Context: an optimization exercise on an open-source flow, tuned for small area, a short achievable clock period and few clock cycles. The choices shown serve that exercise and are no tape-out recipe.
RTL that was checked went through simulation tests only; none was proved equivalent to the original.
The series may have gaps, and a smaller design here may also do less where the tests do not look.
No functional check of the RTL was part of runs 3 to 9.

Figure 1. Power grid (run 1).
Pins as bars on the die edge.
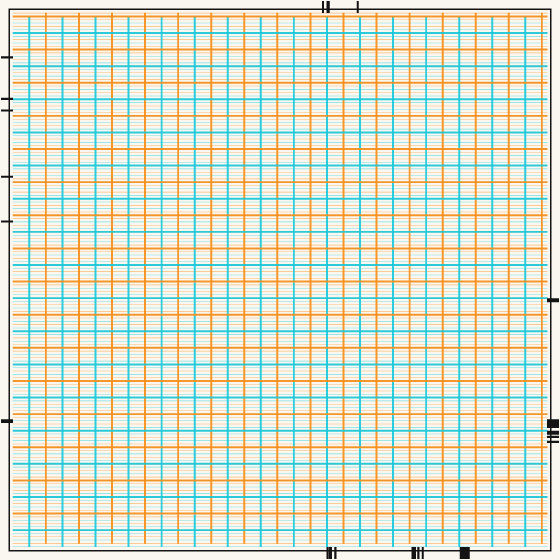
Figure 2. Where the registers sit (run 1).
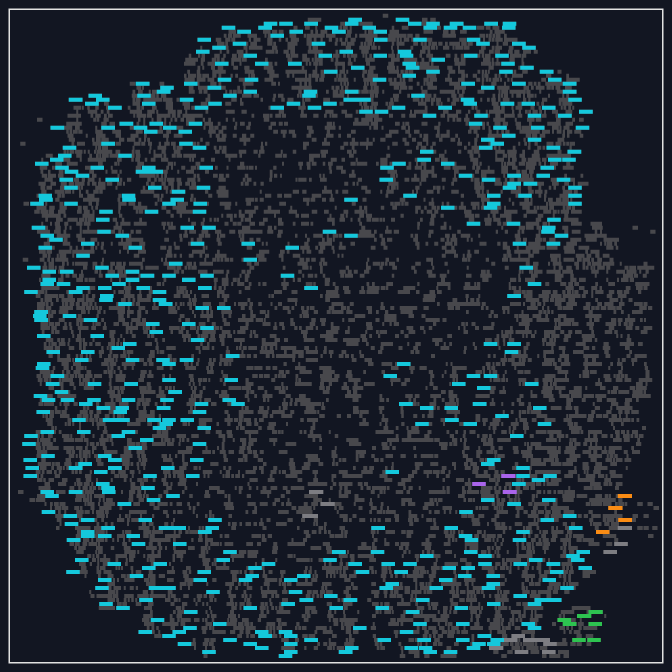
Figure 3. Local utilization (run 1).
22 x 22 tiles, from dark purple (low) to yellow (high), 0 to 100% covered.
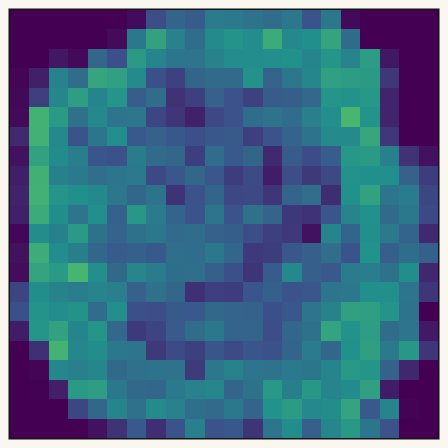
$ cat flow/design.v
module LCD_CTRL(
    input clk, cmd_valid, reset,
    input [3:0] cmd,
    input [7:0] IROM_Q,
    output IRAM_valid, IROM_rd, busy, done,
    output [5:0] IROM_A,
    output [5:0] IRAM_A,
    output [7:0] IRAM_D
);
    reg [3:0] status;
    reg [6:0] datAddr;
    reg [6:0] wrAddr;
    reg [7:0] dat [63:0];
    reg _ramVaild, _romRD, _busy, _done;
    reg [2:0] _x, _y;
    assign IRAM_valid = _ramVaild;
    assign IROM_rd = _romRD;
    assign busy = _busy;
    assign done = _done;
    assign IROM_A = datAddr[5:0];
    assign IRAM_A = wrAddr[5:0];
    assign IRAM_D = dat[0];
    integer idx;
    parameter WR = 4'h0, UP = 4'h1, DOWN = 4'h2, LEFT = 4'h3, RIGHT = 4'h4,
        MAX = 4'h5, MIN = 4'h6, AVG = 4'h7, CCWR = 4'h8, CWR = 4'h9, 
        MX = 4'hA, MY = 4'hB, RD = 4'hC, RCMD = 4'hD, TRANS = 4'hE;
    wire [7:0] max, min;
    wire [7:0] dat1, dat2, dat3, dat4;
    wire [9:0] total;
    wire [7:0] average;
    reg [63:0] rowA, rowB;
    integer r, c;
    always @(*) begin
        rowA = 64'd0;
        rowB = 64'd0;
        for (r = 0; r < 7; r = r + 1)
            if (_y == r)
                for (c = 0; c < 8; c = c + 1) begin
                    rowA[c * 8 +: 8] = dat[r * 8 + c];
                    rowB[c * 8 +: 8] = dat[r * 8 + 8 + c];
                end
    end
    assign dat1 = rowA[{_x, 3'b000} +: 8];
    assign dat2 = rowA[{_x + 3'd1, 3'b000} +: 8];
    assign dat3 = rowB[{_x, 3'b000} +: 8];
    assign dat4 = rowB[{_x + 3'd1, 3'b000} +: 8];
    reg [7:0] new1, new2, new3, new4;
    always @(*) begin
        new1 = dat1; new2 = dat2; new3 = dat3; new4 = dat4;
        case (status)
            MAX: begin new1 = max; new2 = max; new3 = max; new4 = max; end
            MIN: begin new1 = min; new2 = min; new3 = min; new4 = min; end
            AVG: begin new1 = average; new2 = average; new3 = average; new4 = average; end
            CCWR: begin new1 = dat2; new2 = dat4; new3 = dat1; new4 = dat3; end
            CWR: begin new1 = dat3; new2 = dat1; new3 = dat4; new4 = dat2; end
            MX: begin new1 = dat3; new2 = dat4; new3 = dat1; new4 = dat2; end
            MY: begin new1 = dat2; new2 = dat1; new3 = dat4; new4 = dat3; end
            default: ;
        endcase
    end
    assign max = (dat1 > dat2) ? ((dat1 > dat3) ? (dat1 > dat4 ? dat1 : dat4) : (dat3 > dat4 ? dat3 : dat4)) : (dat2 > dat3 ? (dat2 > dat4 ? dat2 : dat4) : (dat3 > dat4 ? dat3 : dat4));
    assign min = (dat1 < dat2) ? ((dat1 < dat3) ? (dat1 < dat4 ? dat1 : dat4) : (dat3 < dat4 ? dat3 : dat4)) : (dat2 < dat3 ? (dat2 < dat4 ? dat2 : dat4) : (dat3 < dat4 ? dat3 : dat4));
    assign total = dat1 + dat2 + dat3 + dat4;
    assign average = total >> 2;
    always @(posedge clk, posedge reset) begin
        if (reset) begin
            datAddr <= 7'd0;
            status <= 4'hC;
            _romRD <= 1'b1;
            _busy <= 1'b1;
            _y <= 3'd3;
            _x <= 3'd3;
        end else begin
            case(status)
                WR: begin
                    _busy <= (wrAddr[6] & !wrAddr[0]) ? 1'b0 : 1'b1;
                end
                UP: begin
                    if (_y == 3'd0) begin
                        _y <= 3'd0;
                    end else begin
                        _y <= _y - 1;
                    end
                    status <= TRANS;
                end
                DOWN: begin
                    if (_y == 3'd6) begin
                        _y <= 3'd6;
                    end else begin
                        _y <= _y + 1;
                    end
                    status <= TRANS;
                end
                LEFT: begin
                    if (_x == 3'd0) begin
                        _x <= 3'd0;
                    end else begin
                        _x <= _x - 1;
                    end
                    status <= TRANS;
                end
                RIGHT: begin
                    if (_x == 3'd6) begin
                        _x <= 3'd6;
                    end else begin
                        _x <= _x + 1;
                    end
                    status <= TRANS;
                end
                RD: begin
                    if (datAddr == 7'd63) begin
                        status <= RCMD;
                        _busy <= 1'b0;
                        _romRD <= 1'b0;
                    end else begin
                        datAddr <= datAddr + 1;
                    end
                end
                RCMD: begin
                    status <= (cmd_valid) ? cmd : status;
                    _busy <= cmd_valid;
                end
                TRANS: begin
                    status <= RCMD;
                    _busy <= 1'b0;
                end
                default: status <= TRANS;
            endcase
        end
    end
    always @(posedge clk, posedge reset) begin
        if (reset) begin
            for (idx = 63; idx >= 0; idx = idx - 1) begin
                dat[idx] <= 0;
            end
            wrAddr <= 7'd65;
            _done <= 1'b0;
            _ramVaild <= 1'b0;
        end else begin
            case(status)
                WR: begin
                    if (wrAddr[6] & wrAddr[0]) begin
                        wrAddr <= 7'd0;
                        _ramVaild <= 1'b1;
                    end else if (wrAddr[6]) begin
                        _done <= 1'b1;
                        _ramVaild <= 1'b0;
                    end else begin
                        dat[63] <= dat[0];
                        for (idx = 63; idx > 0; idx = idx - 1) begin
                            dat[idx - 1] <= dat[idx];
                        end
                        wrAddr <= wrAddr + 1;
                    end
                end
                MAX, MIN, AVG, CCWR, CWR, MX, MY: begin
                    for (idx = 0; idx < 64; idx = idx + 1) begin
                        if (idx[5:3] == _y && idx[2:0] == _x) dat[idx] <= new1;
                        if (idx[5:3] == _y && idx[2:0] == _x + 3'd1) dat[idx] <= new2;
                        if (idx[5:3] == _y + 3'd1 && idx[2:0] == _x) dat[idx] <= new3;
                        if (idx[5:3] == _y + 3'd1 && idx[2:0] == _x + 3'd1) dat[idx] <= new4;
                    end
                end
                RD: begin
                    for (idx = 63; idx > 0; idx = idx - 1) begin
                        dat[idx - 1] <= dat[idx];
                    end
                    dat[63] <= IROM_Q;
                end
            endcase
        end
    end
endmodule
$ cat flow/run.sh
#!/bin/bash
# synth_recipe.tcl (not shown) runs the flow's synth.tcl, then flattens the netlist and writes it again
# the make line also repeats each setting of config.mk as NAME=value (left out here)
make -C /OpenROAD-flow-scripts/flow DESIGN_CONFIG=/design/flow/config.mk WORK_HOME=/design/flow/orfs CLKGATE_MAP_FILE= SYNTH_SCRIPT=/design/flow/synth_recipe.tcl finish
$ cat flow/constraint.sdc
create_clock -name core_clock -period 10.0 [get_ports {clk}]
set_input_delay 2.0000 -clock core_clock [delete_from_list [all_inputs] [get_ports {clk}]]
set_output_delay 2.0000 -clock core_clock [all_outputs]
set_load 0.01 [all_outputs]
$ cat flow/config.mk
export PLATFORM = sky130hd
export DESIGN_NAME = LCD_CTRL
export DESIGN_NICKNAME = LCD_CTRL
export VERILOG_FILES = /design/flow/design.v
export SDC_FILE = /design/flow/constraint.sdc
export NUM_CORES = 8
export LEC_CHECK = 0
export CAP_MARGIN = 20
export CORE_MARGIN = 2
export CORE_UTILIZATION = 30
export SLEW_MARGIN = 20
==> results.txt, run 1 <==
Timing:
- The clock arrives with 0.08416 ns of skew.
- After layout, the worst setup slack is 0.4317 ns.
- The actual transition at the worst max-transition pin is 1.206 ns.
- The tightest hold path in the finished design has a slack of 0.4581 ns.
- The maximum clock frequency is 104.5 MHz.
- The count of final hold-check violations came to 0.
- The worst path uses 95.68% of the clock period.
- The clock period minus worst slack is 9.568 ns.
- Setup repair after global routing left no endpoint under its margin.
- The post-route setup TNS is 0 ns.
- The worst slew margin relative to its limit is 19.63%.
- The count of pins over their slew limit is 0.
- Setup violations remaining at the end of the flow were counted as 0.

GRT:
- The initial antenna violation count came to 64.
- The global-route wire length before repair is 621,600 um.
- The met3 usage in global routing is 18.57%.
- The largest net degree at the start of global routing is 163.
- For met1 alone, demand over resource in global routing was 55.33%.
- The most congested layer reported by global routing is met2.
- The total track usage is 45.36%.
- The total congestion overflow after global routing is 0.
- Global routing used 61.83% of the available met2 tracks.
- The number of global-route vias before repair is 69,526.

Detailed routing:
- The uppermost layer routed is met5.
- The aggregate routed wire length is 465,800 um.
- The wire length the detailed router placed on met1 is 167,700 um.
- In the final routed layout, each cell accounts on average for 43.57 um.
- The via count is 78,635.
- After detailed routing, the met2 layer carries 180,100 um of wire.
- After detailed routing, the number of remaining DRC violations is 0.
- After detailed routing, the number of vias per cell comes to 7.356.
- The count of nets left with antenna violations once routing finished came out at 0.
- In this run, the number of DRC markers left after iteration 0 of detailed routing was 15,539.
- The detailed-routed wire length on met3 is 69,930 um.

Final layout:
- The clock buffers instantiated in the layout total 114.
- In the final layout, the registers with the most flip-flops are dat (512), datAddr (7), wrAddr (7).
- The count of cells in the finished layout, fillers not included, comes to 10,690.
- The number of multi-input combinational cells is 6,864.
- The most area-hungry cell class in the final design is multi-input combinational cells.
- The library cell used most frequently in the layout, excluding fill and tap cells, is sky130_fd_sc_hd__nand2_1.
- The flip-flop and latch count is 540.
- The repair_antennas step left the layout with diodes totalling 62.
- The total area of multi-input combinational cells is 40,810 um2.
- In the final layout, flip-flops and latches occupy 13,530 um2.
- The share of cells above drive strength 1 is 8.998%.
- After routing the design area is 65,290 um2.
- Counting plain and timing-repair buffers in the layout gives 433.
- Multi-input gates account for 62.51% of the area.
- The fraction of final cell area spent on non-clock buffers in this run is 6.681%.
- The register containing the most flip-flops in the final layout is dat.
- The filler cell count in the final layout is 20,599.
- The clock-cell share of area is 4.304%.
- In the layout the commonest cells are 1,090 x sky130_fd_sc_hd__nand2_1, 1,078 x sky130_fd_sc_hd__o21ai_0, 1,054 x sky130_fd_sc_hd__a21oi_1.
- The growth of design area from synthesis to finish is 12.81%.

Synth:
- Of the synthesized area, sequential elements account for 23.37%.
- The Yosys step of the flow raised 2 warnings.
- The most area-hungry cell type in the Yosys netlist is sky130_fd_sc_hd__dfrtp_1.
- The share of the synthesized area in the top cell type is 22.92%.
- Counting distinct cell types in the post-synthesis netlist gives 104.
- After Yosys synthesis, and, or, nand and nor cells account for 21.43% of the synthesized area.
- The post-synthesis instance total is 8,361.
- The most numerous cell in the Yosys netlist is sky130_fd_sc_hd__nand2_1.
- The xor/xnor share of the synthesized area is 0.2875%.
- The post-synthesis area per instance is 6.922 um2.
- By area the synthesized netlist is led by sky130_fd_sc_hd__dfrtp_1 23%, sky130_fd_sc_hd__o21ai_0 9.3%, sky130_fd_sc_hd__a21oi_1 9.1%, sky130_fd_sc_hd__nand2_1 7.1%, sky130_fd_sc_hd__nor2_1 6.0%.
- The number of synthesized flops with an enable pin is 0.
- The share of flip-flops with an asynchronous set or reset after synthesis is 100.0%.
- The number of synthesized register bits is 540.
- Ranked by instance count, the synthesized netlist is headed by 1,091 x sky130_fd_sc_hd__nand2_1, 1,078 x sky130_fd_sc_hd__o21ai_0, 1,058 x sky130_fd_sc_hd__a21oi_1.
- Measured against the total synthesized area, the mux share comes to 7.184%.
- The mapped netlist covers 57,870 um2.
- For this run, the leading register cell type out of synthesis is sky130_fd_sc_hd__dfrtp_1.
- The number of nets handed over by synthesis was 8,468.
- The synthesized netlist devotes 2.162% of its cell area to adder and majority cells.
- The largest family of logic cells by synthesized area is compound AO/OA/AOI/OAI gates.
- Summing the areas of all compound-gate instances in the mapped netlist gives 38.43% of the synthesized area.

Min path:
- Counting instances, the worst hold path has a depth of 1.
- The path with the worst hold slack has its endpoint at _romRD.
- The class of the tightest hold or removal check is reg2reg.
- The startpoint of the lowest-slack hold path is _romRD.

CTS:
- The total CTS buffers is 79.
- The clock sink count is 540.
- After clock tree synthesis, the repair step resized 0 gates.
- The root buffer cell is sky130_fd_sc_hd__clkbuf_16.
- In this run the deepest clock path goes through 3 buffers.
- The number of H-tree levels is 3.
- The number of hold-repair buffers added at the cts stage is 0.
- The clock-pin slew on the worst setup and hold paths is 0.06 ns.
- At the later pin of the worst-skew pair, clock insertion delay measures 0.81 ns.

Setup path:
- The slowest library cell on the worst path is sky130_fd_sc_hd__o22ai_4.
- The largest single stage delay on the critical path is 0.96 ns.
- The worst path buffer plus inverter count is 5.
- For the worst setup path, the data arrival time is 10.14 ns.
- In this run the critical register-to-register path is launched from _y[0].
- The number of cells on the worst reg-to-reg path is 25.
- For flop-to-flop paths, the worst setup slack is 0.43 ns.
- Broken down by cell family, the worst path's largest delay share belongs to compound AO/OA/AOI/OAI gates.
- The worst setup path is of the reg2reg kind.
- Of all nets on the critical path, the largest fanout is 47.
- The category of the worst setup path capture point is a flip-flop.
- The depth of the critical timing path with buffers and inverters included is 25.
- In this run the worst setup path begins at _y[0].
- The worst register-to-register path ends at dat[35][5].
- At the worst endpoint, the required time is 10.57 ns.
- The kind of launch point of the worst setup path is a flip-flop.
- In this run the worst setup path terminates at dat[35][5].

Floorplan:
- For this design the top-level I/O count stands at 39.
- The number of rows in the core area is 161.
- The floorplan step defined a die boundary enclosing 196,400 um2.
- The flow inserted 2,526 tap cells.

Placed design:
- Detailed placement finished with a half-perimeter wire length of 323,400 um.
- The setup slack at placement is 1.037 ns.
- In this run, placement finished with an instance count of 10,480.
- During placement, the flow inserted port buffers numbering 38.
- At the end of routability-driven placement, the weighted congestion stood at 1.085.
- The total placed instance area is 62,240 um2.

Run:
- The tool flagged a number of max-cap violations equal to 0.

Outcome:
- The run finished with no timing, DRC or antenna violations.
Testbench counts for the RTL of run 1, summed over its fixed seeds: cycles 24,921.
Back to the opening pictures, Figure 1:
net	colour
VDD	orange
VSS	cyan
met4 straps	32
rows	161
signal pins	39
met1 rails	162
met5 straps	32
Core Region: 192,200 um2
DIE WIDTH: 443.2 um
height of the die: 443.2 um

Back to the opening pictures, Figure 2:
name in the netlist	colour	sequential cells
status	orange	4
dat	cyan	512
_x	purple	3
wrAddr	green	7
not coloured	14
flip-flop and latch share of the layout cell area: 20.72%
final cell utilization of the core: 33.97%

Back to the opening pictures, Figure 3:
nearly empty tiles	11%
mean over tiles	32%
fullest tile	66%
densest ninth of the die	left middle
starting density of the core: 30.11%

==> run 2: a larger rewrite; changed files in full <==
==> flow/design.v <==
module LCD_CTRL(
    input clk, cmd_valid, reset,
    input [3:0] cmd,
    input [7:0] IROM_Q,
    output IRAM_valid, IROM_rd, busy, done,
    output [5:0] IROM_A,
    output [5:0] IRAM_A,
    output [7:0] IRAM_D
);
    reg [2:0] r, c;           
    reg       busy_r, pend, wph, done_r, rom_rd, ram_v;
    reg [3:0] pcmd;           
    reg [5:0] rom_a, ram_a;
    reg [7:0] ram_d;
    reg [63:0] ld;            
    reg [7:0] pix [0:63];     
    assign busy = busy_r;
    assign done = done_r;
    assign IROM_rd = rom_rd;
    assign IROM_A = rom_a;
    assign IRAM_valid = ram_v;
    assign IRAM_A = ram_a;
    assign IRAM_D = ram_d;
    wire [1:0] ri1 = r[2:1];                  
    wire [1:0] ri0 = r[2:1] + {1'b0, r[0]};    
    wire [1:0] ci1 = c[2:1];
    wire [1:0] ci0 = c[2:1] + {1'b0, c[0]};
    wire [5:0] wa0 = {ri0, 1'b0, ci0, 1'b0};   
    wire [5:0] wa1 = {ri0, 1'b0, ci1, 1'b1};   
    wire [5:0] wa2 = {ri1, 1'b1, ci0, 1'b0};   
    wire [5:0] wa3 = {ri1, 1'b1, ci1, 1'b1};   
    wire [7:0] x0 = pix[wa0];
    wire [7:0] x1 = pix[wa1];
    wire [7:0] x2 = pix[wa2];
    wire [7:0] x3 = pix[wa3];
    wire l0 = ld[wa0], l1 = ld[wa1], l2 = ld[wa2], l3 = ld[wa3];
    wire wc = l0 & l1 & l2 & l3;              
    wire g01 = x0 >= x1, g02 = x0 >= x2, g03 = x0 >= x3;
    wire g12 = x1 >= x2, g13 = x1 >= x3, g23 = x2 >= x3;
    wire [7:0] vmax = ({8{ g01 &  g02 &  g03}} & x0) | ({8{~g01 &  g12 &  g13}} & x1) |
                      ({8{~g02 & ~g12 &  g23}} & x2) | ({8{~g03 & ~g13 & ~g23}} & x3);
    wire [7:0] vmin = ({8{~g01 & ~g02 & ~g03}} & x0) | ({8{ g01 & ~g12 & ~g13}} & x1) |
                      ({8{ g02 &  g12 & ~g23}} & x2) | ({8{ g03 &  g13 &  g23}} & x3);
    wire [9:0] sum = x0 + x1 + x2 + x3;
    wire [7:0] vavg = sum[9:2];
    wire       take = cmd_valid & ~busy_r;
    wire [3:0] opc = pend ? pcmd : cmd;
    wire       is_op = (cmd >= 4'd5);
    wire       opx = (pend | (take & is_op)) & wc;
    wire d = r[0] ^ c[0];
    function [7:0] newv;
        input [3:0] op;
        input       dd;
        input [7:0] rown, coln, mx, mn, av;
        begin
            case (op)
                4'd5: newv = mx;
                4'd6: newv = mn;
                4'd7: newv = av;
                4'd8: newv = dd ? rown : coln;    
                4'd9: newv = dd ? coln : rown;    
                4'd10: newv = rown;               
                default: newv = coln;             
            endcase
        end
    endfunction
    wire [7:0] n0 = newv(opc, d,  x2, x1, vmax, vmin, vavg);
    wire [7:0] n1 = newv(opc, ~d, x3, x0, vmax, vmin, vavg);
    wire [7:0] n2 = newv(opc, ~d, x0, x3, vmax, vmin, vavg);
    wire [7:0] n3 = newv(opc, d,  x1, x2, vmax, vmin, vavg);
    wire       land = rom_rd & ~wph;         
    integer k;
    always @(posedge clk) begin
        for (k = 0; k < 64; k = k + 1) begin
            if (opx && k == wa0) pix[k] <= n0;
            if (opx && k == wa1) pix[k] <= n1;
            if (opx && k == wa2) pix[k] <= n2;
            if (opx && k == wa3) pix[k] <= n3;
            if (land && k == rom_a) pix[k] <= IROM_Q;
        end
    end
    reg [2:0] rn, cn;
    always @(*) begin
        rn = r; cn = c;
        if (take) case (cmd)
            4'd1: if (r != 3'd0) rn = r - 3'd1;
            4'd2: if (r != 3'd6) rn = r + 3'd1;
            4'd3: if (c != 3'd0) cn = c - 3'd1;
            4'd4: if (c != 3'd6) cn = c + 3'd1;
            default: ;
        endcase
    end
    wire [63:0] ldn = ld | ({63'd0, land} << rom_a);
    wire [1:0] nri1 = rn[2:1], nri0 = rn[2:1] + {1'b0, rn[0]};
    wire [1:0] nci1 = cn[2:1], nci0 = cn[2:1] + {1'b0, cn[0]};
    wire [5:0] na0 = {nri0, 1'b0, nci0, 1'b0};
    wire [5:0] na1 = {nri0, 1'b0, nci1, 1'b1};
    wire [5:0] na2 = {nri1, 1'b1, nci0, 1'b0};
    wire [5:0] na3 = {nri1, 1'b1, nci1, 1'b1};
    wire m0 = ~ldn[na0], m1 = ~ldn[na1], m2 = ~ldn[na2], m3 = ~ldn[na3];
    wire [5:0] fa = m0 ? na0 : m1 ? na1 : m2 ? na2 : na3;
    wire [5:0] w = {r, c};
    wire       wlast = ram_v & (ram_a == 6'd63);
    wire       wgo = wph & ~done_r & ~wlast;
    reg  [7:0] wsel;
    reg        lsel;
    always @(*) begin
        case ({r[0], c[0]})
            2'b00: begin wsel = x0; lsel = l0; end
            2'b01: begin wsel = x1; lsel = l1; end
            2'b10: begin wsel = x2; lsel = l2; end
            default: begin wsel = x3; lsel = l3; end
        endcase
    end
    always @(posedge clk) begin
        if (wgo) begin
            ram_a <= w;
            ram_d <= lsel ? wsel : IROM_Q;
        end
    end
    always @(posedge clk, posedge reset) begin
        if (reset) begin
            r <= 3'd3;
            c <= 3'd3;
            busy_r <= 1'b0;
            pend <= 1'b0;
            pcmd <= 4'd0;
            wph <= 1'b0;
            done_r <= 1'b0;
            rom_rd <= 1'b0;
            rom_a <= 6'd0;
            ram_v <= 1'b0;
            ld <= 64'd0;
        end else begin
            ld <= ldn;
            if (wph) begin
                ram_v <= wgo;
                if (wlast) done_r <= 1'b1;
                if (wgo) begin
                    {r, c} <= w + 6'd1;
                    rom_a <= w + 6'd1;
                end
                rom_rd <= wgo;
            end else if (take && cmd == 4'd0) begin
                wph <= 1'b1;
                busy_r <= 1'b1;
                {r, c} <= 6'd0;
                rom_a <= 6'd0;
                rom_rd <= 1'b1;
            end else begin
                r <= rn;
                c <= cn;
                rom_rd <= m0 | m1 | m2 | m3;
                rom_a <= fa;
                if (pend) begin
                    if (wc) begin
                        pend <= 1'b0;
                        busy_r <= 1'b0;
                    end
                end else if (take && is_op && !wc) begin
                    pend <= 1'b1;
                    pcmd <= cmd;
                    busy_r <= 1'b1;
                end
            end
        end
    end
endmodule
Figure 4. Met1 routing (run 2).
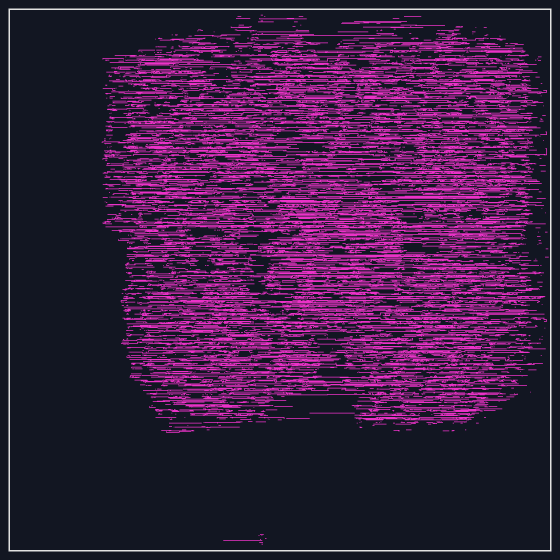
main direction	horizontal
wire length on this layer	57.3 mm
routed vias: 30,037
met1 Track Usage GR: 30.22%
final WL: 142,000 um

Figure 5. Power grid (run 2).
Pins as bars on the die edge.
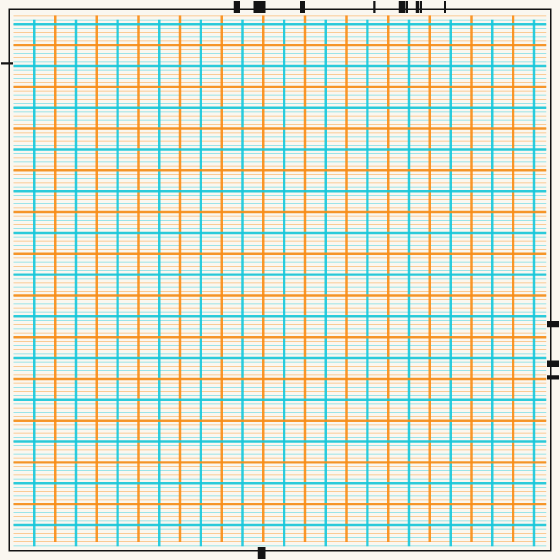
net	colour
VSS	cyan
VDD	orange
met1 rails	128
met5 straps	25
rows	127
signal pins	39
Core Region: 120,000 um2

Figure 6. Signal routing as the flow saved it (run 2).
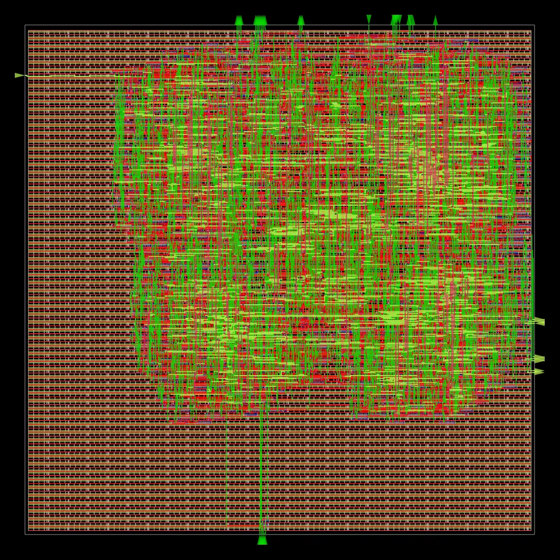
WL met3: 14,670 um
routed metal-1 wire length: 57,280 um
overall routing resource usage: 22.19%

==> run 2 against run 1 <==
  * First-iteration DRC count is 71% lower
  * Final cell count is 52% lower
  * Synthesized cell count is 58% lower
==> results.txt, run 2 <==
Outcome:
- The run finished with no timing, DRC or antenna violations.

Floorplan:
- The starting utilization of the core area is 30.29% (+0.17 points).
- The number of rows in the core area was 127 (-21%).
- The count of pins on the block boundary came to 39 (unchanged).

Final layout:
- The flip-flop and latch count was 612 (+13%).
- The leading cell type in the layout, fill and taps excluded is sky130_fd_sc_hd__edfxtp_1.
- In the final layout, the registers with the most flip-flops are pix (512), ld (64), ram_d (8).
- The library cells used most frequently in the layout, excluding fill and tap cells, are 526 x sky130_fd_sc_hd__edfxtp_1, 499 x sky130_fd_sc_hd__nand2_1, 449 x sky130_fd_sc_hd__o21ai_0.
- The number of multi-input combinational cells is 2,480 (-64%).
- The clock buffer count came to 105 (-7.9%).
- The clock-cell share of area came to 5.141% (+0.84 points).
- The final instance area is 40,890 um2 (-37%).
- The proportion of cell area occupied by registers was 43.93% (+23 points).
- The sequential cell area is 17,960 um2 (+33%).
- The share of the core filled with cells was 34.08% (+0.11 points).
- Relative to the synthesized area, the layout overhead comes to 12.53%.

Synth:
- The xor/xnor share of the synthesized area is 0.4752% (+0.19 points).
- The biggest area contributor in the post-synthesis netlist is sky130_fd_sc_hd__edfxtp_1.
- The fraction of the mapped netlist area in simple logic gates is 13.32% (-8.1 points).
- The post-synthesis area per instance is 10.47 um2 (+51%).
- The mapped cell area is 36,340 um2 (-37%).
- The part of the Yosys area used for sequential elements is 49.40% (+26 points).
- The number of synthesized flops with an enable pin is 526 (+526).
- The post-synthesis compound-gate area fraction came to 17.28% (-21 points).
- The post-synth net total was 3,579 (-58%).
- The post-synthesis instance total is 3,471 (-58%).
- The share of the synthesized area in the top cell type is 43.47% (+21 points).
- The share of flip-flops with an asynchronous set or reset after synthesis came to 14.05% (-86 points).
- The largest family of logic cells by synthesized area is compound AO/OA/AOI/OAI gates.
- By count the netlist is led by 526 x sky130_fd_sc_hd__edfxtp_1, 499 x sky130_fd_sc_hd__nand2_1, 454 x sky130_fd_sc_hd__o21ai_0.
- In the post-synthesis netlist, the biggest area contributors are sky130_fd_sc_hd__edfxtp_1 43%, sky130_fd_sc_hd__mux2_2 6.8%, sky130_fd_sc_hd__o21ai_0 6.3%, sky130_fd_sc_hd__dfrtp_1 5.6%, sky130_fd_sc_hd__nand2_1 5.2%.

Timing:
- The final-layout worst hold slack is 0.4750 ns (+0.01691 ns).
- The count of pins over their slew limit is 0 (unchanged).
- The count of final setup violators is 0 (unchanged).
- The count of final hold-check violations is 0 (unchanged).
- The period utilization is 84.09% (-12 points).
- The post-layout worst setup margin is 1.591 ns (+1.159 ns).

CTS:
- The clock sink count is 612 (+13%).
- The clock latency reported for the late side of the worst-skew pair came to 0.65 ns (-0.16 ns).
- The number of H-tree levels is 3 (unchanged).
- The total CTS buffers is 70 (-11%).
- The clock-pin slew on the worst setup and hold paths is 0.06 ns (about the same).
- The number of hold-repair buffers added at the cts stage is 0 (unchanged).
- The post-cts resize count came to 0 (unchanged).

GRT:
- The initial antenna violation count came to 0 (-100%).
- The met2 layer usage reported by global route is 34.18% (-28 points).
- The met3 usage in global routing is 4.472% (-14 points).
- met2 is the most crowded layer.
- The global-route wire length before repair was 205,300 um (-67%).

Setup path:
- The capture point of the worst reg-to-reg path is pix[54][7].
- The category of the most critical setup path is reg2reg.
- The maximum fanout encountered on the critical timing path was 41 (-13%).
- The depth of the critical timing path with buffers and inverters included is 24 (-4.0%).
- The most critical setup path has its endpoint at pix[54][7].
- The required time of the critical path was 10.33 ns (-0.24 ns).

Placed design:
- The post-DP HPWL came to 93,530 um (-71%).
- The final estimated routing congestion in global placement is 0.9853 (-9.2%).
- The setup slack at placement is 1.810 ns (+0.7736 ns).
- The placed instance count was 4,980 (-52%).

Detailed routing:
- The highest metal layer carrying signal wires in the routed design is met4.
- The number of design-rule violations left by the first detailed-router iteration was 4,503 (-71%).
- The number of remaining DRC errors is 0 (unchanged).
- The remaining antenna violation count after routing came to 0 (unchanged).

Min path:
- The startpoint of the lowest-slack hold path is ld[23].
- The number of cells on the worst hold path is 1 (unchanged).
- The class of the tightest hold or removal check is reg2reg.
Testbench counts for the RTL of run 2, summed over its fixed seeds: cycles 11,473.
## Run 3: files that changed since run 2, shown whole
==> flow/design.v <==
module LCD_CTRL(
    input clk, cmd_valid, reset,
    input [3:0] cmd,
    input [7:0] IROM_Q,
    output IRAM_valid, IROM_rd, busy, done,
    output [5:0] IROM_A,
    output [5:0] IRAM_A,
    output [7:0] IRAM_D
);
    reg [2:0] r, c;           
    reg [1:0] ri0, ri1, ci0, ci1;
    reg [1:0] pri0, pri1, pci0, pci1;   
    reg       busy_r, cv, cw, wph, done_r, rom_rd, ram_v;
    reg       smax, smin, savg;
    reg [3:0] srow, scol;     
    reg [5:0] rom_a, ram_a, wend;
    reg [7:0] ram_d;
    reg [63:0] ld;            
    reg [7:0] b0 [0:15];      
    reg [7:0] b1 [0:15];      
    reg [7:0] b2 [0:15];      
    reg [7:0] b3 [0:15];      
    reg [7:0] x0, x1, x2, x3;  
    reg       l0, l1, l2, l3;  
    assign busy = busy_r;
    assign done = done_r;
    assign IROM_rd = rom_rd;
    assign IROM_A = rom_a;
    assign IRAM_valid = ram_v;
    assign IRAM_A = ram_a;
    assign IRAM_D = ram_d;
    wire wc = l0 & l1 & l2 & l3;              
    wire opx = cv & wc;                       
    wire g01 = x0 >= x1, g02 = x0 >= x2, g03 = x0 >= x3;
    wire g12 = x1 >= x2, g13 = x1 >= x3, g23 = x2 >= x3;
    wire [7:0] vmax = ({8{ g01 &  g02 &  g03}} & x0) | ({8{~g01 &  g12 &  g13}} & x1) |
                      ({8{~g02 & ~g12 &  g23}} & x2) | ({8{~g03 & ~g13 & ~g23}} & x3);
    wire [7:0] vmin = ({8{~g01 & ~g02 & ~g03}} & x0) | ({8{ g01 & ~g12 & ~g13}} & x1) |
                      ({8{ g02 &  g12 & ~g23}} & x2) | ({8{ g03 &  g13 &  g23}} & x3);
    wire [9:0] sum = x0 + x1 + x2 + x3;
    wire [7:0] vavg = sum[9:2];
    wire [7:0] vsym = ({8{smax}} & vmax) | ({8{smin}} & vmin) | ({8{savg}} & vavg);
    wire [7:0] nv0 = vsym | ({8{srow[0]}} & x2) | ({8{scol[0]}} & x1);
    wire [7:0] nv1 = vsym | ({8{srow[1]}} & x3) | ({8{scol[1]}} & x0);
    wire [7:0] nv2 = vsym | ({8{srow[2]}} & x0) | ({8{scol[2]}} & x3);
    wire [7:0] nv3 = vsym | ({8{srow[3]}} & x1) | ({8{scol[3]}} & x2);
    wire [3:0] wi0 = {ri0, ci0}, wi1 = {ri0, ci1}, wi2 = {ri1, ci0}, wi3 = {ri1, ci1};
    wire [3:0] pi0 = {pri0, pci0}, pi1 = {pri0, pci1}, pi2 = {pri1, pci0}, pi3 = {pri1, pci1};
    wire chg0 = wi0 != pi0, chg1 = wi1 != pi1, chg2 = wi2 != pi2, chg3 = wi3 != pi3;
    wire land = rom_rd & ~wph;                 
    wire lb0 = land & ~rom_a[3] & ~rom_a[0];
    wire lb1 = land & ~rom_a[3] &  rom_a[0];
    wire lb2 = land &  rom_a[3] & ~rom_a[0];
    wire lb3 = land &  rom_a[3] &  rom_a[0];
    wire wstart = cw & ~wph;
    wire ev0 = lb0 | wstart | (chg0 & ~wph);
    wire ev1 = lb1 | wstart | (chg1 & ~wph);
    wire ev2 = lb2 | wstart | (chg2 & ~wph);
    wire ev3 = lb3 | wstart | (chg3 & ~wph);
    wire [7:0] wd0 = lb0 ? IROM_Q : x0;
    wire [7:0] wd1 = lb1 ? IROM_Q : x1;
    wire [7:0] wd2 = lb2 ? IROM_Q : x2;
    wire [7:0] wd3 = lb3 ? IROM_Q : x3;
    integer k;
    always @(posedge clk) begin
        for (k = 0; k < 16; k = k + 1) begin
            if (ev0 && pi0 == k) b0[k] <= wd0;
            if (ev1 && pi1 == k) b1[k] <= wd1;
            if (ev2 && pi2 == k) b2[k] <= wd2;
            if (ev3 && pi3 == k) b3[k] <= wd3;
        end
    end
    wire [5:0] a0 = {ri0, 1'b0, ci0, 1'b0};    
    wire [5:0] a1 = {ri0, 1'b0, ci1, 1'b1};
    wire [5:0] a2 = {ri1, 1'b1, ci0, 1'b0};
    wire [5:0] a3 = {ri1, 1'b1, ci1, 1'b1};
    wire [7:0] y0 = b0[wi0], y1 = b1[wi1], y2 = b2[wi2], y3 = b3[wi3];
    wire nl0 = chg0 ? ld[a0] : (l0 | lb0);
    wire nl1 = chg1 ? ld[a1] : (l1 | lb1);
    wire nl2 = chg2 ? ld[a2] : (l2 | lb2);
    wire nl3 = chg3 ? ld[a3] : (l3 | lb3);
    wire miss = ~(nl0 & nl1 & nl2 & nl3);
    wire [5:0] fa = ~nl0 ? a0 : ~nl1 ? a1 : ~nl2 ? a2 : a3;
    always @(posedge clk) begin
        x0 <= opx ? nv0 : chg0 ? y0 : lb0 ? IROM_Q : x0;
        x1 <= opx ? nv1 : chg1 ? y1 : lb1 ? IROM_Q : x1;
        x2 <= opx ? nv2 : chg2 ? y2 : lb2 ? IROM_Q : x2;
        x3 <= opx ? nv3 : chg3 ? y3 : lb3 ? IROM_Q : x3;
    end
    wire take = cmd_valid & ~busy_r;
    wire mu = take & (cmd == 4'd1) & (r != 3'd0);
    wire md = take & (cmd == 4'd2) & (r != 3'd6);
    wire ml = take & (cmd == 4'd3) & (c != 3'd0);
    wire mr = take & (cmd == 4'd4) & (c != 3'd6);
    wire is_op = cmd >= 4'd5;
    wire [2:0] ru = r - 3'd1, rd = r + 3'd1, cl = c - 3'd1, cr = c + 3'd1;
    wire [1:0] ru0 = ru[2:1] + {1'b0, ru[0]}, rd0 = rd[2:1] + {1'b0, rd[0]};
    wire [1:0] cl0 = cl[2:1] + {1'b0, cl[0]}, cr0 = cr[2:1] + {1'b0, cr[0]};
    wire [5:0] w = {r, c};
    wire [5:0] wfirst = wc ? w : rom_a;
    wire [5:0] wnext = (wstart ? wfirst : w) + 6'd1;
    wire [2:0] wr = wnext[5:3], wcl = wnext[2:0];
    wire       wlast = ram_v & (w == wend);     
    wire       wgo = wph & ~done_r & ~wlast;
    reg  [7:0] xs, ys;
    reg        nls;
    always @(*) begin
        case ({r[0], c[0]})
            2'b00: begin xs = x0; ys = y0; nls = ld[a0]; end
            2'b01: begin xs = x1; ys = y1; nls = ld[a1]; end
            2'b10: begin xs = x2; ys = y2; nls = ld[a2]; end
            default: begin xs = x3; ys = y3; nls = ld[a3]; end
        endcase
    end
    always @(posedge clk) begin
        if (wstart) begin
            ram_a <= wfirst;
            ram_d <= wc ? xs : IROM_Q;
            wend <= wfirst;
        end else if (wgo) begin
            ram_a <= w;
            ram_d <= nls ? ys : IROM_Q;
        end
    end
    wire cvn = (take & is_op) | (cv & ~wc);
    wire dd = r[0] ^ c[0];                    
    always @(posedge clk, posedge reset) begin
        if (reset) begin
            r <= 3'd3; c <= 3'd3;
            ri0 <= 2'd2; ri1 <= 2'd1; ci0 <= 2'd2; ci1 <= 2'd1;
            pri0 <= 2'd2; pri1 <= 2'd1; pci0 <= 2'd2; pci1 <= 2'd1;
            busy_r <= 1'b0;
            cv <= 1'b0;
            cw <= 1'b0;
            wph <= 1'b0;
            done_r <= 1'b0;
            rom_rd <= 1'b0;
            rom_a <= 6'd0;
            ram_v <= 1'b0;
            ld <= 64'd0;
            l0 <= 1'b0; l1 <= 1'b0; l2 <= 1'b0; l3 <= 1'b0;
        end else begin
            pri0 <= ri0; pri1 <= ri1; pci0 <= ci0; pci1 <= ci1;
            ld <= ld | ({63'd0, land} << rom_a);
            l0 <= nl0; l1 <= nl1; l2 <= nl2; l3 <= nl3;
            if (wph | wstart) begin
                wph <= 1'b1;
                cv <= 1'b0;
                ram_v <= wstart | wgo;
                if (wlast) done_r <= 1'b1;
                if (wstart | wgo) begin
                    r <= wr; c <= wcl;
                    ri1 <= wr[2:1]; ri0 <= wr[2:1] + {1'b0, wr[0]};
                    ci1 <= wcl[2:1]; ci0 <= wcl[2:1] + {1'b0, wcl[0]};
                    rom_a <= wnext;
                end
                rom_rd <= wstart | wgo;
            end else begin
                if (mu) begin r <= ru; ri1 <= ru[2:1]; ri0 <= ru0; end
                if (md) begin r <= rd; ri1 <= rd[2:1]; ri0 <= rd0; end
                if (ml) begin c <= cl; ci1 <= cl[2:1]; ci0 <= cl0; end
                if (mr) begin c <= cr; ci1 <= cr[2:1]; ci0 <= cr0; end
                rom_rd <= miss;
                rom_a <= fa;
                cv <= cvn;
                if (take & (cmd == 4'd0)) cw <= 1'b1;
                busy_r <= (take & (cmd == 4'd0)) | (cvn & miss);
            end
        end
    end
    always @(posedge clk) begin
        if (take) begin
            smax <= cmd == 4'd5;
            smin <= cmd == 4'd6;
            savg <= cmd == 4'd7;
            srow[0] <= (cmd == 4'd10) | (cmd == 4'd8 &  dd) | (cmd == 4'd9 & ~dd);
            srow[1] <= (cmd == 4'd10) | (cmd == 4'd8 & ~dd) | (cmd == 4'd9 &  dd);
            srow[2] <= (cmd == 4'd10) | (cmd == 4'd8 & ~dd) | (cmd == 4'd9 &  dd);
            srow[3] <= (cmd == 4'd10) | (cmd == 4'd8 &  dd) | (cmd == 4'd9 & ~dd);
            scol[0] <= (cmd == 4'd11) | (cmd == 4'd8 & ~dd) | (cmd == 4'd9 &  dd);
            scol[1] <= (cmd == 4'd11) | (cmd == 4'd8 &  dd) | (cmd == 4'd9 & ~dd);
            scol[2] <= (cmd == 4'd11) | (cmd == 4'd8 &  dd) | (cmd == 4'd9 & ~dd);
            scol[3] <= (cmd == 4'd11) | (cmd == 4'd8 & ~dd) | (cmd == 4'd9 &  dd);
        end
    end
endmodule
==> flow/config.mk <==
export PLATFORM = sky130hd
export DESIGN_NAME = LCD_CTRL
export DESIGN_NICKNAME = LCD_CTRL
export VERILOG_FILES = /design/flow/design.v
export SDC_FILE = /design/flow/constraint.sdc
export NUM_CORES = 8
export LEC_CHECK = 0
export CAP_MARGIN = 20
export CORE_MARGIN = 2
export CORE_UTILIZATION = 30
export SETUP_SLACK_MARGIN = 5
export SLEW_MARGIN = 20
Figure 7. Met1 routing (run 3).
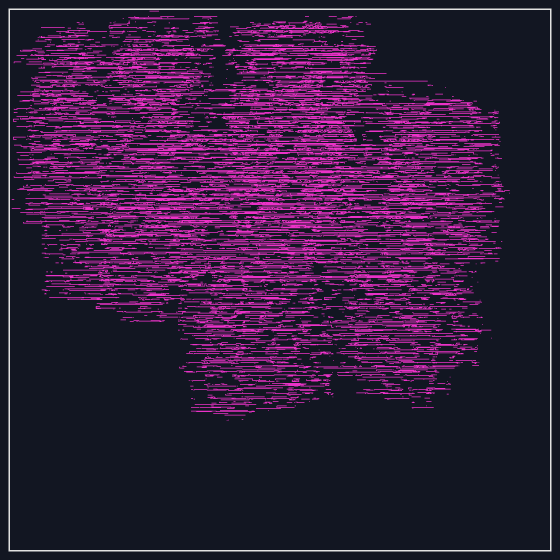
nets with wire on the layer	2,359
wire length on this layer	40.2 mm
main direction	horizontal
met1 Track Usage GR: 24.83%
routed vias: 21,356

Figure 8. Where the registers sit (run 3).
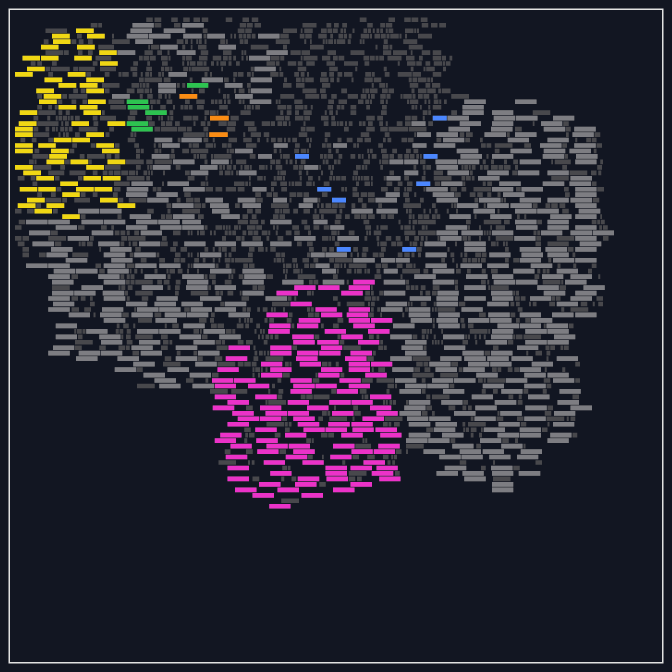
name in the netlist	colour	sequential cells
ld	yellow	64
r	orange	3
b1	magenta	128
wend	green	6
x2	blue	8
sequential standard cell area: 19,330 um2
final cell utilization of the core: 34.44%

Figure 9. Local utilization (run 3).
32 x 32 tiles, from dark purple (low) to yellow (high), 0 to 100% covered.
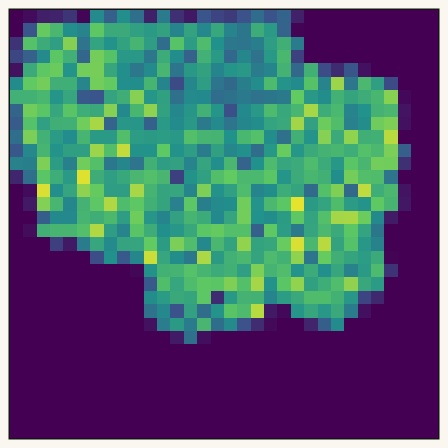
nearly empty tiles	42%
tiles over 75% full	7.2%
emptiest ninth of the die	bottom left
densest ninth of the die	middle
Core Region: 101,900 um2
starting density of the core: 30.24%

==> run 3 against run 2 <==
  * Area after synthesis fell by 15%
  * Flip-flop and latch count rose by 58
  * Non-clock buffer count fell by 120
  * Utilization rose by 0.36 points
  * Largest cell class unchanged
  * First-iteration DRC count fell by 30%
  * Critical endpoint is now b2[12][0]
  * Via count fell by 29%
==> results.txt, run 3 <==
Synth:
- The share of flip-flops with an asynchronous set or reset after synthesis is 14.78% (+0.72 points).
- In the post-synthesis netlist, the biggest area contributors are sky130_fd_sc_hd__edfxtp_1 53%, sky130_fd_sc_hd__dfrtp_1 7.2%, sky130_fd_sc_hd__ha_1 3.2%, sky130_fd_sc_hd__a22oi_1 2.7%, sky130_fd_sc_hd__dfxtp_1 2.1%.
- The number of synthesized flops with an enable pin came to 539 (+2.5%).
- The part of the Yosys area used for sequential elements came to 62.69% (+13 points).
- The most numerous cell in the Yosys netlist is sky130_fd_sc_hd__edfxtp_1.
- By count the netlist is led by 539 x sky130_fd_sc_hd__edfxtp_1, 148 x sky130_fd_sc_hd__nand2_1, 139 x sky130_fd_sc_hd__nor2_1.
- The post-synthesis instance total was 2,344 (-32%).
- The mapped cell area is 30,810 um2 (-15%).
- sky130_fd_sc_hd__edfxtp_1 takes more of the synthesized area than any other cell.
- The fraction of the mapped netlist area in simple logic gates is 8.309% (-5.0 points).
- The post-synthesis mux area share is 4.061%.
- The share of the synthesized area in the top cell type is 52.53% (+9.1 points).
- Counting distinct cell types in the post-synthesis netlist gives 89.
- After synthesis, the largest family of logic cells by area is compound AO/OA/AOI/OAI gates.
- The most used flip-flop cell after synthesis is sky130_fd_sc_hd__edfxtp_1.
- Yosys printed 5 warnings.
- The xor/xnor share of the synthesized area is 0.8975% (+0.42 points).
- The post-synthesis compound-gate area fraction was 16.67% (-0.61 points).
- The number of synthesized register bits is 670.
- The synthesized netlist devotes 4.288% of its cell area to adder and majority cells.
- The post-synthesis area per instance was 13.14 um2 (+26%).
- The post-synth net total is 2,455 (-31%).

CTS:
- The total CTS buffers is 71 (+1.4%).
- The clock-pin slew on the worst setup and hold paths is 0.06 ns (about the same).
- In this run the clock root is driven by a sky130_fd_sc_hd__clkbuf_16.
- The post-cts resize count is 0 (unchanged).
- The number of setup buffers added after CTS is 0.
- The number of hold-repair buffers added at the cts stage was 0 (unchanged).
- The clock latency reported for the late side of the worst-skew pair is 0.63 ns (-0.02 ns).
- The number of H-tree levels is 3 (unchanged).
- The clock sink count is 670 (+9.5%).
- The largest buffer count on any clock path is 3.

Timing:
- The maximum clock frequency is 227.8 MHz.
- The count of pins over their slew limit came to 0 (unchanged).
- The period utilization is 43.89% (-40 points).
- The count of final setup violators is 0 (unchanged).
- Setup repair after global routing left no endpoint under its margin.
- Measured against its own limit, the worst slew margin works out to 24.76%.
- The post-layout worst setup margin is 5.611 ns (+4.020 ns).
- The maximum clock skew at final layout is 0.03124 ns.
- The count of final hold-check violations is 0 (unchanged).
- For the finished layout, the period the worst path requires is 4.389 ns.
- The final-layout worst hold slack is 0.4453 ns (-0.02970 ns).

Setup path:
- The maximum fanout encountered on the critical timing path is 47 (+15%).
- The category of the worst setup path capture point is a flip-flop.
- The setup check on the worst reg-to-reg path leaves a slack of 5.61 ns.
- The endpoint of the most critical setup path is b2[12][0].
- The category of the most critical setup path is reg2reg.
- The depth of the critical timing path with buffers and inverters included is 7 (-71%).
- Measured in cells, the most critical reg-to-reg path has a length of 7.
- Together, buffers and inverters on the worst path number 1.
- The required time of the critical path is 10.25 ns (-0.08 ns).
- The worst register-to-register path ends at b2[12][0].
- Among all stages on the critical path, the largest delay is contributed by sky130_fd_sc_hd__dfstp_4.
- The beginning of the worst register-to-register path is ci0[1].
- The family with the most delay on the worst path is simple AND/OR/NAND/NOR gates.
- Traced cell by cell, the critical path runs through buf_4 -> xor2_1 -> or4_1 -> nor2_1 -> o21ai_0 -> nand2_1 -> nor2_1.
- The kind of launch point of the worst setup path is a flip-flop.

Detailed routing:
- The average wire per standard cell is 25.43 um.
- The detailed-routed wire length on met3 is 9662 um (-34%).
- The number of design-rule violations left by the first detailed-router iteration came to 3,139 (-30%).
- The aggregate routed wire length is 96,050 um (-32%).
- Signal routing reaches up to met4.
- The number of remaining DRC errors is 0 (unchanged).
- The wire length the detailed router placed on met1 is 40,150 um (-30%).
- The remaining antenna violation count after routing was 0 (unchanged).
- The average vias per placed instance is 5.654.

Floorplan:
- The number of rows in the core area came to 117 (-7.9%).
- The area of the die is 105,300 um2.
- The number of tapcells is 1,368.
- The count of pins on the block boundary is 39 (unchanged).

Final layout:
- The area growth from synthesis to layout is 13.90%.
- The proportion of cell area occupied by registers is 55.07% (+11 points).
- The final instance area is 35,090 um2 (-14%).
- The flip-flop and latch count was 670 (+9.5%).
- The clock buffer count is 83 (-21%).
- The clock-cell share of area is 6.506% (+1.4 points).
- Ranked by total area, the top cell class in this layout is sequential cells.
- The number of multi-input combinational cells came to 1,439 (-42%).
- The share of cells above drive strength 1 is 10.75%.
- The non-clock buffer contribution to total cell area is 2.303%.
- The leading cell type in the layout, fill and taps excluded is sky130_fd_sc_hd__edfxtp_1.
- The library cells used most frequently in the layout, excluding fill and tap cells, are 539 x sky130_fd_sc_hd__edfxtp_1, 148 x sky130_fd_sc_hd__nand2_1, 137 x sky130_fd_sc_hd__nor2_1.
- The multi-input logic portion of the cell area is 30.41%.
- In the final layout, the multi-input gates occupy 10,670 um2.

Min path:
- The class of the tightest hold or removal check is reg2reg.
- The number of cells on the worst hold path came to 1 (unchanged).
- The worst hold path begins at ld[42].

Run:
- The number of maximum-capacitance constraint violations is 0.

GRT:
- The most congested layer reported by global routing is met2.
- The total track usage was 17.68% (-4.5 points).
- The met3 usage in global routing is 4.116% (-0.36 points).
- The total congestion overflow after global routing is 0.
- The global-route wire length before repair came to 141,100 um (-31%).
- The initial antenna violation count is 1 (+1).
- Entering global routing, the biggest net connects 68 pins.
- The met2 layer usage reported by global route is 26.88% (-7.3 points).

Placed design:
- In this run the tool buffered the top-level ports with 38 buffer cells.
- The setup slack at placement is 5.535 ns (+3.725 ns).
- The post-DP HPWL came to 64,160 um (-31%).
- The final estimated routing congestion in global placement is 0.9589 (-2.7%).
- The total placed instance area is 32,800 um2.
- The placed instance count was 3,649 (-27%).

Outcome:
- The run finished with no timing, DRC or antenna violations.
## Run 4: what changed since run 3
--- a/flow/design.v
+++ b/flow/design.v
@@ -38,5 +38,28 @@
     wire [7:0] vmin = ({8{~g01 & ~g02 & ~g03}} & x0) | ({8{ g01 & ~g12 & ~g13}} & x1) |
                       ({8{ g02 &  g12 & ~g23}} & x2) | ({8{ g03 &  g13 &  g23}} & x3);
-    wire [9:0] sum = x0 + x1 + x2 + x3;
+    function [8:0] add8;
+        input [7:0] a, b;
+        reg [7:0] g0, p0, g1, p1, g2, p2, g3;
+        begin
+            g0 = a & b; p0 = a ^ b;
+            g1 = g0 | (p0 & {g0[6:0], 1'b0}); p1 = p0 & {p0[6:0], 1'b0};
+            g2 = g1 | (p1 & {g1[5:0], 2'b0}); p2 = p1 & {p1[5:0], 2'b0};
+            g3 = g2 | (p2 & {g2[3:0], 4'b0});
+            add8 = {g3[7], p0 ^ {g3[6:0], 1'b0}};
+        end
+    endfunction
+    function [9:0] add9;
+        input [8:0] a, b;
+        reg [8:0] g0, p0, g1, p1, g2, p2, g3, p3, g4;
+        begin
+            g0 = a & b; p0 = a ^ b;
+            g1 = g0 | (p0 & {g0[7:0], 1'b0}); p1 = p0 & {p0[7:0], 1'b0};
+            g2 = g1 | (p1 & {g1[6:0], 2'b0}); p2 = p1 & {p1[6:0], 2'b0};
+            g3 = g2 | (p2 & {g2[4:0], 4'b0}); p3 = p2 & {p2[4:0], 4'b0};
+            g4 = g3 | (p3 & {g3[0], 8'b0});
+            add9 = {g4[8], p0 ^ {g4[7:0], 1'b0}};
+        end
+    endfunction
+    wire [9:0] sum = add9(add8(x0, x1), add8(x2, x3));
     wire [7:0] vavg = sum[9:2];
     wire [7:0] vsym = ({8{smax}} & vmax) | ({8{smin}} & vmin) | ({8{savg}} & vavg);
==> flow/flow/run.sh (new file) <==
#!/bin/bash
# The standard layout, with timing repair aiming for a setup slack of 6.5 ns at the 10 ns clock.
set -euo pipefail
bash standard.sh SETUP_SLACK_MARGIN=6.5 finish > standard.log 2>&1
==> flow/standard.sh (new file) <==
#!/bin/bash
# synth_recipe.tcl (not shown) runs the flow's synth.tcl, then flattens the netlist and writes it again
# the make line also repeats each setting of config.mk as NAME=value (left out here)
make -C /OpenROAD-flow-scripts/flow DESIGN_CONFIG=/design/flow/config.mk WORK_HOME=/design/flow/orfs CLKGATE_MAP_FILE= SYNTH_SCRIPT=/design/flow/synth_recipe.tcl "${@:-finish}"
--- a/flow/config.mk
+++ b/flow/config.mk
@@ -9,4 +9,3 @@
 export CORE_MARGIN = 2
 export CORE_UTILIZATION = 30
-export SETUP_SLACK_MARGIN = 5
 export SLEW_MARGIN = 20
removed: flow/run.sh
Figure 10. Met1 routing (run 4).
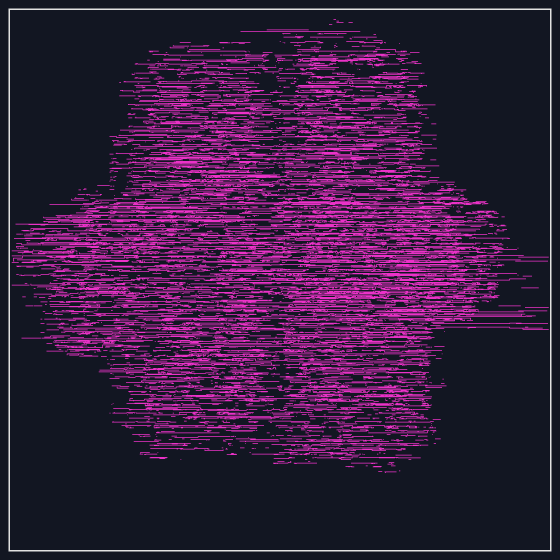
share of all routed wire	43%
wire length on this layer	44.3 mm
nets with wire on the layer	2,493
main direction	horizontal
met1 Track Usage GR: 26.68%
final WL: 104,200 um
routed vias: 22,400

Figure 11. Power grid (run 4).
Pins as bars on the die edge.
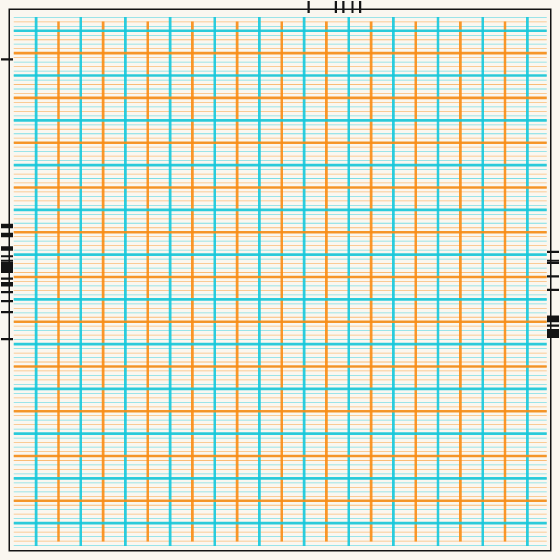
net	colour
VDD	orange
VSS	cyan
met5 straps	23
met4 straps	23
DIE WIDTH: 328.2 um
height of the die: 328.2 um

Figure 12. Local utilization (run 4).
33 x 33 tiles, from dark purple (low) to yellow (high), 0 to 100% covered.
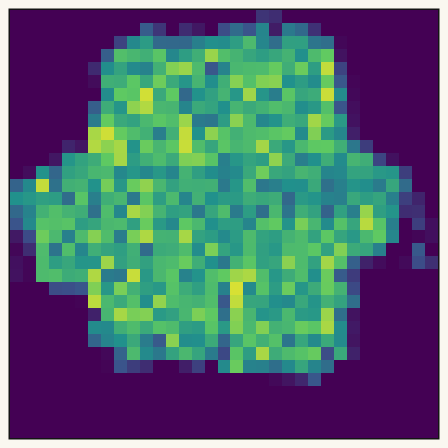
mean over tiles	33%
nearly empty tiles	41%
densest ninth of the die	middle
fullest tile	94%
tiles over 75% full	8.4%
final cell utilization of the core: 35.60%
Core Region: 103,900 um2

==> run 4 against run 3 <==
  * Non-clock buffer count is 59 higher
  * Via count increased by 4.9%
  * Critical path depth is 6 lower
  * Critical path type is now reg2out
  * Critical endpoint is now IRAM_D[0]
==> results.txt, run 4 <==
Synth:
- The number of unique standard cell types used by synthesis came to 95 (+6.7%).
- The number of synthesized register bits is 670 (unchanged).
- The post-synthesis compound-gate area fraction is 15.05% (-1.6 points).
- The most numerous cell in the Yosys netlist is sky130_fd_sc_hd__edfxtp_1.
- By count the netlist is led by 539 x sky130_fd_sc_hd__edfxtp_1, 159 x sky130_fd_sc_hd__nor2_1, 158 x sky130_fd_sc_hd__nand2_1.
- The largest family of logic cells by synthesized area is compound AO/OA/AOI/OAI gates.
- The arithmetic-cell share of the synthesized area counting full adders, half adders and majority gates was 3.659% (-0.63 points).
- After synthesis, the cell types taking the most area are sky130_fd_sc_hd__edfxtp_1 51%, sky130_fd_sc_hd__dfrtp_1 7.1%, sky130_fd_sc_hd__ha_1 3.5%, sky130_fd_sc_hd__mux2i_1 2.4%, sky130_fd_sc_hd__a22oi_1 2.2%.
- The xor/xnor share of the synthesized area is 1.278% (+0.38 points).
- The post-synth net total is 2,556 (+4.1%).
- The mapped cell area is 31,520 um2 (+2.3%).
- The share of the synthesized area in the top cell type came to 51.34% (-1.2 points).
- The part of the Yosys area used for sequential elements is 61.27% (-1.4 points).
- The share of flip-flops with an asynchronous set or reset after synthesis is 14.78% (unchanged).
- Summed over all instances, the cell type with the most area after synthesis is sky130_fd_sc_hd__edfxtp_1.
- The most used flip-flop cell after synthesis is sky130_fd_sc_hd__edfxtp_1.

Timing:
- The count of pins over their slew limit is 0 (unchanged).
- The maximum clock frequency is 285.7 MHz (+25%).
- The period utilization came to 35.00% (-8.9 points).
- The worst slew margin relative to its limit is 26.62% (+1.9 points).
- The final-layout worst hold slack is 0.4481 ns (+0.002756 ns).
- The count of final setup violators is 0 (unchanged).
- Setup repair after global routing could not meet its margin everywhere.
- The maximum clock skew at final layout was 0.03200 ns (+0.0007637 ns).

Final layout:
- The biggest slice of the area belongs to sequential cells.
- The clock-cell share of area came to 6.228% (-0.28 points).
- The final instance area is 37,010 um2 (+5.4%).
- The non-clock buffer contribution to total cell area is 3.993% (+1.7 points).
- The total area of multi-input combinational cells is 11,810 um2 (+11%).
- The multi-input logic portion of the cell area is 31.92% (+1.5 points).
- The share of cells above drive strength 1 is 19.04% (+8.3 points).
- The growth of design area from synthesis to finish is 17.39%.
- The number of multi-input combinational cells was 1,558 (+8.3%).
- The leading cell type in the layout, fill and taps excluded is sky130_fd_sc_hd__edfxtp_1.
- The clock buffer count is 92 (+11%).
- The proportion of cell area occupied by registers is 52.43% (-2.6 points).
- The flip-flop and latch count is 670 (unchanged).

Detailed routing:
- The wire length the detailed router placed on met1 is 44,330 um (+10%).
- The number of remaining DRC errors is 0 (unchanged).
- The detailed-routed wire length on met3 is 10,520 um (+8.9%).
- The average wire per standard cell was 26.30 um (+3.4%).
- The remaining antenna violation count after routing was 0 (unchanged).
- The uppermost layer routed is met5.
- The number of design-rule violations left by the first detailed-router iteration was 3,308 (+5.4%).
- The average vias per placed instance is 5.655 (about the same).

Floorplan:
- The count of pins on the block boundary is 39 (unchanged).
- The area of the die came to 107,700 um2 (+2.3%).
- The number of rows in the core area is 118 (+0.85%).
- The starting utilization of the core area was 30.33% (+0.089 points).
- The number of tapcells is 1,380 (+0.88%).

GRT:
- The total track usage is 18.82% (+1.1 points).
- The total congestion overflow after global routing is 0 (unchanged).
- The met2 layer usage reported by global route is 28.59% (+1.7 points).
- The global-route wire length before repair is 150,200 um (+6.4%).
- The most congested layer reported by global routing is met2.
- The initial antenna violation count is 7 (+6).
- The met3 usage in global routing came to 3.973% (-0.14 points).
- The largest net degree at the start of global routing is 69 (+1.5%).

Setup path:
- The capture point of the worst reg-to-reg path is ram_d[2].
- The category of the worst setup path capture point is a primary output.
- The maximum fanout encountered on the critical timing path is 1 (-98%).
- The required time of the critical path is 8.00 ns (-2.25 ns).
- The worst register-to-register path begins at ci0[0].
- The category of the most critical setup path is reg2out.
- The worst path buffer plus inverter count was 1 (unchanged).
- Walking the worst path, the cells encountered are dlygate4sd2_1.
- The family with the most delay on the worst path is flip-flops.
- The depth of the critical timing path with buffers and inverters included is 1 (-6).
- The minimum setup slack among reg-to-reg paths came to 6.50 ns (+0.89 ns).
- The slowest library cell on the worst path is sky130_fd_sc_hd__edfxtp_1.
- The depth of the most critical reg-to-reg path came to 8 (+1).
- The kind of launch point of the worst setup path is a flip-flop.
- The most critical setup path has its endpoint at IRAM_D[0].

Placed design:
- The placed instance count is 3,770 (+3.3%).
- The port buffer count came to 38 (unchanged).
- The setup slack at placement is 5.740 ns (+0.2049 ns).
- The post-DP HPWL is 66,850 um (+4.2%).
- The final estimated routing congestion in global placement was 0.9340 (-2.6%).

CTS:
- The number of H-tree levels is 3 (unchanged).
- The clock latency reported for the late side of the worst-skew pair is 0.64 ns (about the same).
- The number of setup buffers added after CTS was 27 (+27).
- The post-cts resize count is 142 (+142).
- The clock sink count is 670 (unchanged).
- The total CTS buffers is 72 (+1.4%).
- The number of hold-repair buffers added at the cts stage came to 0 (unchanged).
- The largest buffer count on any clock path is 3 (unchanged).
- The clock-pin slew on the worst setup and hold paths is 0.06 ns (about the same).

Min path:
- The startpoint of the lowest-slack hold path is ld[48].
- The endpoint of the worst hold-timing path is ld[48].
- The class of the tightest hold or removal check is reg2reg.
- The number of cells on the worst hold path is 1 (unchanged).

Outcome:
- The flow ran to the end and the layout has no timing, DRC or antenna violations.

Run:
- The number of maximum-capacitance constraint violations is 0 (unchanged).
## Run 5: what changed since run 4
==> flow/flow/run.sh (replaced) <==
#!/bin/bash
# The standard layout, with timing repair aiming for a setup slack of 7 ns at the 10 ns clock.
set -euo pipefail
bash standard.sh SETUP_SLACK_MARGIN=7 finish > standard.log 2>&1
Figure 13. Signal routing as the flow saved it (run 5).
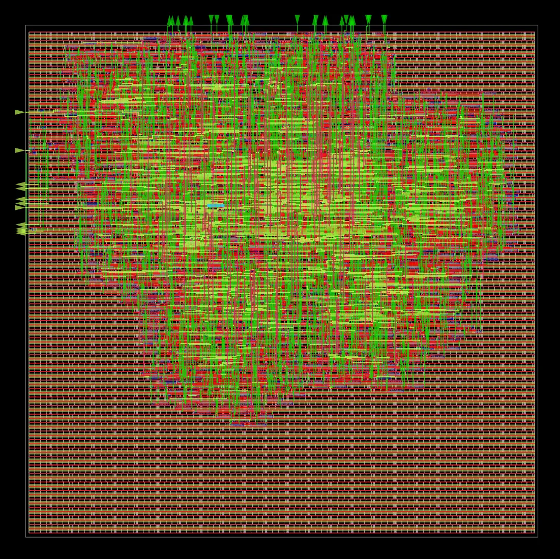
final WL: 111,700 um
WL/cell: 27.14 um
overall routing resource usage: 19.90%
routed vias: 23,744

Figure 14. Met1 routing (run 5).
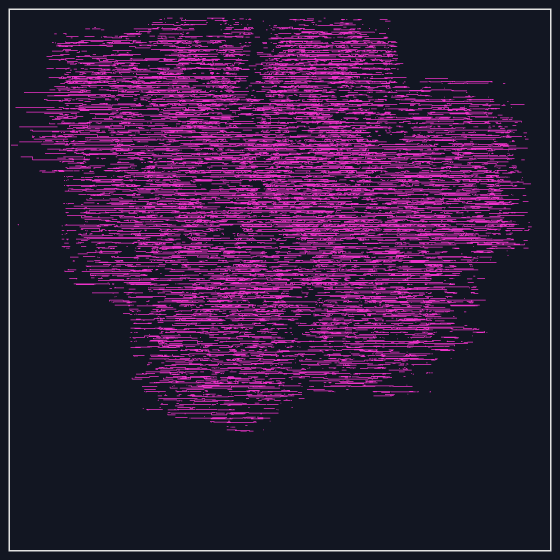
main direction	horizontal
nets with wire on the layer	2,646
wire length on this layer	42.7 mm
share of all routed wire	38%
met1 Track Usage GR: 26.51%

Figure 15. Where the registers sit (run 5).
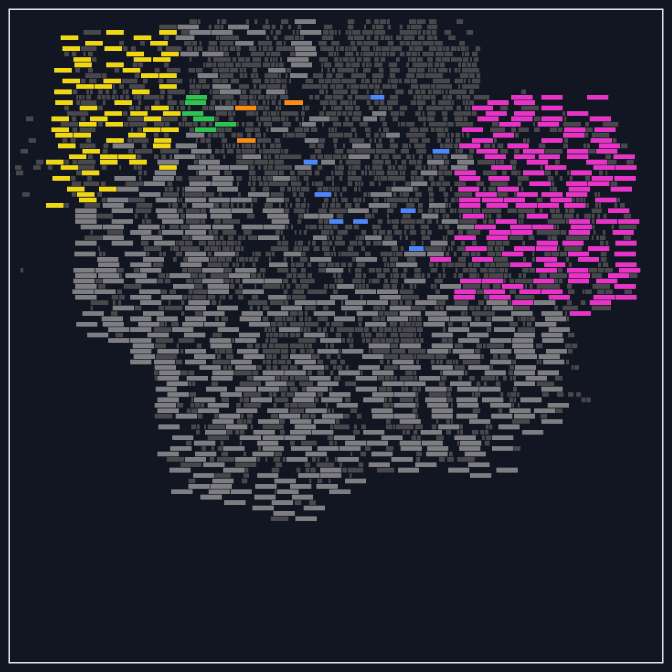
name in the netlist	colour	sequential cells
r	orange	3
ld	yellow	64
wend	green	6
b1	magenta	128
x2	blue	8
not coloured	461
final cell utilization of the core: 38.64%
sequential standard cell area: 19,420 um2
flip-flop and latch share of the layout cell area: 48.36%

==> run 5 against run 4 <==
  * Still clean on timing, DRC and antenna
  * Synthesized cell count did not move
  * Hold slack better by 0.0040 ns
  * Clock-buffer cell count grew 1
  * Register-to-register slack improved by 0.22 ns
  * Utilization up 3.0 points
  * Via count is 6.0% higher
  * Flip-flop and latch count unchanged
  * Die area stayed put
==> results.txt, run 5 <==
Final layout:
- The final instance area is 40,160 um2 (+8.5%).
- The multi-input logic portion of the cell area is 32.30% (+0.38 points).
- The clock-cell share of area was 5.982% (-0.25 points).
- The total area of multi-input combinational cells is 12,970 um2 (+9.8%).
- The number of multi-input combinational cells is 1,558 (unchanged).
- By area, sequential cells come first.
- The share of cells above drive strength 1 came to 30.60% (+12 points).
- The flip-flop and latch count was 670 (unchanged).
- The growth of design area from synthesis to finish is 27.39%.
- The leading cell type in the layout, fill and taps excluded is sky130_fd_sc_hd__edfxtp_1.

Floorplan:
- The floorplan die width was 328.2 um (unchanged).
- The number of tapcells is 1,380 (unchanged).
- The area of the die was 107,700 um2 (unchanged).
- The starting utilization of the core area was 30.33% (unchanged).

Setup path:
- The minimum setup slack among reg-to-reg paths is 6.72 ns (+0.22 ns).
- The worst path buffer plus inverter count is 1 (unchanged).
- The family with the most delay on the worst path is flip-flops.
- The required time of the critical path came to 8.00 ns (about the same).
- The worst register-to-register path begins at x2[1].
- The capture point of the worst reg-to-reg path is x3[6].
- The worst setup path is captured at a primary output.
- The worst setup path is of the reg2out kind.
- The depth of the critical timing path with buffers and inverters included was 1 (unchanged).
- The worst setup path is launched from a flip-flop.

Timing:
- The period utilization is 33.94% (-1.1 points).
- Setup repair after global routing could not meet its margin everywhere.
- The count of pins over their slew limit is 0 (unchanged).
- The count of final setup violators is 0 (unchanged).
- The maximum clock frequency is 294.6 MHz (+3.1%).
- The final-layout worst hold slack was 0.4520 ns (+0.003985 ns).
- The maximum clock skew at final layout came to 0.03681 ns (+0.004806 ns).
- The worst slew margin relative to its limit was 32.04% (+5.4 points).

Placed design:
- The post-DP HPWL came to 68,930 um (+3.1%).
- The port buffer count is 38 (unchanged).
- The placed instance count is 3,779 (+0.24%).

Detailed routing:
- The number of design-rule violations left by the first detailed-router iteration is 2,953 (-11%).
- The number of remaining DRC errors is 0 (unchanged).
- The wire length the detailed router placed on met1 came to 42,680 um (-3.7%).
- The remaining antenna violation count after routing is 0 (unchanged).

GRT:
- The global routing stage identified its most utilized layer as met2.
- The initial antenna violation count is 3 (-4).
- The met3 usage in global routing is 4.946% (+0.97 points).
- The global-route wire length before repair is 158,600 um (+5.6%).
- The total congestion overflow after global routing is 0 (unchanged).
- The met2 layer usage reported by global route was 30.56% (+2.0 points).

Synth:
- The post-synthesis compound-gate area fraction is 15.05% (unchanged).
- The mapped cell area is 31,520 um2 (unchanged).
- The largest family of logic cells by synthesized area is compound AO/OA/AOI/OAI gates.
- The part of the Yosys area used for sequential elements is 61.27% (unchanged).
- The number of unique standard cell types used by synthesis was 95 (unchanged).
- The xor/xnor share of the synthesized area is 1.278% (unchanged).
- The number of synthesized register bits is 670 (unchanged).
- The share of the synthesized area in the top cell type was 51.34% (unchanged).
- The largest total area in the synthesized netlist belongs to sky130_fd_sc_hd__edfxtp_1.
- By area the synthesized netlist is led by sky130_fd_sc_hd__edfxtp_1 51%, sky130_fd_sc_hd__dfrtp_1 7.1%, sky130_fd_sc_hd__ha_1 3.5%, sky130_fd_sc_hd__mux2i_1 2.4%, sky130_fd_sc_hd__a22oi_1 2.2%.
- The arithmetic-cell share of the synthesized area counting full adders, half adders and majority gates is 3.659% (unchanged).

Min path:
- The startpoint of the lowest-slack hold path is ld[37].
- The worst hold path terminates at ld[37].
- The class of the tightest hold or removal check is reg2reg.

CTS:
- The largest buffer count on any clock path is 3 (unchanged).
- The number of setup buffers added after CTS is 148 (+450%).
- The total CTS buffers is 72 (unchanged).
- The number of hold-repair buffers added at the cts stage is 0 (unchanged).

Outcome:
- The flow ran to the end and the layout has no timing, DRC or antenna violations.
## Run 6: what changed since run 5
--- a/flow/config.mk
+++ b/flow/config.mk
@@ -6,4 +6,5 @@
 export NUM_CORES = 8
 export LEC_CHECK = 0
+export ABC_AREA = 1
 export CAP_MARGIN = 20
 export CORE_MARGIN = 2
Figure 16. Local utilization (run 6).
33 x 33 tiles, from dark purple (low) to yellow (high), 0 to 100% covered.
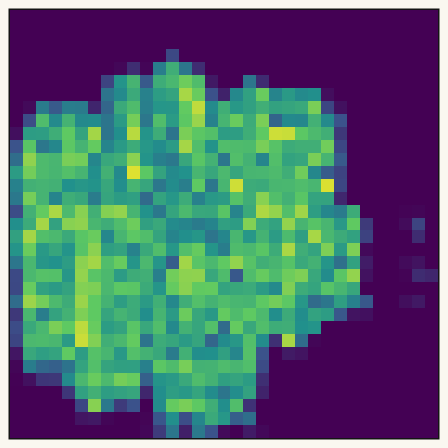
fullest tile	95%
nearly empty tiles	40%
tiles over 75% full	9.3%
Core Region: 103,200 um2
starting density of the core: 30.19%
final cell utilization of the core: 36.51%

Figure 17. Met1 routing (run 6).
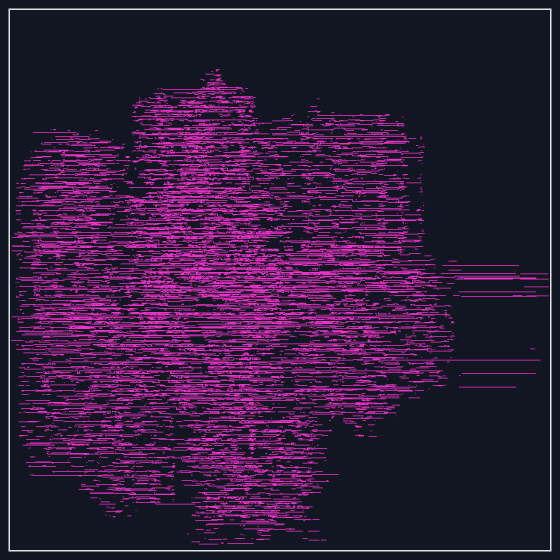
main direction	horizontal
wire length on this layer	39.6 mm
share of all routed wire	42%
longest straight run	115 um
nets with wire on the layer	3,166
routed vias: 23,855
final WL: 95,320 um
met1 Track Usage GR: 23.58%

Figure 18. Where the registers sit (run 6).
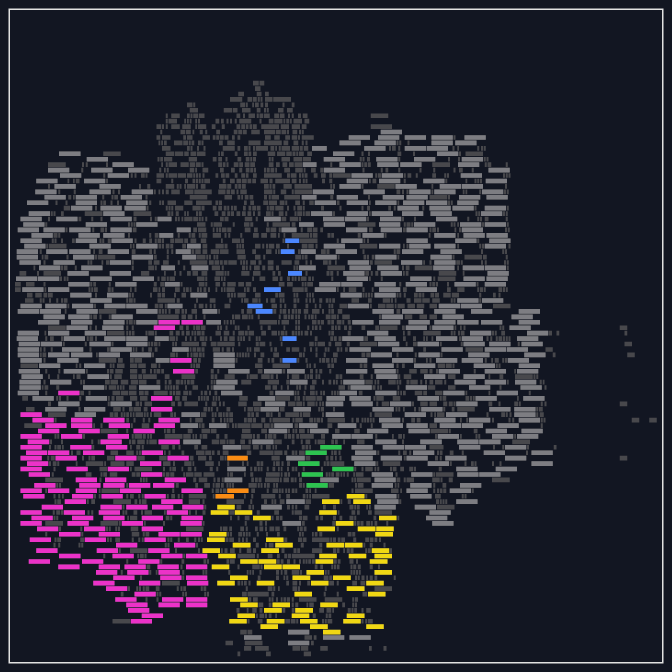
name in the netlist	colour	sequential cells
wend	green	6
r	orange	3
b1	magenta	128
ld	yellow	64
x2	blue	8
sequential standard cell area: 19,390 um2
flip-flop and latch share of the layout cell area: 51.46%

==> run 6 against run 5 <==
  * Clock-buffer cell count decreased by 1
  * Critical path depth unchanged
==> results.txt, run 6 <==
Timing:
- The post-route setup TNS is 0 ns.
- The maximum clock frequency is 301.8 MHz (+2.4%).
- The post-layout worst setup margin is 6.687 ns.
- The count of pins over their slew limit is 0 (unchanged).
- The worst slew margin relative to its limit came to 42.94% (+11 points).
- The maximum clock skew at final layout is 0.03514 ns (-0.001674 ns).
- The worst path needs 3.313 ns of the cycle, external delays included.
- The final-layout worst hold slack is 0.4541 ns (+0.002007 ns).
- The count of final setup violators is 0 (unchanged).
- Setup repair after global routing could not meet its margin everywhere.
- The actual transition at the worst max-transition pin is 0.8538 ns.
- The period utilization is 33.13% (-0.81 points).

Final layout:
- The non-filler instance count after layout is 4,684.
- In the finished layout, the clock tree contains a buffer count of 92.
- The share of cells above drive strength 1 is 17.84% (-13 points).
- The final instance area came to 37,680 um2 (-6.2%).
- The library cell used most frequently in the layout, excluding fill and tap cells, is sky130_fd_sc_hd__nand2_1.
- Leaving out the clock tree, the finished layout contains an inverter count of 231.
- The multi-input logic portion of the cell area is 32.28% (about the same).
- The number of multi-input combinational cells is 2,137 (+37%).
- The total area of multi-input combinational cells is 12,160 um2 (-6.2%).
- The growth of design area from synthesis to finish is 20.92%.
- The most area-hungry cell class in the final design is sequential cells.
- The clock-cell share of area was 5.944% (-0.037 points).
- The flip-flop and latch count is 670 (unchanged).
- Counting the fill cells in the layout gives 10,142.
- The top cell types in the final layout, fill and taps aside, are 849 x sky130_fd_sc_hd__nand2_1, 539 x sky130_fd_sc_hd__edfxtp_1, 223 x sky130_fd_sc_hd__nor2_1.
- The number of antenna diodes in the final layout is 2.
- The net count reported at finish is 3,350.
- The fraction of final cell area spent on non-clock buffers in this run is 3.178%.
- The layout has 131 buffers outside the clock class.

Detailed routing:
- After detailed routing, no signal wire sits above met5.
- In the detailed route, the total length drawn on met3 is 7996 um.
- The number of remaining DRC errors is 0 (unchanged).
- The wire length the detailed router placed on met1 is 39,610 um (-7.2%).
- The average wire per standard cell is 20.35 um (-25%).
- The first detailed-routing pass ran for 7 iterations.
- The remaining antenna violation count after routing is 0 (unchanged).
- The number of design-rule violations left by the first detailed-router iteration is 2,523 (-15%).
- Detailed routing placed a total of 44,050 um of wire on met2.
- In the routed layout, each cell is associated on average with a via count of 5.093.

Setup path:
- At the worst endpoint, the arrival time is 1.31 ns.
- The capture point of the worst reg-to-reg path is x3[7].
- The worst setup path is captured at a primary output.
- In this run the worst setup path begins at ram_d[4].
- The worst setup path is of the reg2out kind.
- The slowest library cell on the worst path is sky130_fd_sc_hd__edfxtp_1.
- The required time of the critical path came to 8.00 ns (about the same).
- The minimum setup slack among reg-to-reg paths is 6.72 ns (about the same).
- The critical path goes through buf_6.
- The worst setup path is launched from a flip-flop.
- The depth of the critical timing path with buffers and inverters included is 1 (unchanged).
- The worst path buffer plus inverter count was 1 (unchanged).
- The worst register-to-register path begins at x3[1].
- For the worst flop-to-flop path, the logic depth is 21.
- In this design, the largest share of critical-path delay is due to flip-flops.
- The largest single stage delay on the critical path is 0.51 ns.

Outcome:
- The run finished with no timing, DRC or antenna violations.

Synth:
- The number of unique standard cell types used by synthesis is 51 (-46%).
- The fraction of the mapped netlist area in simple logic gates is 22.33%.
- The largest family of logic cells by synthesized area is simple AND/OR/NAND/NOR gates.
- The arithmetic-cell share of the synthesized area counting full adders, half adders and majority gates is 3.702% (+0.043 points).
- Each instance of the synthesized netlist takes up on average 10.03 um2.
- Sorting the synthesized cells by area gives the leading types as sky130_fd_sc_hd__edfxtp_1 52%, sky130_fd_sc_hd__nand2_1 11%, sky130_fd_sc_hd__dfrtp_1 7.1%, sky130_fd_sc_hd__nor2_1 4.3%, sky130_fd_sc_hd__ha_1 3.6%.
- When the netlist entered floorplanning its net count stood at 3,211.
- Of all flip-flops after synthesis, the portion carrying an async set or reset was 14.78%.
- The synthesized design contains 539 enable-type register cells.
- The most area-hungry cell type in the Yosys netlist is sky130_fd_sc_hd__edfxtp_1.
- The most numerous cell in the Yosys netlist is sky130_fd_sc_hd__nand2_1.
- The mapped cell area came to 31,160 um2 (-1.2%).
- The xor/xnor share of the synthesized area is 0.7589% (-0.52 points).
- The share of the synthesized area in the top cell type is 51.95% (+0.60 points).
- The post-synthesis compound-gate area fraction came to 7.353% (-7.7 points).
- The Yosys step of the flow raised 5 warnings.
- The number of synthesized register bits is 670 (unchanged).
- Among all flip-flop cells after synthesis, the most frequent one is sky130_fd_sc_hd__edfxtp_1.
- The part of the Yosys area used for sequential elements is 61.99% (+0.72 points).
- Counting every instance in the synthesized netlist gives 3,105.
- After synthesis, the most frequently instantiated cells are 874 x sky130_fd_sc_hd__nand2_1, 539 x sky130_fd_sc_hd__edfxtp_1, 360 x sky130_fd_sc_hd__nor2_1.
- Multiplexer cells account for 0% of the synthesized area.

CTS:
- Post-CTS repair changed the size of 420 cells.
- The largest buffer count on any clock path came to 3 (unchanged).
- The total CTS buffers is 73 (+1.4%).
- CTS saw 670 sinks.
- The number of setup buffers added after CTS was 50 (-66%).
- The tree is rooted in a sky130_fd_sc_hd__clkbuf_16.
- The number of H-tree levels is 3.
- The clock latency reported for the late side of the worst-skew pair is 0.63 ns.
- TritonCTS built the clock tree.
- The number of hold-repair buffers added at the cts stage is 0 (unchanged).

GRT:
- The global-route wire length before repair is 142,400 um (-10%).
- The met2 layer usage reported by global route is 28.21% (-2.3 points).
- The largest net degree at the start of global routing is 66.
- The total congestion overflow after global routing is 0 (unchanged).
- The initial antenna violation count is 2 (-1).
- met2 is the most crowded layer.
- The number of global-route vias before repair is 22,852.
- The met3 usage in global routing is 3.036% (-1.9 points).
- The total track usage was 17.53% (-2.4 points).

Placed design:
- Summing all placed instances gives a cell area of 33,180 um2.
- The placed instance count is 4,478 (+18%).
- The port buffer count is 38 (unchanged).
- The post-DP HPWL is 65,570 um (-4.9%).
- Timing analysis after detailed placement gives a worst setup slack of 5.982 ns.

Floorplan:
- During I/O placement, the number of pins put on the boundary was 39.
- The floorplan die width was 326.3 um (-0.57%).
- The number of tapcells is 1,380 (unchanged).
- The area of the die is 106,500 um2 (-1.1%).

Min path:
- The worst hold path passes through 2 cells.
- The class of the tightest hold or removal check is reg2reg.
- The endpoint of the worst hold-timing path is ld[59].
- In this run the most critical hold path is launched from ld[59].

Run:
- The tool flagged a number of max-cap violations equal to 0.
## Run 7: what changed since run 6
--- a/flow/design.v
+++ b/flow/design.v
@@ -77,8 +77,4 @@
     wire lb3 = land &  rom_a[3] &  rom_a[0];
     wire wstart = cw & ~wph;
-    wire ev0 = lb0 | wstart | (chg0 & ~wph);
-    wire ev1 = lb1 | wstart | (chg1 & ~wph);
-    wire ev2 = lb2 | wstart | (chg2 & ~wph);
-    wire ev3 = lb3 | wstart | (chg3 & ~wph);
     wire [7:0] wd0 = lb0 ? IROM_Q : x0;
     wire [7:0] wd1 = lb1 ? IROM_Q : x1;
@@ -88,8 +84,8 @@
     always @(posedge clk) begin
         for (k = 0; k < 16; k = k + 1) begin
-            if (ev0 && pi0 == k) b0[k] <= wd0;
-            if (ev1 && pi1 == k) b1[k] <= wd1;
-            if (ev2 && pi2 == k) b2[k] <= wd2;
-            if (ev3 && pi3 == k) b3[k] <= wd3;
+            if (pi0 == k) b0[k] <= wd0;
+            if (pi1 == k) b1[k] <= wd1;
+            if (pi2 == k) b2[k] <= wd2;
+            if (pi3 == k) b3[k] <= wd3;
         end
     end
@@ -137,12 +133,7 @@
     end
     always @(posedge clk) begin
-        if (wstart) begin
-            ram_a <= wfirst;
-            ram_d <= wc ? xs : IROM_Q;
-            wend <= wfirst;
-        end else if (wgo) begin
-            ram_a <= w;
-            ram_d <= nls ? ys : IROM_Q;
-        end
+        ram_a <= wstart ? wfirst : w;
+        ram_d <= wstart ? (wc ? xs : IROM_Q) : (nls ? ys : IROM_Q);
+        if (wstart) wend <= wfirst;
     end
     wire cvn = (take & is_op) | (cv & ~wc);
@@ -159,11 +150,8 @@
             done_r <= 1'b0;
             rom_rd <= 1'b0;
-            rom_a <= 6'd0;
             ram_v <= 1'b0;
-            ld <= 64'd0;
             l0 <= 1'b0; l1 <= 1'b0; l2 <= 1'b0; l3 <= 1'b0;
         end else begin
             pri0 <= ri0; pri1 <= ri1; pci0 <= ci0; pci1 <= ci1;
-            ld <= ld | ({63'd0, land} << rom_a);
             l0 <= nl0; l1 <= nl1; l2 <= nl2; l3 <= nl3;
             if (wph | wstart) begin
@@ -176,5 +164,4 @@
                     ri1 <= wr[2:1]; ri0 <= wr[2:1] + {1'b0, wr[0]};
                     ci1 <= wcl[2:1]; ci0 <= wcl[2:1] + {1'b0, wcl[0]};
-                    rom_a <= wnext;
                 end
                 rom_rd <= wstart | wgo;
@@ -185,5 +172,4 @@
                 if (mr) begin c <= cr; ci1 <= cr[2:1]; ci0 <= cr0; end
                 rom_rd <= miss;
-                rom_a <= fa;
                 cv <= cvn;
                 if (take & (cmd == 4'd0)) cw <= 1'b1;
@@ -191,4 +177,10 @@
             end
         end
+    end
+    always @(posedge clk) rom_a <= (wph | wstart) ? wnext : fa;
+    integer q;
+    always @(posedge clk, posedge reset) begin
+        if (reset) ld <= 64'd0;
+        else for (q = 0; q < 64; q = q + 1) if (land && rom_a == q) ld[q] <= 1'b1;
     end
     always @(posedge clk) begin
--- a/flow/config.mk
+++ b/flow/config.mk
@@ -10,3 +10,4 @@
 export CORE_MARGIN = 2
 export CORE_UTILIZATION = 30
+export CTS_BUF_LIST = sky130_fd_sc_hd__clkbuf_8
 export SLEW_MARGIN = 20
Figure 19. Where the registers sit (run 7).
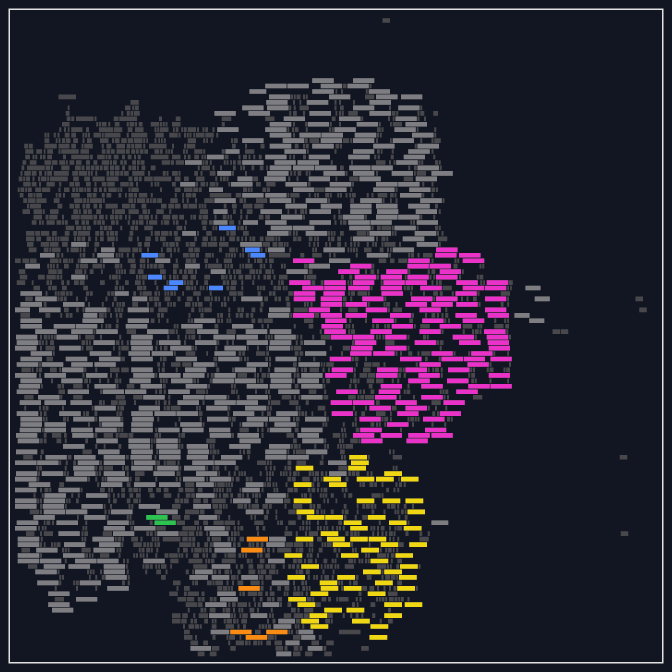
name in the netlist	colour	sequential cells
ld	yellow	64
wend	orange	6
b1	magenta	128
x2	blue	8
scol	green	2
final cell utilization of the core: 36.19%
flip-flop and latch share of the layout cell area: 52.21%
sequential standard cell area: 19,250 um2

Figure 20. Signal routing as the flow saved it (run 7).
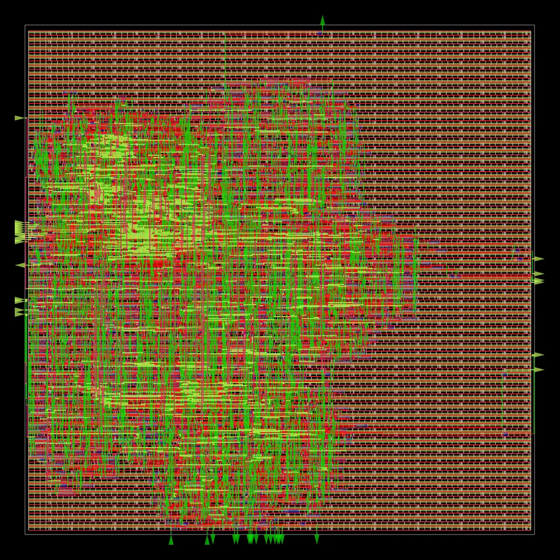
routed metal-1 wire length: 40,420 um
routed vias: 24,092
final WL: 98,530 um
uppermost layer routed: met4
wire length on met2: 45,240 um

Figure 21. Local utilization (run 7).
32 x 32 tiles, from dark purple (low) to yellow (high), 0 to 100% covered.
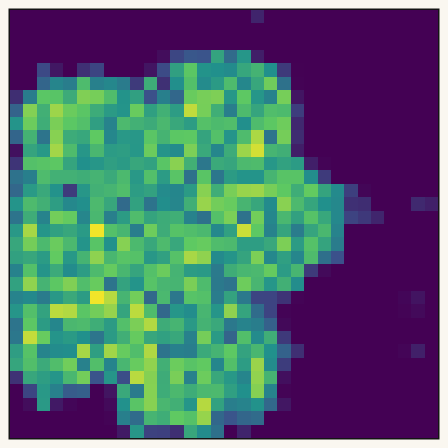
tiles over 75% full	9.6%
nearly empty tiles	41%
mean over tiles	33%
fullest tile	98%
Core Region: 101,900 um2
starting density of the core: 30.31%

==> run 7 against run 6 <==
  * First-iteration DRC count increased by 13%
  * Worst setup slack got worse by 0.070 ns
  * Utilization decreased by 0.31 points
  * Highest routed layer is now met4
==> results.txt, run 7 <==
Final layout:
- The growth of design area from synthesis to finish is 19.42%.
- The non-clock buffer contribution to total cell area is 3.369% (+0.19 points).
- The flip-flop and latch count came to 670 (unchanged).
- The buffer count excluding the clock tree in the final layout is 145 (+11%).
- The clock-cell share of area is 5.625% (-0.32 points).
- The number of inverters outside the clock class in the layout is 245 (+6.1%).
- The final instance area is 36,880 um2 (-2.1%).
- The filler cell count in the final layout is 10,198 (+0.55%).
- The clock buffer count is 116 (+26%).
- The multi-input logic portion of the cell area is 31.36% (-0.92 points).
- The total area of multi-input combinational cells came to 11,570 um2 (-4.9%).
- The number of multi-input combinational cells came to 2,090 (-2.2%).
- The non-filler instance count after layout was 4,720 (+0.77%).
- The most area-hungry cell class in the final design is sequential cells.
- In the layout the commonest cells are 828 x sky130_fd_sc_hd__nand2_1, 525 x sky130_fd_sc_hd__edfxtp_1, 294 x sky130_fd_sc_hd__nor2_1.

CTS:
- The largest buffer count on any clock path is 3 (unchanged).
- The root buffer cell is sky130_fd_sc_hd__clkbuf_8.
- The post-cts resize count is 313 (-25%).
- The number of hold-repair buffers added at the cts stage is 0 (unchanged).
- The clock latency reported for the late side of the worst-skew pair is 0.76 ns (+0.13 ns).
- The clock sink count is 670 (unchanged).
- TritonCTS built the clock tree.
- The number of H-tree levels is 3 (unchanged).
- The number of setup buffers added after CTS is 43 (-14%).
- The total CTS buffers is 108 (+48%).

GRT:
- The met3 usage in global routing came to 3.560% (+0.52 points).
- The initial antenna violation count was 4 (+2).
- The met2 layer usage reported by global route is 29.34% (+1.1 points).
- The total congestion overflow after global routing is 0 (unchanged).
- The met1 capacity usage during global routing is 23.91% (+0.33 points).
- The largest net degree at the start of global routing is 57 (-14%).
- The most congested layer reported by global routing is met2.
- The global-route wire length before repair is 146,200 um (+2.7%).

Synth:
- The share of flip-flops with an asynchronous set or reset after synthesis is 13.88% (-0.90 points).
- The mapped cell area is 30,880 um2 (-0.89%).
- The largest family of logic cells by synthesized area is simple AND/OR/NAND/NOR gates.
- The warning count from the yosys run is 5 (unchanged).
- The most common cell in the synthesized netlist is sky130_fd_sc_hd__nand2_1.
- The post-synthesis area per instance is 10.07 um2 (+0.30%).
- In the post-synthesis netlist, the biggest area contributors are sky130_fd_sc_hd__edfxtp_1 51%, sky130_fd_sc_hd__nand2_1 10%, sky130_fd_sc_hd__dfrtp_1 6.7%, sky130_fd_sc_hd__nor2_1 4.4%, sky130_fd_sc_hd__ha_1 3.6%.
- The post-synthesis compound-gate area fraction is 6.961% (-0.39 points).
- The number of synthesized register bits is 670 (unchanged).
- The xor/xnor share of the synthesized area came to 0.8225% (+0.064 points).
- The most area-hungry cell type in the Yosys netlist is sky130_fd_sc_hd__edfxtp_1.
- The commonest cells after synthesis are 856 x sky130_fd_sc_hd__nand2_1, 525 x sky130_fd_sc_hd__edfxtp_1, 366 x sky130_fd_sc_hd__nor2_1.
- The post-synth net total is 3,174 (-1.2%).
- The post-synthesis mux area share was 0% (unchanged).
- The part of the Yosys area used for sequential elements is 62.00% (about the same).

Placed design:
- The port buffer count is 38 (unchanged).
- The setup slack at placement was 6.096 ns (+0.1136 ns).
- The post-DP HPWL is 67,860 um (+3.5%).
- The placed instance count came to 4,431 (-1.0%).
- The total placed instance area is 32,950 um2 (-0.71%).

Setup path:
- The slowest library cell on the worst path is sky130_fd_sc_hd__dfrtp_2.
- The category of the worst setup path capture point is a primary output.
- STA classifies the critical path startpoint as a flip-flop.
- In this design, the largest share of critical-path delay is due to flip-flops.
- The beginning of the worst register-to-register path is x1[4].
- The largest stage delay on the critical path is 0.47 ns (-0.04 ns).
- The critical path starts at ram_v.
- The minimum setup slack among reg-to-reg paths is 6.74 ns (+0.02 ns).
- The depth of the most critical reg-to-reg path was 16 (-24%).
- The required time of the critical path is 8.00 ns (about the same).
- The category of the most critical setup path is reg2out.
- The depth of the critical timing path with buffers and inverters included is 1 (unchanged).

Timing:
- The count of final setup violators is 0 (unchanged).
- The actual transition at the worst max-transition pin came to 1.085 ns (+0.2310 ns).
- The count of pins over their slew limit is 0 (unchanged).
- The maximum clock frequency came to 295.6 MHz (-2.1%).
- The post-layout worst setup margin came to 6.617 ns (-0.06971 ns).
- The final-layout worst hold slack is 0.4566 ns (+0.002551 ns).

Floorplan:
- The area of the die is 105,500 um2 (-0.88%).
- The count of pins on the block boundary is 39 (unchanged).
- The floorplan die width is 324.8 um (-0.44%).

Run:
- The number of maximum-capacitance constraint violations is 0 (unchanged).

Detailed routing:
- The average wire per standard cell is 20.88 um (+2.6%).
- The number of design-rule violations left by the first detailed-router iteration is 2,852 (+13%).
- The detailed-routed wire length on met3 is 8681 um (+8.6%).
- The total iterations of the first detailed-routing run is 6 (-1).
- The number of remaining DRC errors is 0 (unchanged).

Min path:
- The startpoint of the lowest-slack hold path is ld[12].
- The number of cells on the worst hold path is 1 (-1).
- The class of the tightest hold or removal check is reg2reg.

Outcome:
- The run finished with no timing, DRC or antenna violations.
## Run 8: what changed since run 7
--- a/flow/config.mk
+++ b/flow/config.mk
@@ -10,4 +10,3 @@
 export CORE_MARGIN = 2
 export CORE_UTILIZATION = 30
-export CTS_BUF_LIST = sky130_fd_sc_hd__clkbuf_8
 export SLEW_MARGIN = 20
Figure 22. Met1 routing (run 8).
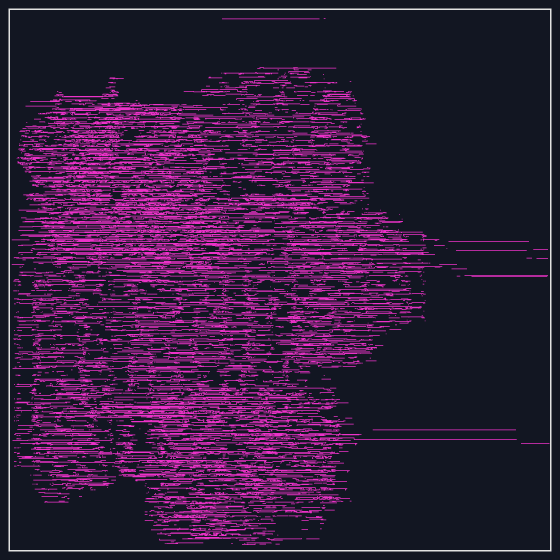
share of all routed wire	41%
nets with wire on the layer	3,129
main direction	horizontal
wire length on this layer	40.0 mm
longest straight run	97.7 um
met1 Track Usage GR: 23.72%
final WL: 98,700 um
routed vias: 23,938

Figure 23. Power grid (run 8).
Pins as bars on the die edge.
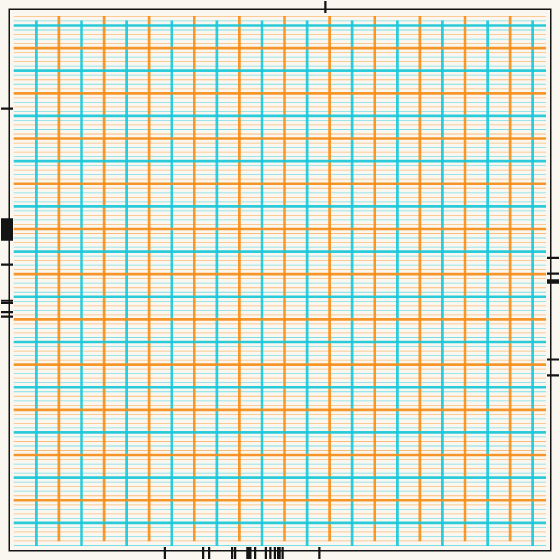
net	colour
VDD	orange
VSS	cyan
signal pins	39
met5 straps	23
met4 straps	23
rows	117
met1 rails	118
DIE WIDTH: 324.8 um
height of the die: 324.8 um

Figure 24. Signal routing as the flow saved it (run 8).
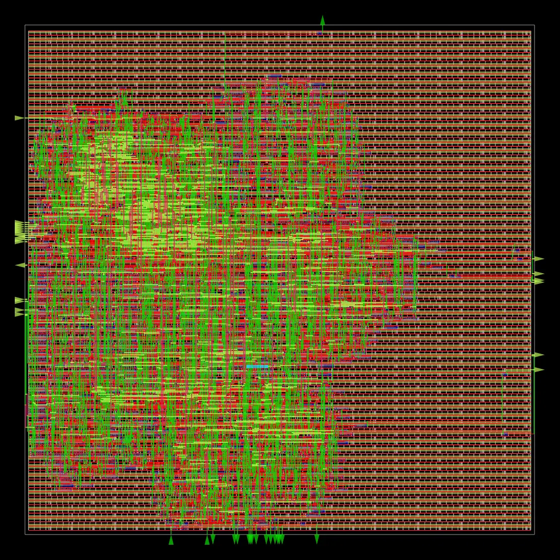
WL/cell: 21.32 um
WL met3: 8912 um
uppermost layer routed: met5

==> run 8 against run 7 <==
  * Still clean on timing, DRC and antenna
  * Utilization is 0.12 points lower
  * Hold slack worse by 0.0015 ns
  * First-iteration DRC count is 1.1% higher
  * Sequential share of layout area is 0.17 points higher
  * Critical path type is now reg2reg
==> results.txt, run 8 <==
Outcome:
- The run finished with no timing, DRC or antenna violations.

Synth:
- The number of synthesized register bits is 670 (unchanged).
- The largest family of logic cells by synthesized area is simple AND/OR/NAND/NOR gates.
- The post-synthesis mux area share was 0% (unchanged).
- The number of unique standard cell types used by synthesis is 55.
- The most area-hungry cell type in the Yosys netlist is sky130_fd_sc_hd__edfxtp_1.
- The post-synthesis area per instance is 10.07 um2 (unchanged).
- The post-synthesis instance total is 3,068.
- The post-synth net total was 3,174 (unchanged).
- The mapped cell area is 30,880 um2 (unchanged).
- The xor/xnor share of the synthesized area was 0.8225% (unchanged).
- The warning count from the yosys run is 5 (unchanged).
- The most numerous cell in the Yosys netlist is sky130_fd_sc_hd__nand2_1.
- The share of the synthesized area in the top cell type is 51.05%.
- The share of flip-flops with an asynchronous set or reset after synthesis is 13.88% (unchanged).
- In the synthesized netlist the dominant register cell turns out to be sky130_fd_sc_hd__edfxtp_1.
- By count the netlist is led by 856 x sky130_fd_sc_hd__nand2_1, 525 x sky130_fd_sc_hd__edfxtp_1, 366 x sky130_fd_sc_hd__nor2_1.
- The post-synthesis compound-gate area fraction is 6.961% (unchanged).
- The number of synthesized flops with an enable pin is 525.
- Yosys attributes the largest share of cell area to sky130_fd_sc_hd__edfxtp_1 51%, sky130_fd_sc_hd__nand2_1 10%, sky130_fd_sc_hd__dfrtp_1 6.7%, sky130_fd_sc_hd__nor2_1 4.4%, sky130_fd_sc_hd__ha_1 3.6%.
- The part of the Yosys area used for sequential elements came to 62.00% (unchanged).

CTS:
- The total CTS buffers came to 72 (-33%).
- The clock sink count was 670 (unchanged).
- The number of H-tree levels is 3 (unchanged).
- The clock latency reported for the late side of the worst-skew pair is 0.62 ns (-0.14 ns).
- The root buffer cell is sky130_fd_sc_hd__clkbuf_16.
- The post-cts resize count was 324 (+3.5%).
- TritonCTS built the clock tree.
- The number of setup buffers added after CTS came to 42 (-2.3%).
- The largest buffer count on any clock path is 3 (unchanged).
- Clock-pin slew was measured on the worst setup and hold paths at 0.06 ns.
- The number of hold-repair buffers added at the cts stage is 0 (unchanged).

GRT:
- The most congested layer reported by global routing is met2.
- The largest net degree at the start of global routing is 57 (unchanged).
- The global-route wire length before repair is 145,100 um (-0.74%).
- The met3 usage in global routing is 3.591% (+0.031 points).
- The number of global-route vias before repair is 22,921.
- The initial antenna violation count came to 4 (unchanged).
- The total congestion overflow after global routing was 0 (unchanged).
- The met2 layer usage reported by global route is 29.28% (-0.065 points).
- Global routing used 18.11% of the available tracks across all layers.

Placed design:
- The port buffer count was 38 (unchanged).
- The setup slack at placement was 6.096 ns (unchanged).
- The placed instance count is 4,431 (unchanged).
- The total placed instance area is 32,950 um2 (unchanged).
- The post-DP HPWL is 67,860 um (unchanged).

Timing:
- The count of pins over their slew limit came to 0 (unchanged).
- Counting I/O delays and the setup requirement, the final critical path takes 3.298 ns.
- The maximum clock frequency was 303.2 MHz (+2.6%).
- The count of final hold-check violations is 0.
- The worst pin sits at a relative slew slack of 27.77%.
- The period utilization is 32.98%.
- The final-layout worst hold slack came to 0.4551 ns (-0.001477 ns).
- The post-layout worst setup margin is 6.702 ns (+0.08524 ns).
- Setup repair after global routing could not meet its margin everywhere.
- The count of final setup violators was 0 (unchanged).
- For the final database, setup skew stands at 0.03592 ns.
- The actual transition at the worst max-transition pin is 1.080 ns (-0.005254 ns).

Setup path:
- The family with the most delay on the worst path is adder cells.
- The category of the worst setup path capture point is a flip-flop.
- The depth of the critical timing path with buffers and inverters included is 18 (+17).
- The beginning of the worst register-to-register path is x0[0].
- The depth of the most critical reg-to-reg path was 18 (+2).
- The largest stage delay on the critical path is 0.37 ns (-0.10 ns).
- The slowest library cell on the worst path is sky130_fd_sc_hd__dfxtp_1.
- The kind of launch point of the worst setup path is a flip-flop.
- In this run the worst setup path begins at x0[0].
- The required time of the critical path is 10.50 ns (+2.50 ns).
- In this run the worst path has a maximum fanout of 5.
- The minimum setup slack among reg-to-reg paths is 6.70 ns (-0.04 ns).
- The worst setup path is of the reg2reg kind.
- Traced cell by cell, the critical path runs through ha_1 -> fa_2 -> a21oi_2 -> o21bai_2 -> a21oi_2 -> o21bai_1 -> xor2_1 -> inv_1 -> ha_4 -> nand2_2 -> inv_2 -> a221oi_2 -> nand2_1 -> or2_4 -> nand3_4 -> nand3_4 -> nor2_1 -> nor2_1.

Floorplan:
- The core area came to 101,900 um2 (unchanged).
- The number of rows in the core area is 117.
- The count of pins on the block boundary is 39 (unchanged).
- The number of tapcells is 1,368.
- The area of the die is 105,500 um2 (unchanged).
- The starting utilization of the core area was 30.31% (unchanged).

Final layout:
- The sequential cell area is 19,250 um2 (about the same).
- The filler cell count in the final layout was 10,109 (-0.87%).
- The multi-input logic portion of the cell area is 31.13% (-0.24 points).
- From synthesis to final layout, the design area changed by 19.01%.
- The non-filler instance count after layout is 4,630 (-1.9%).
- In the layout the commonest cells are 833 x sky130_fd_sc_hd__nand2_1, 525 x sky130_fd_sc_hd__edfxtp_1, 300 x sky130_fd_sc_hd__nor2_1.
- The flip-flop and latch count is 670 (unchanged).
- The proportion of cell area occupied by registers is 52.38% (+0.17 points).
- The share of the core filled with cells is 36.07% (-0.12 points).
- The non-clock buffer contribution to total cell area is 3.054% (-0.32 points).
- The number of inverters outside the clock class in the layout is 246 (+0.41%).
- The buffer count excluding the clock tree in the final layout is 132 (-9.0%).
- The most area-hungry cell class in the final design is sequential cells.
- The final instance area came to 36,750 um2 (-0.34%).
- The number of multi-input combinational cells was 2,089 (-0.048%).
- The total area of multi-input combinational cells is 11,440 um2 (-1.1%).
- The clock-cell share of area is 5.999% (+0.37 points).
- The clock buffer count came to 94 (-19%).
- The share of cells above drive strength 1 is 16.58%.

Detailed routing:
- The met2 layer wire length in the routed design is 45,910 um (+1.5%).
- The wire length the detailed router placed on met1 is 40,020 um (-0.99%).
- The number of remaining DRC errors is 0 (unchanged).
- The total iterations of the first detailed-routing run came to 6 (unchanged).
- The number of design-rule violations left by the first detailed-router iteration is 2,883 (+1.1%).

Min path:
- The number of cells on the worst hold path is 1 (unchanged).
- The tightest min-delay check is of the reg2reg type.
- The startpoint of the lowest-slack hold path is ld[12].
- The endpoint of the worst hold-timing path is ld[12].

Run:
- The number of maximum-capacitance constraint violations is 0 (unchanged).
## Run 9: what changed since run 8
--- a/flow/config.mk
+++ b/flow/config.mk
@@ -9,4 +9,4 @@
 export CAP_MARGIN = 20
 export CORE_MARGIN = 2
-export CORE_UTILIZATION = 30
+export CORE_UTILIZATION = 55
 export SLEW_MARGIN = 20
Figure 25. Local utilization (run 9).
24 x 24 tiles, from dark purple (low) to yellow (high), 0 to 100% covered.
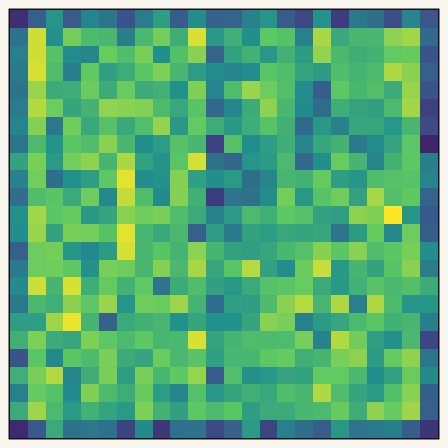
fullest tile	100%
mean over tiles	61%
tiles over 75% full	24%
final cell utilization of the core: 65.95%
starting density of the core: 55.83%
Core Region: 55,310 um2

Figure 26. Power grid (run 9).
Pins as bars on the die edge.
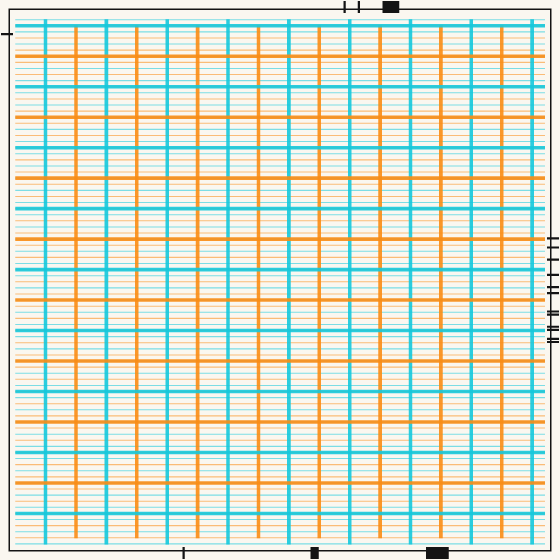
net	colour
VDD	orange
VSS	cyan
rows	86
met5 straps	17
signal pins	39
met1 rails	87
DIE WIDTH: 241.0 um
height of the die: 241.0 um

Figure 27. Where the registers sit (run 9).
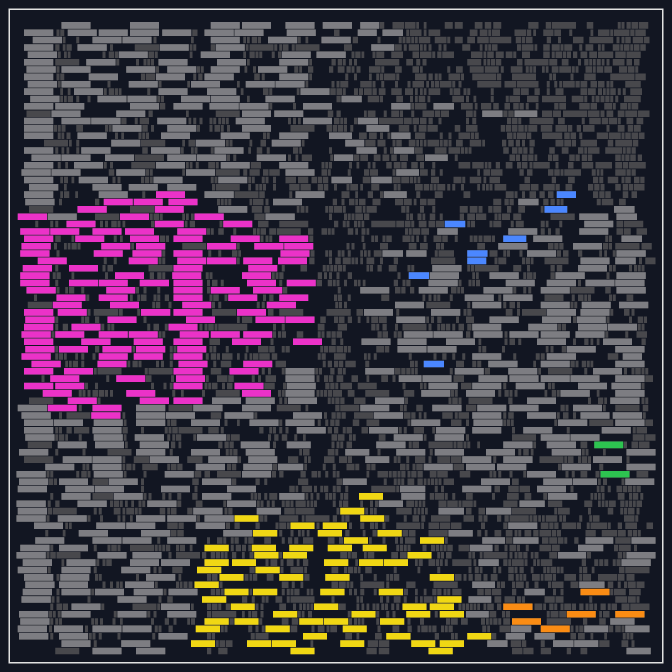
name in the netlist	colour	sequential cells
ld	yellow	64
x2	blue	8
scol	green	2
wend	orange	6
b1	magenta	128
not coloured	462
sequential standard cell area: 19,260 um2
flip-flop and latch share of the layout cell area: 52.80%

==> run 9 against run 8 <==
  * Largest cell class unchanged
  * Utilization is 30 points higher
  * Critical path depth stayed put
  * Final cell count is 13% lower
  * Clock-buffer cell count is 3 lower
  * Die area is 45% lower
  * Still clean
  * Synthesized cell count stayed put
  * Via count is 2.8% higher
==> results.txt, run 9 <==
Synth:
- The post-synthesis mux area share is 0% (unchanged).
- The number of synthesized register bits was 670 (unchanged).
- The share of the synthesized area in the top cell type came to 51.05% (unchanged).
- The warning count from the yosys run is 5 (unchanged).
- The number of unique standard cell types used by synthesis is 55 (unchanged).
- The post-synthesis area per instance was 10.07 um2 (unchanged).
- The part of the Yosys area used for sequential elements came to 62.00% (unchanged).
- The largest family of logic cells by synthesized area is simple AND/OR/NAND/NOR gates.
- In the synthesized netlist, the cells that appear most often are 856 x sky130_fd_sc_hd__nand2_1, 525 x sky130_fd_sc_hd__edfxtp_1, 366 x sky130_fd_sc_hd__nor2_1.
- In the post-synthesis netlist, the cell with the most instances is sky130_fd_sc_hd__nand2_1.
- The post-synthesis instance total is 3,068 (unchanged).
- The synthesized design spends more area on one cell type than any other, namely sky130_fd_sc_hd__edfxtp_1.
- For this run, the leading register cell type out of synthesis is sky130_fd_sc_hd__edfxtp_1.
- The post-synthesis compound-gate area fraction was 6.961% (unchanged).
- The post-synth net total is 3,174 (unchanged).
- The xor/xnor share of the synthesized area is 0.8225% (unchanged).
- The arithmetic-cell share of the synthesized area counting full adders, half adders and majority gates is 3.736%.
- The number of synthesized flops with an enable pin came to 525 (unchanged).
- The fraction of the mapped netlist area in simple logic gates is 22.38%.
- After synthesis, the cell types taking the most area are sky130_fd_sc_hd__edfxtp_1 51%, sky130_fd_sc_hd__nand2_1 10%, sky130_fd_sc_hd__dfrtp_1 6.7%, sky130_fd_sc_hd__nor2_1 4.4%, sky130_fd_sc_hd__ha_1 3.6%.
- The mapped cell area came to 30,880 um2 (unchanged).
- The share of flip-flops with an asynchronous set or reset after synthesis is 13.88% (unchanged).

Setup path:
- The depth of the critical timing path with buffers and inverters included is 18 (unchanged).
- Following the worst setup path forward leads to its endpoint at x0[6].
- The category of the worst setup path capture point is a flip-flop.
- The worst register-to-register path begins at x1[0].
- The minimum setup slack among reg-to-reg paths is 6.69 ns (-0.02 ns).
- Data arrives at the worst endpoint at 3.82 ns.
- The required time of the critical path is 10.51 ns (about the same).
- The largest stage delay on the critical path came to 0.43 ns (+0.06 ns).
- The startpoint of the worst setup timing path is x1[0].
- The signal on the critical path passes through ha_2 -> fa_2 -> a21oi_2 -> o21bai_1 -> a21oi_1 -> o21bai_1 -> xor2_1 -> inv_1 -> ha_4 -> nand2_2 -> inv_2 -> a221oi_2 -> nand2_1 -> or2_4 -> nand3_4 -> nand3_4 -> nor2_2 -> nor2_1.
- The family with the most delay on the worst path is simple AND/OR/NAND/NOR gates.
- The depth of the most critical reg-to-reg path is 18 (unchanged).
- The slowest library cell on the worst path is sky130_fd_sc_hd__dfxtp_2.
- The maximum fanout encountered on the critical timing path is 5 (unchanged).
- The worst setup path is launched from a flip-flop.
- The category of the most critical setup path is reg2reg.

Min path:
- The number of cells on the worst hold path is 2 (+1).
- The class of the tightest hold or removal check is reg2reg.
- The endpoint of the worst hold-timing path is ld[0].
- The startpoint of the lowest-slack hold path is ld[0].

Final layout:
- The multi-input logic portion of the cell area is 32.20% (+1.1 points).
- The buffer count excluding the clock tree in the final layout is 145 (+9.8%).
- The clock-cell share of area is 6.209% (+0.21 points).
- The net count reported at finish is 3,329.
- Ranked by total area, the top cell class in this layout is sequential cells.
- The number of multi-input combinational cells is 2,090 (+0.048%).
- In the layout the commonest cells are 827 x sky130_fd_sc_hd__nand2_1, 525 x sky130_fd_sc_hd__edfxtp_1, 287 x sky130_fd_sc_hd__nor2_1.
- The total area of multi-input combinational cells is 11,750 um2 (+2.7%).
- The non-filler instance count after layout is 4,029 (-13%).
- The non-clock buffer contribution to total cell area is 3.393% (+0.34 points).
- The final instance area came to 36,480 um2 (-0.75%).
- The filler cell count in the final layout is 4,458 (-56%).
- The area growth from synthesis to layout is 18.12%.
- The share of cells above drive strength 1 was 17.95% (+1.4 points).
- The number of inverters outside the clock class in the layout is 245 (-0.41%).
- The clock buffer count is 91 (-3.2%).
- The flip-flop and latch count came to 670 (unchanged).

Placed design:
- The total placed instance area is 32,160 um2 (-2.4%).
- The setup slack at placement came to 5.787 ns (-0.3090 ns).
- The placed instance count came to 3,809 (-14%).
- The post-DP HPWL was 68,530 um (+0.99%).
- The port buffer count is 38 (unchanged).

GRT:
- The met3 usage in global routing is 8.555% (+5.0 points).
- The number of global-route vias before repair came to 22,649 (-1.2%).
- The global-route wire length before repair was 148,000 um (+2.0%).
- The initial antenna violation count is 1 (-3).
- The met2 layer usage reported by global route is 53.46% (+24 points).
- The met1 capacity usage during global routing came to 48.80% (+25 points).
- After global routing, the most crowded layer is met2.
- The total track usage is 35.39% (+17 points).
- The largest net degree at the start of global routing is 80 (+40%).
- The total congestion overflow after global routing is 0 (unchanged).

CTS:
- The clock tree from TritonCTS is built.
- The tree is rooted in a sky130_fd_sc_hd__clkbuf_16.
- The total CTS buffers is 71 (-1.4%).
- The number of setup buffers added after CTS was 50 (+19%).
- The clock sink count is 670 (unchanged).
- The number of H-tree levels was 3 (unchanged).
- The number of hold-repair buffers added at the cts stage is 0 (unchanged).
- The clock latency reported for the late side of the worst-skew pair is 0.63 ns (about the same).
- The clock-pin slew on the worst setup and hold paths came to 0.06 ns (about the same).
- The largest buffer count on any clock path is 3 (unchanged).
- The post-cts resize count is 349 (+7.7%).

Detailed routing:
- The number of design-rule violations left by the first detailed-router iteration is 3,461 (+20%).
- The detailed-routed wire length on met3 is 10,890 um (+22%).
- The number of remaining DRC errors is 0 (unchanged).
- The met2 layer wire length in the routed design is 45,760 um (-0.32%).
- The uppermost layer routed is met5.
- The average vias per placed instance is 6.106.
- The remaining antenna violation count after routing is 0.
- The via count came to 24,603 (+2.8%).
- The wire length the detailed router placed on met1 was 40,740 um (+1.8%).
- The total iterations of the first detailed-routing run came to 8 (+2).
- The aggregate routed wire length was 102,400 um (+3.8%).
- The average wire per standard cell is 25.42 um (+19%).

Outcome:
- The run finished with no timing, DRC or antenna violations.

Floorplan:
- The count of pins on the block boundary was 39 (unchanged).
- The area of the die is 58,060 um2 (-45%).
- The number of tapcells is 748 (-45%).
- The number of rows in the core area came to 86 (-26%).

Timing:
- The worst slew margin relative to its limit came to 22.51% (-5.3 points).
- The clock period minus worst slack was 3.314 ns (+0.01600 ns).
- The maximum clock frequency is 301.8 MHz (-0.48%).
- Setup repair after global routing could not meet its margin everywhere.
- The post-layout worst setup margin is 6.686 ns (-0.01600 ns).
- The final-layout worst hold slack came to 0.4583 ns (+0.003139 ns).
- The count of final setup violators was 0 (unchanged).
- The maximum clock skew at final layout was 0.03219 ns (-0.003726 ns).
- The actual transition at the worst max-transition pin is 1.158 ns (+0.07861 ns).
- The period utilization is 33.14% (+0.16 points).
- The count of final hold-check violations is 0 (unchanged).
- The count of pins over their slew limit came to 0 (unchanged).

Run:
- The number of maximum-capacitance constraint violations was 0 (unchanged).

==> gallery <==
Where the registers sit.
(a)
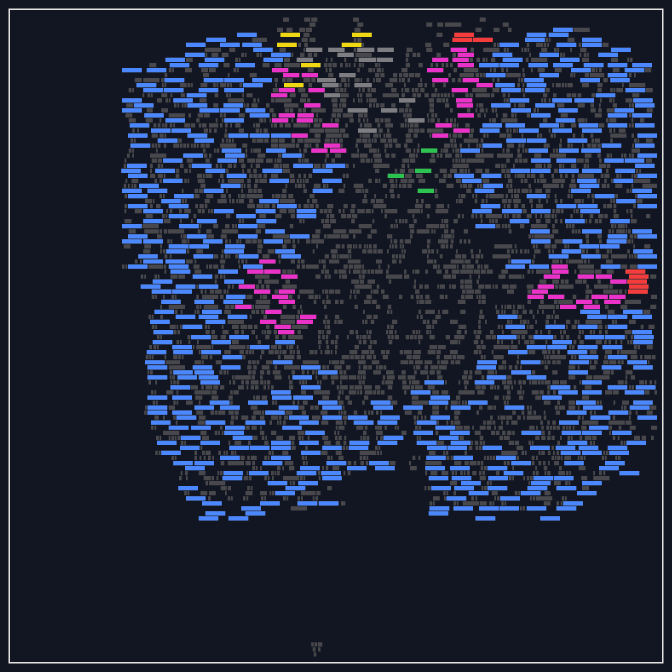
(b)
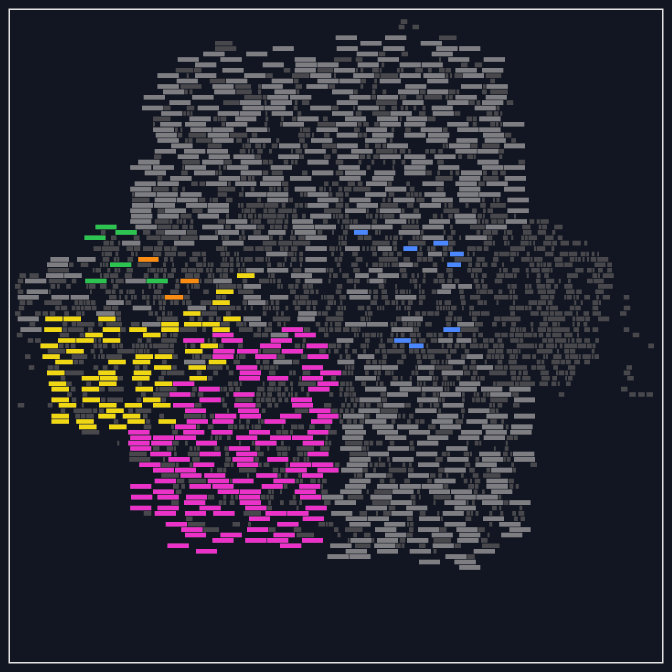
(c)
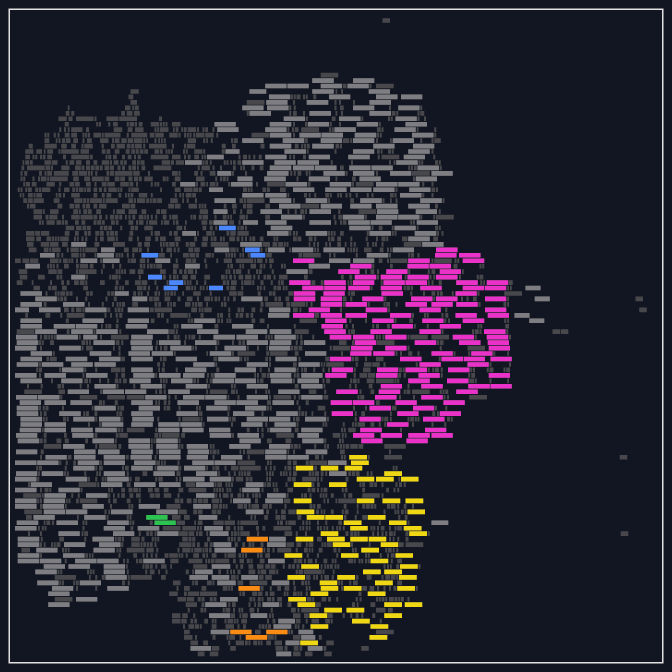
The one with the fewest cells is (b).
(a): run 2
(b): run 4
(c): run 8

Key to (a):
name in the netlist	colour	sequential cells
pcmd	green	4
pix	blue	512
ram_a	yellow	6
ram_d	red	8
ld	magenta	64


==> notes/layouts.md <==
Pictures saved along the way, in no particular order.

Met1 routing.
panel A
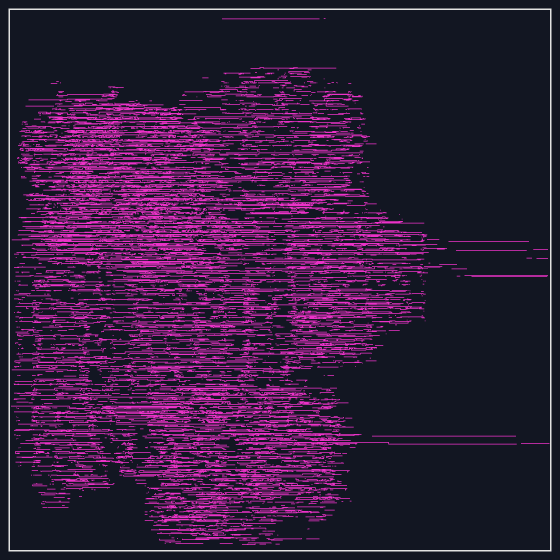
panel B
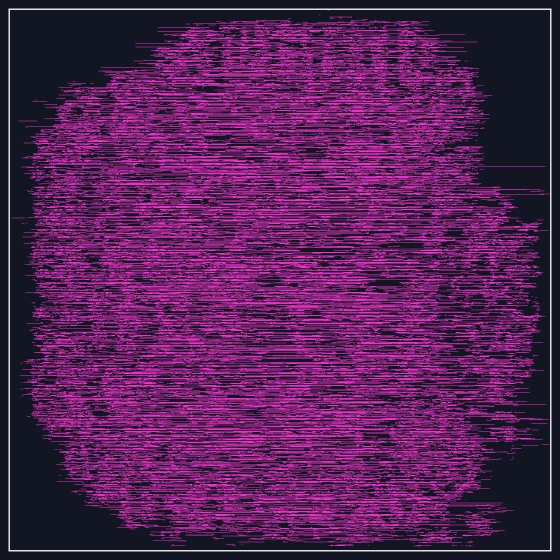
panel C
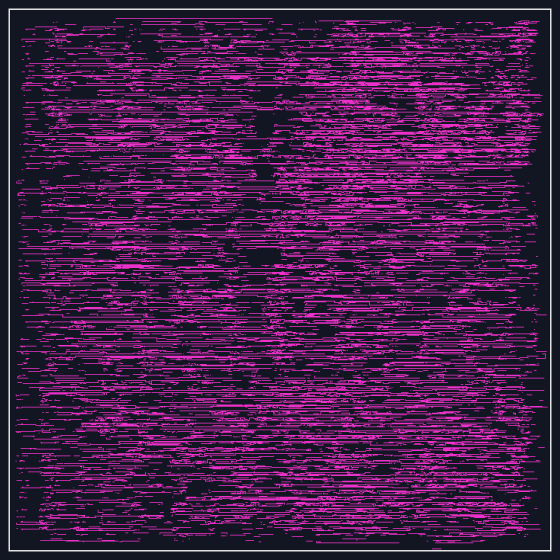
Panel B is run 1.
Panel A is run 7.
Panel C is run 9.

static timing again, ports no longer ideal:
In the flow no input, the clock included, has a driving cell. The finished layouts below were timed again as built, in two steps. Step 1 sets driving cells, clkbuf_16 on the clock port and buf_2 on the other inputs (assumed; they add their load-dependent delay and slew). Step 2 times the ports against the registers' clock, not the clock port: input delays grow and output delays shrink by t, the midpoint of the rising clock arrivals with the driver on. Three values: ideal ports, drivers, drivers and shift; two values: the first two.
run | t, ns | setup slack, ns | slew at the worst register clock pin (ns)
run 1 | 0.854 | 0.432 / 0.432 / 0.432 | 0.07 / 0.07
run 2 | 0.706 | 1.591 / 1.591 / 1.591 | 0.07 / 0.07
run 3 | 0.678 | 5.611 / 5.611 / 5.535 | 0.07 / 0.07
run 4 | 0.689 | 6.500 / 6.435 / 5.893 | 0.07 / 0.07
run 5 | 0.699 | 6.606 / 6.539 / 6.101 | 0.07 / 0.07
run 6 | 0.675 | 6.687 / 6.628 / 6.192 | 0.07 / 0.07
run 7 | 0.780 | 6.617 / 6.561 / 6.211 | 0.07 / 0.07
run 8 | 0.674 | 6.702 / 6.683 / 6.267 | 0.06 / 0.06
run 9 | 0.675 | 6.686 / 6.686 / 6.272 | 0.06 / 0.06
After both steps setup and hold are still met in every run listed. The setup slack of run 4, which loses most, moves by -0.065 ns with the drivers and by -0.607 ns with both steps.
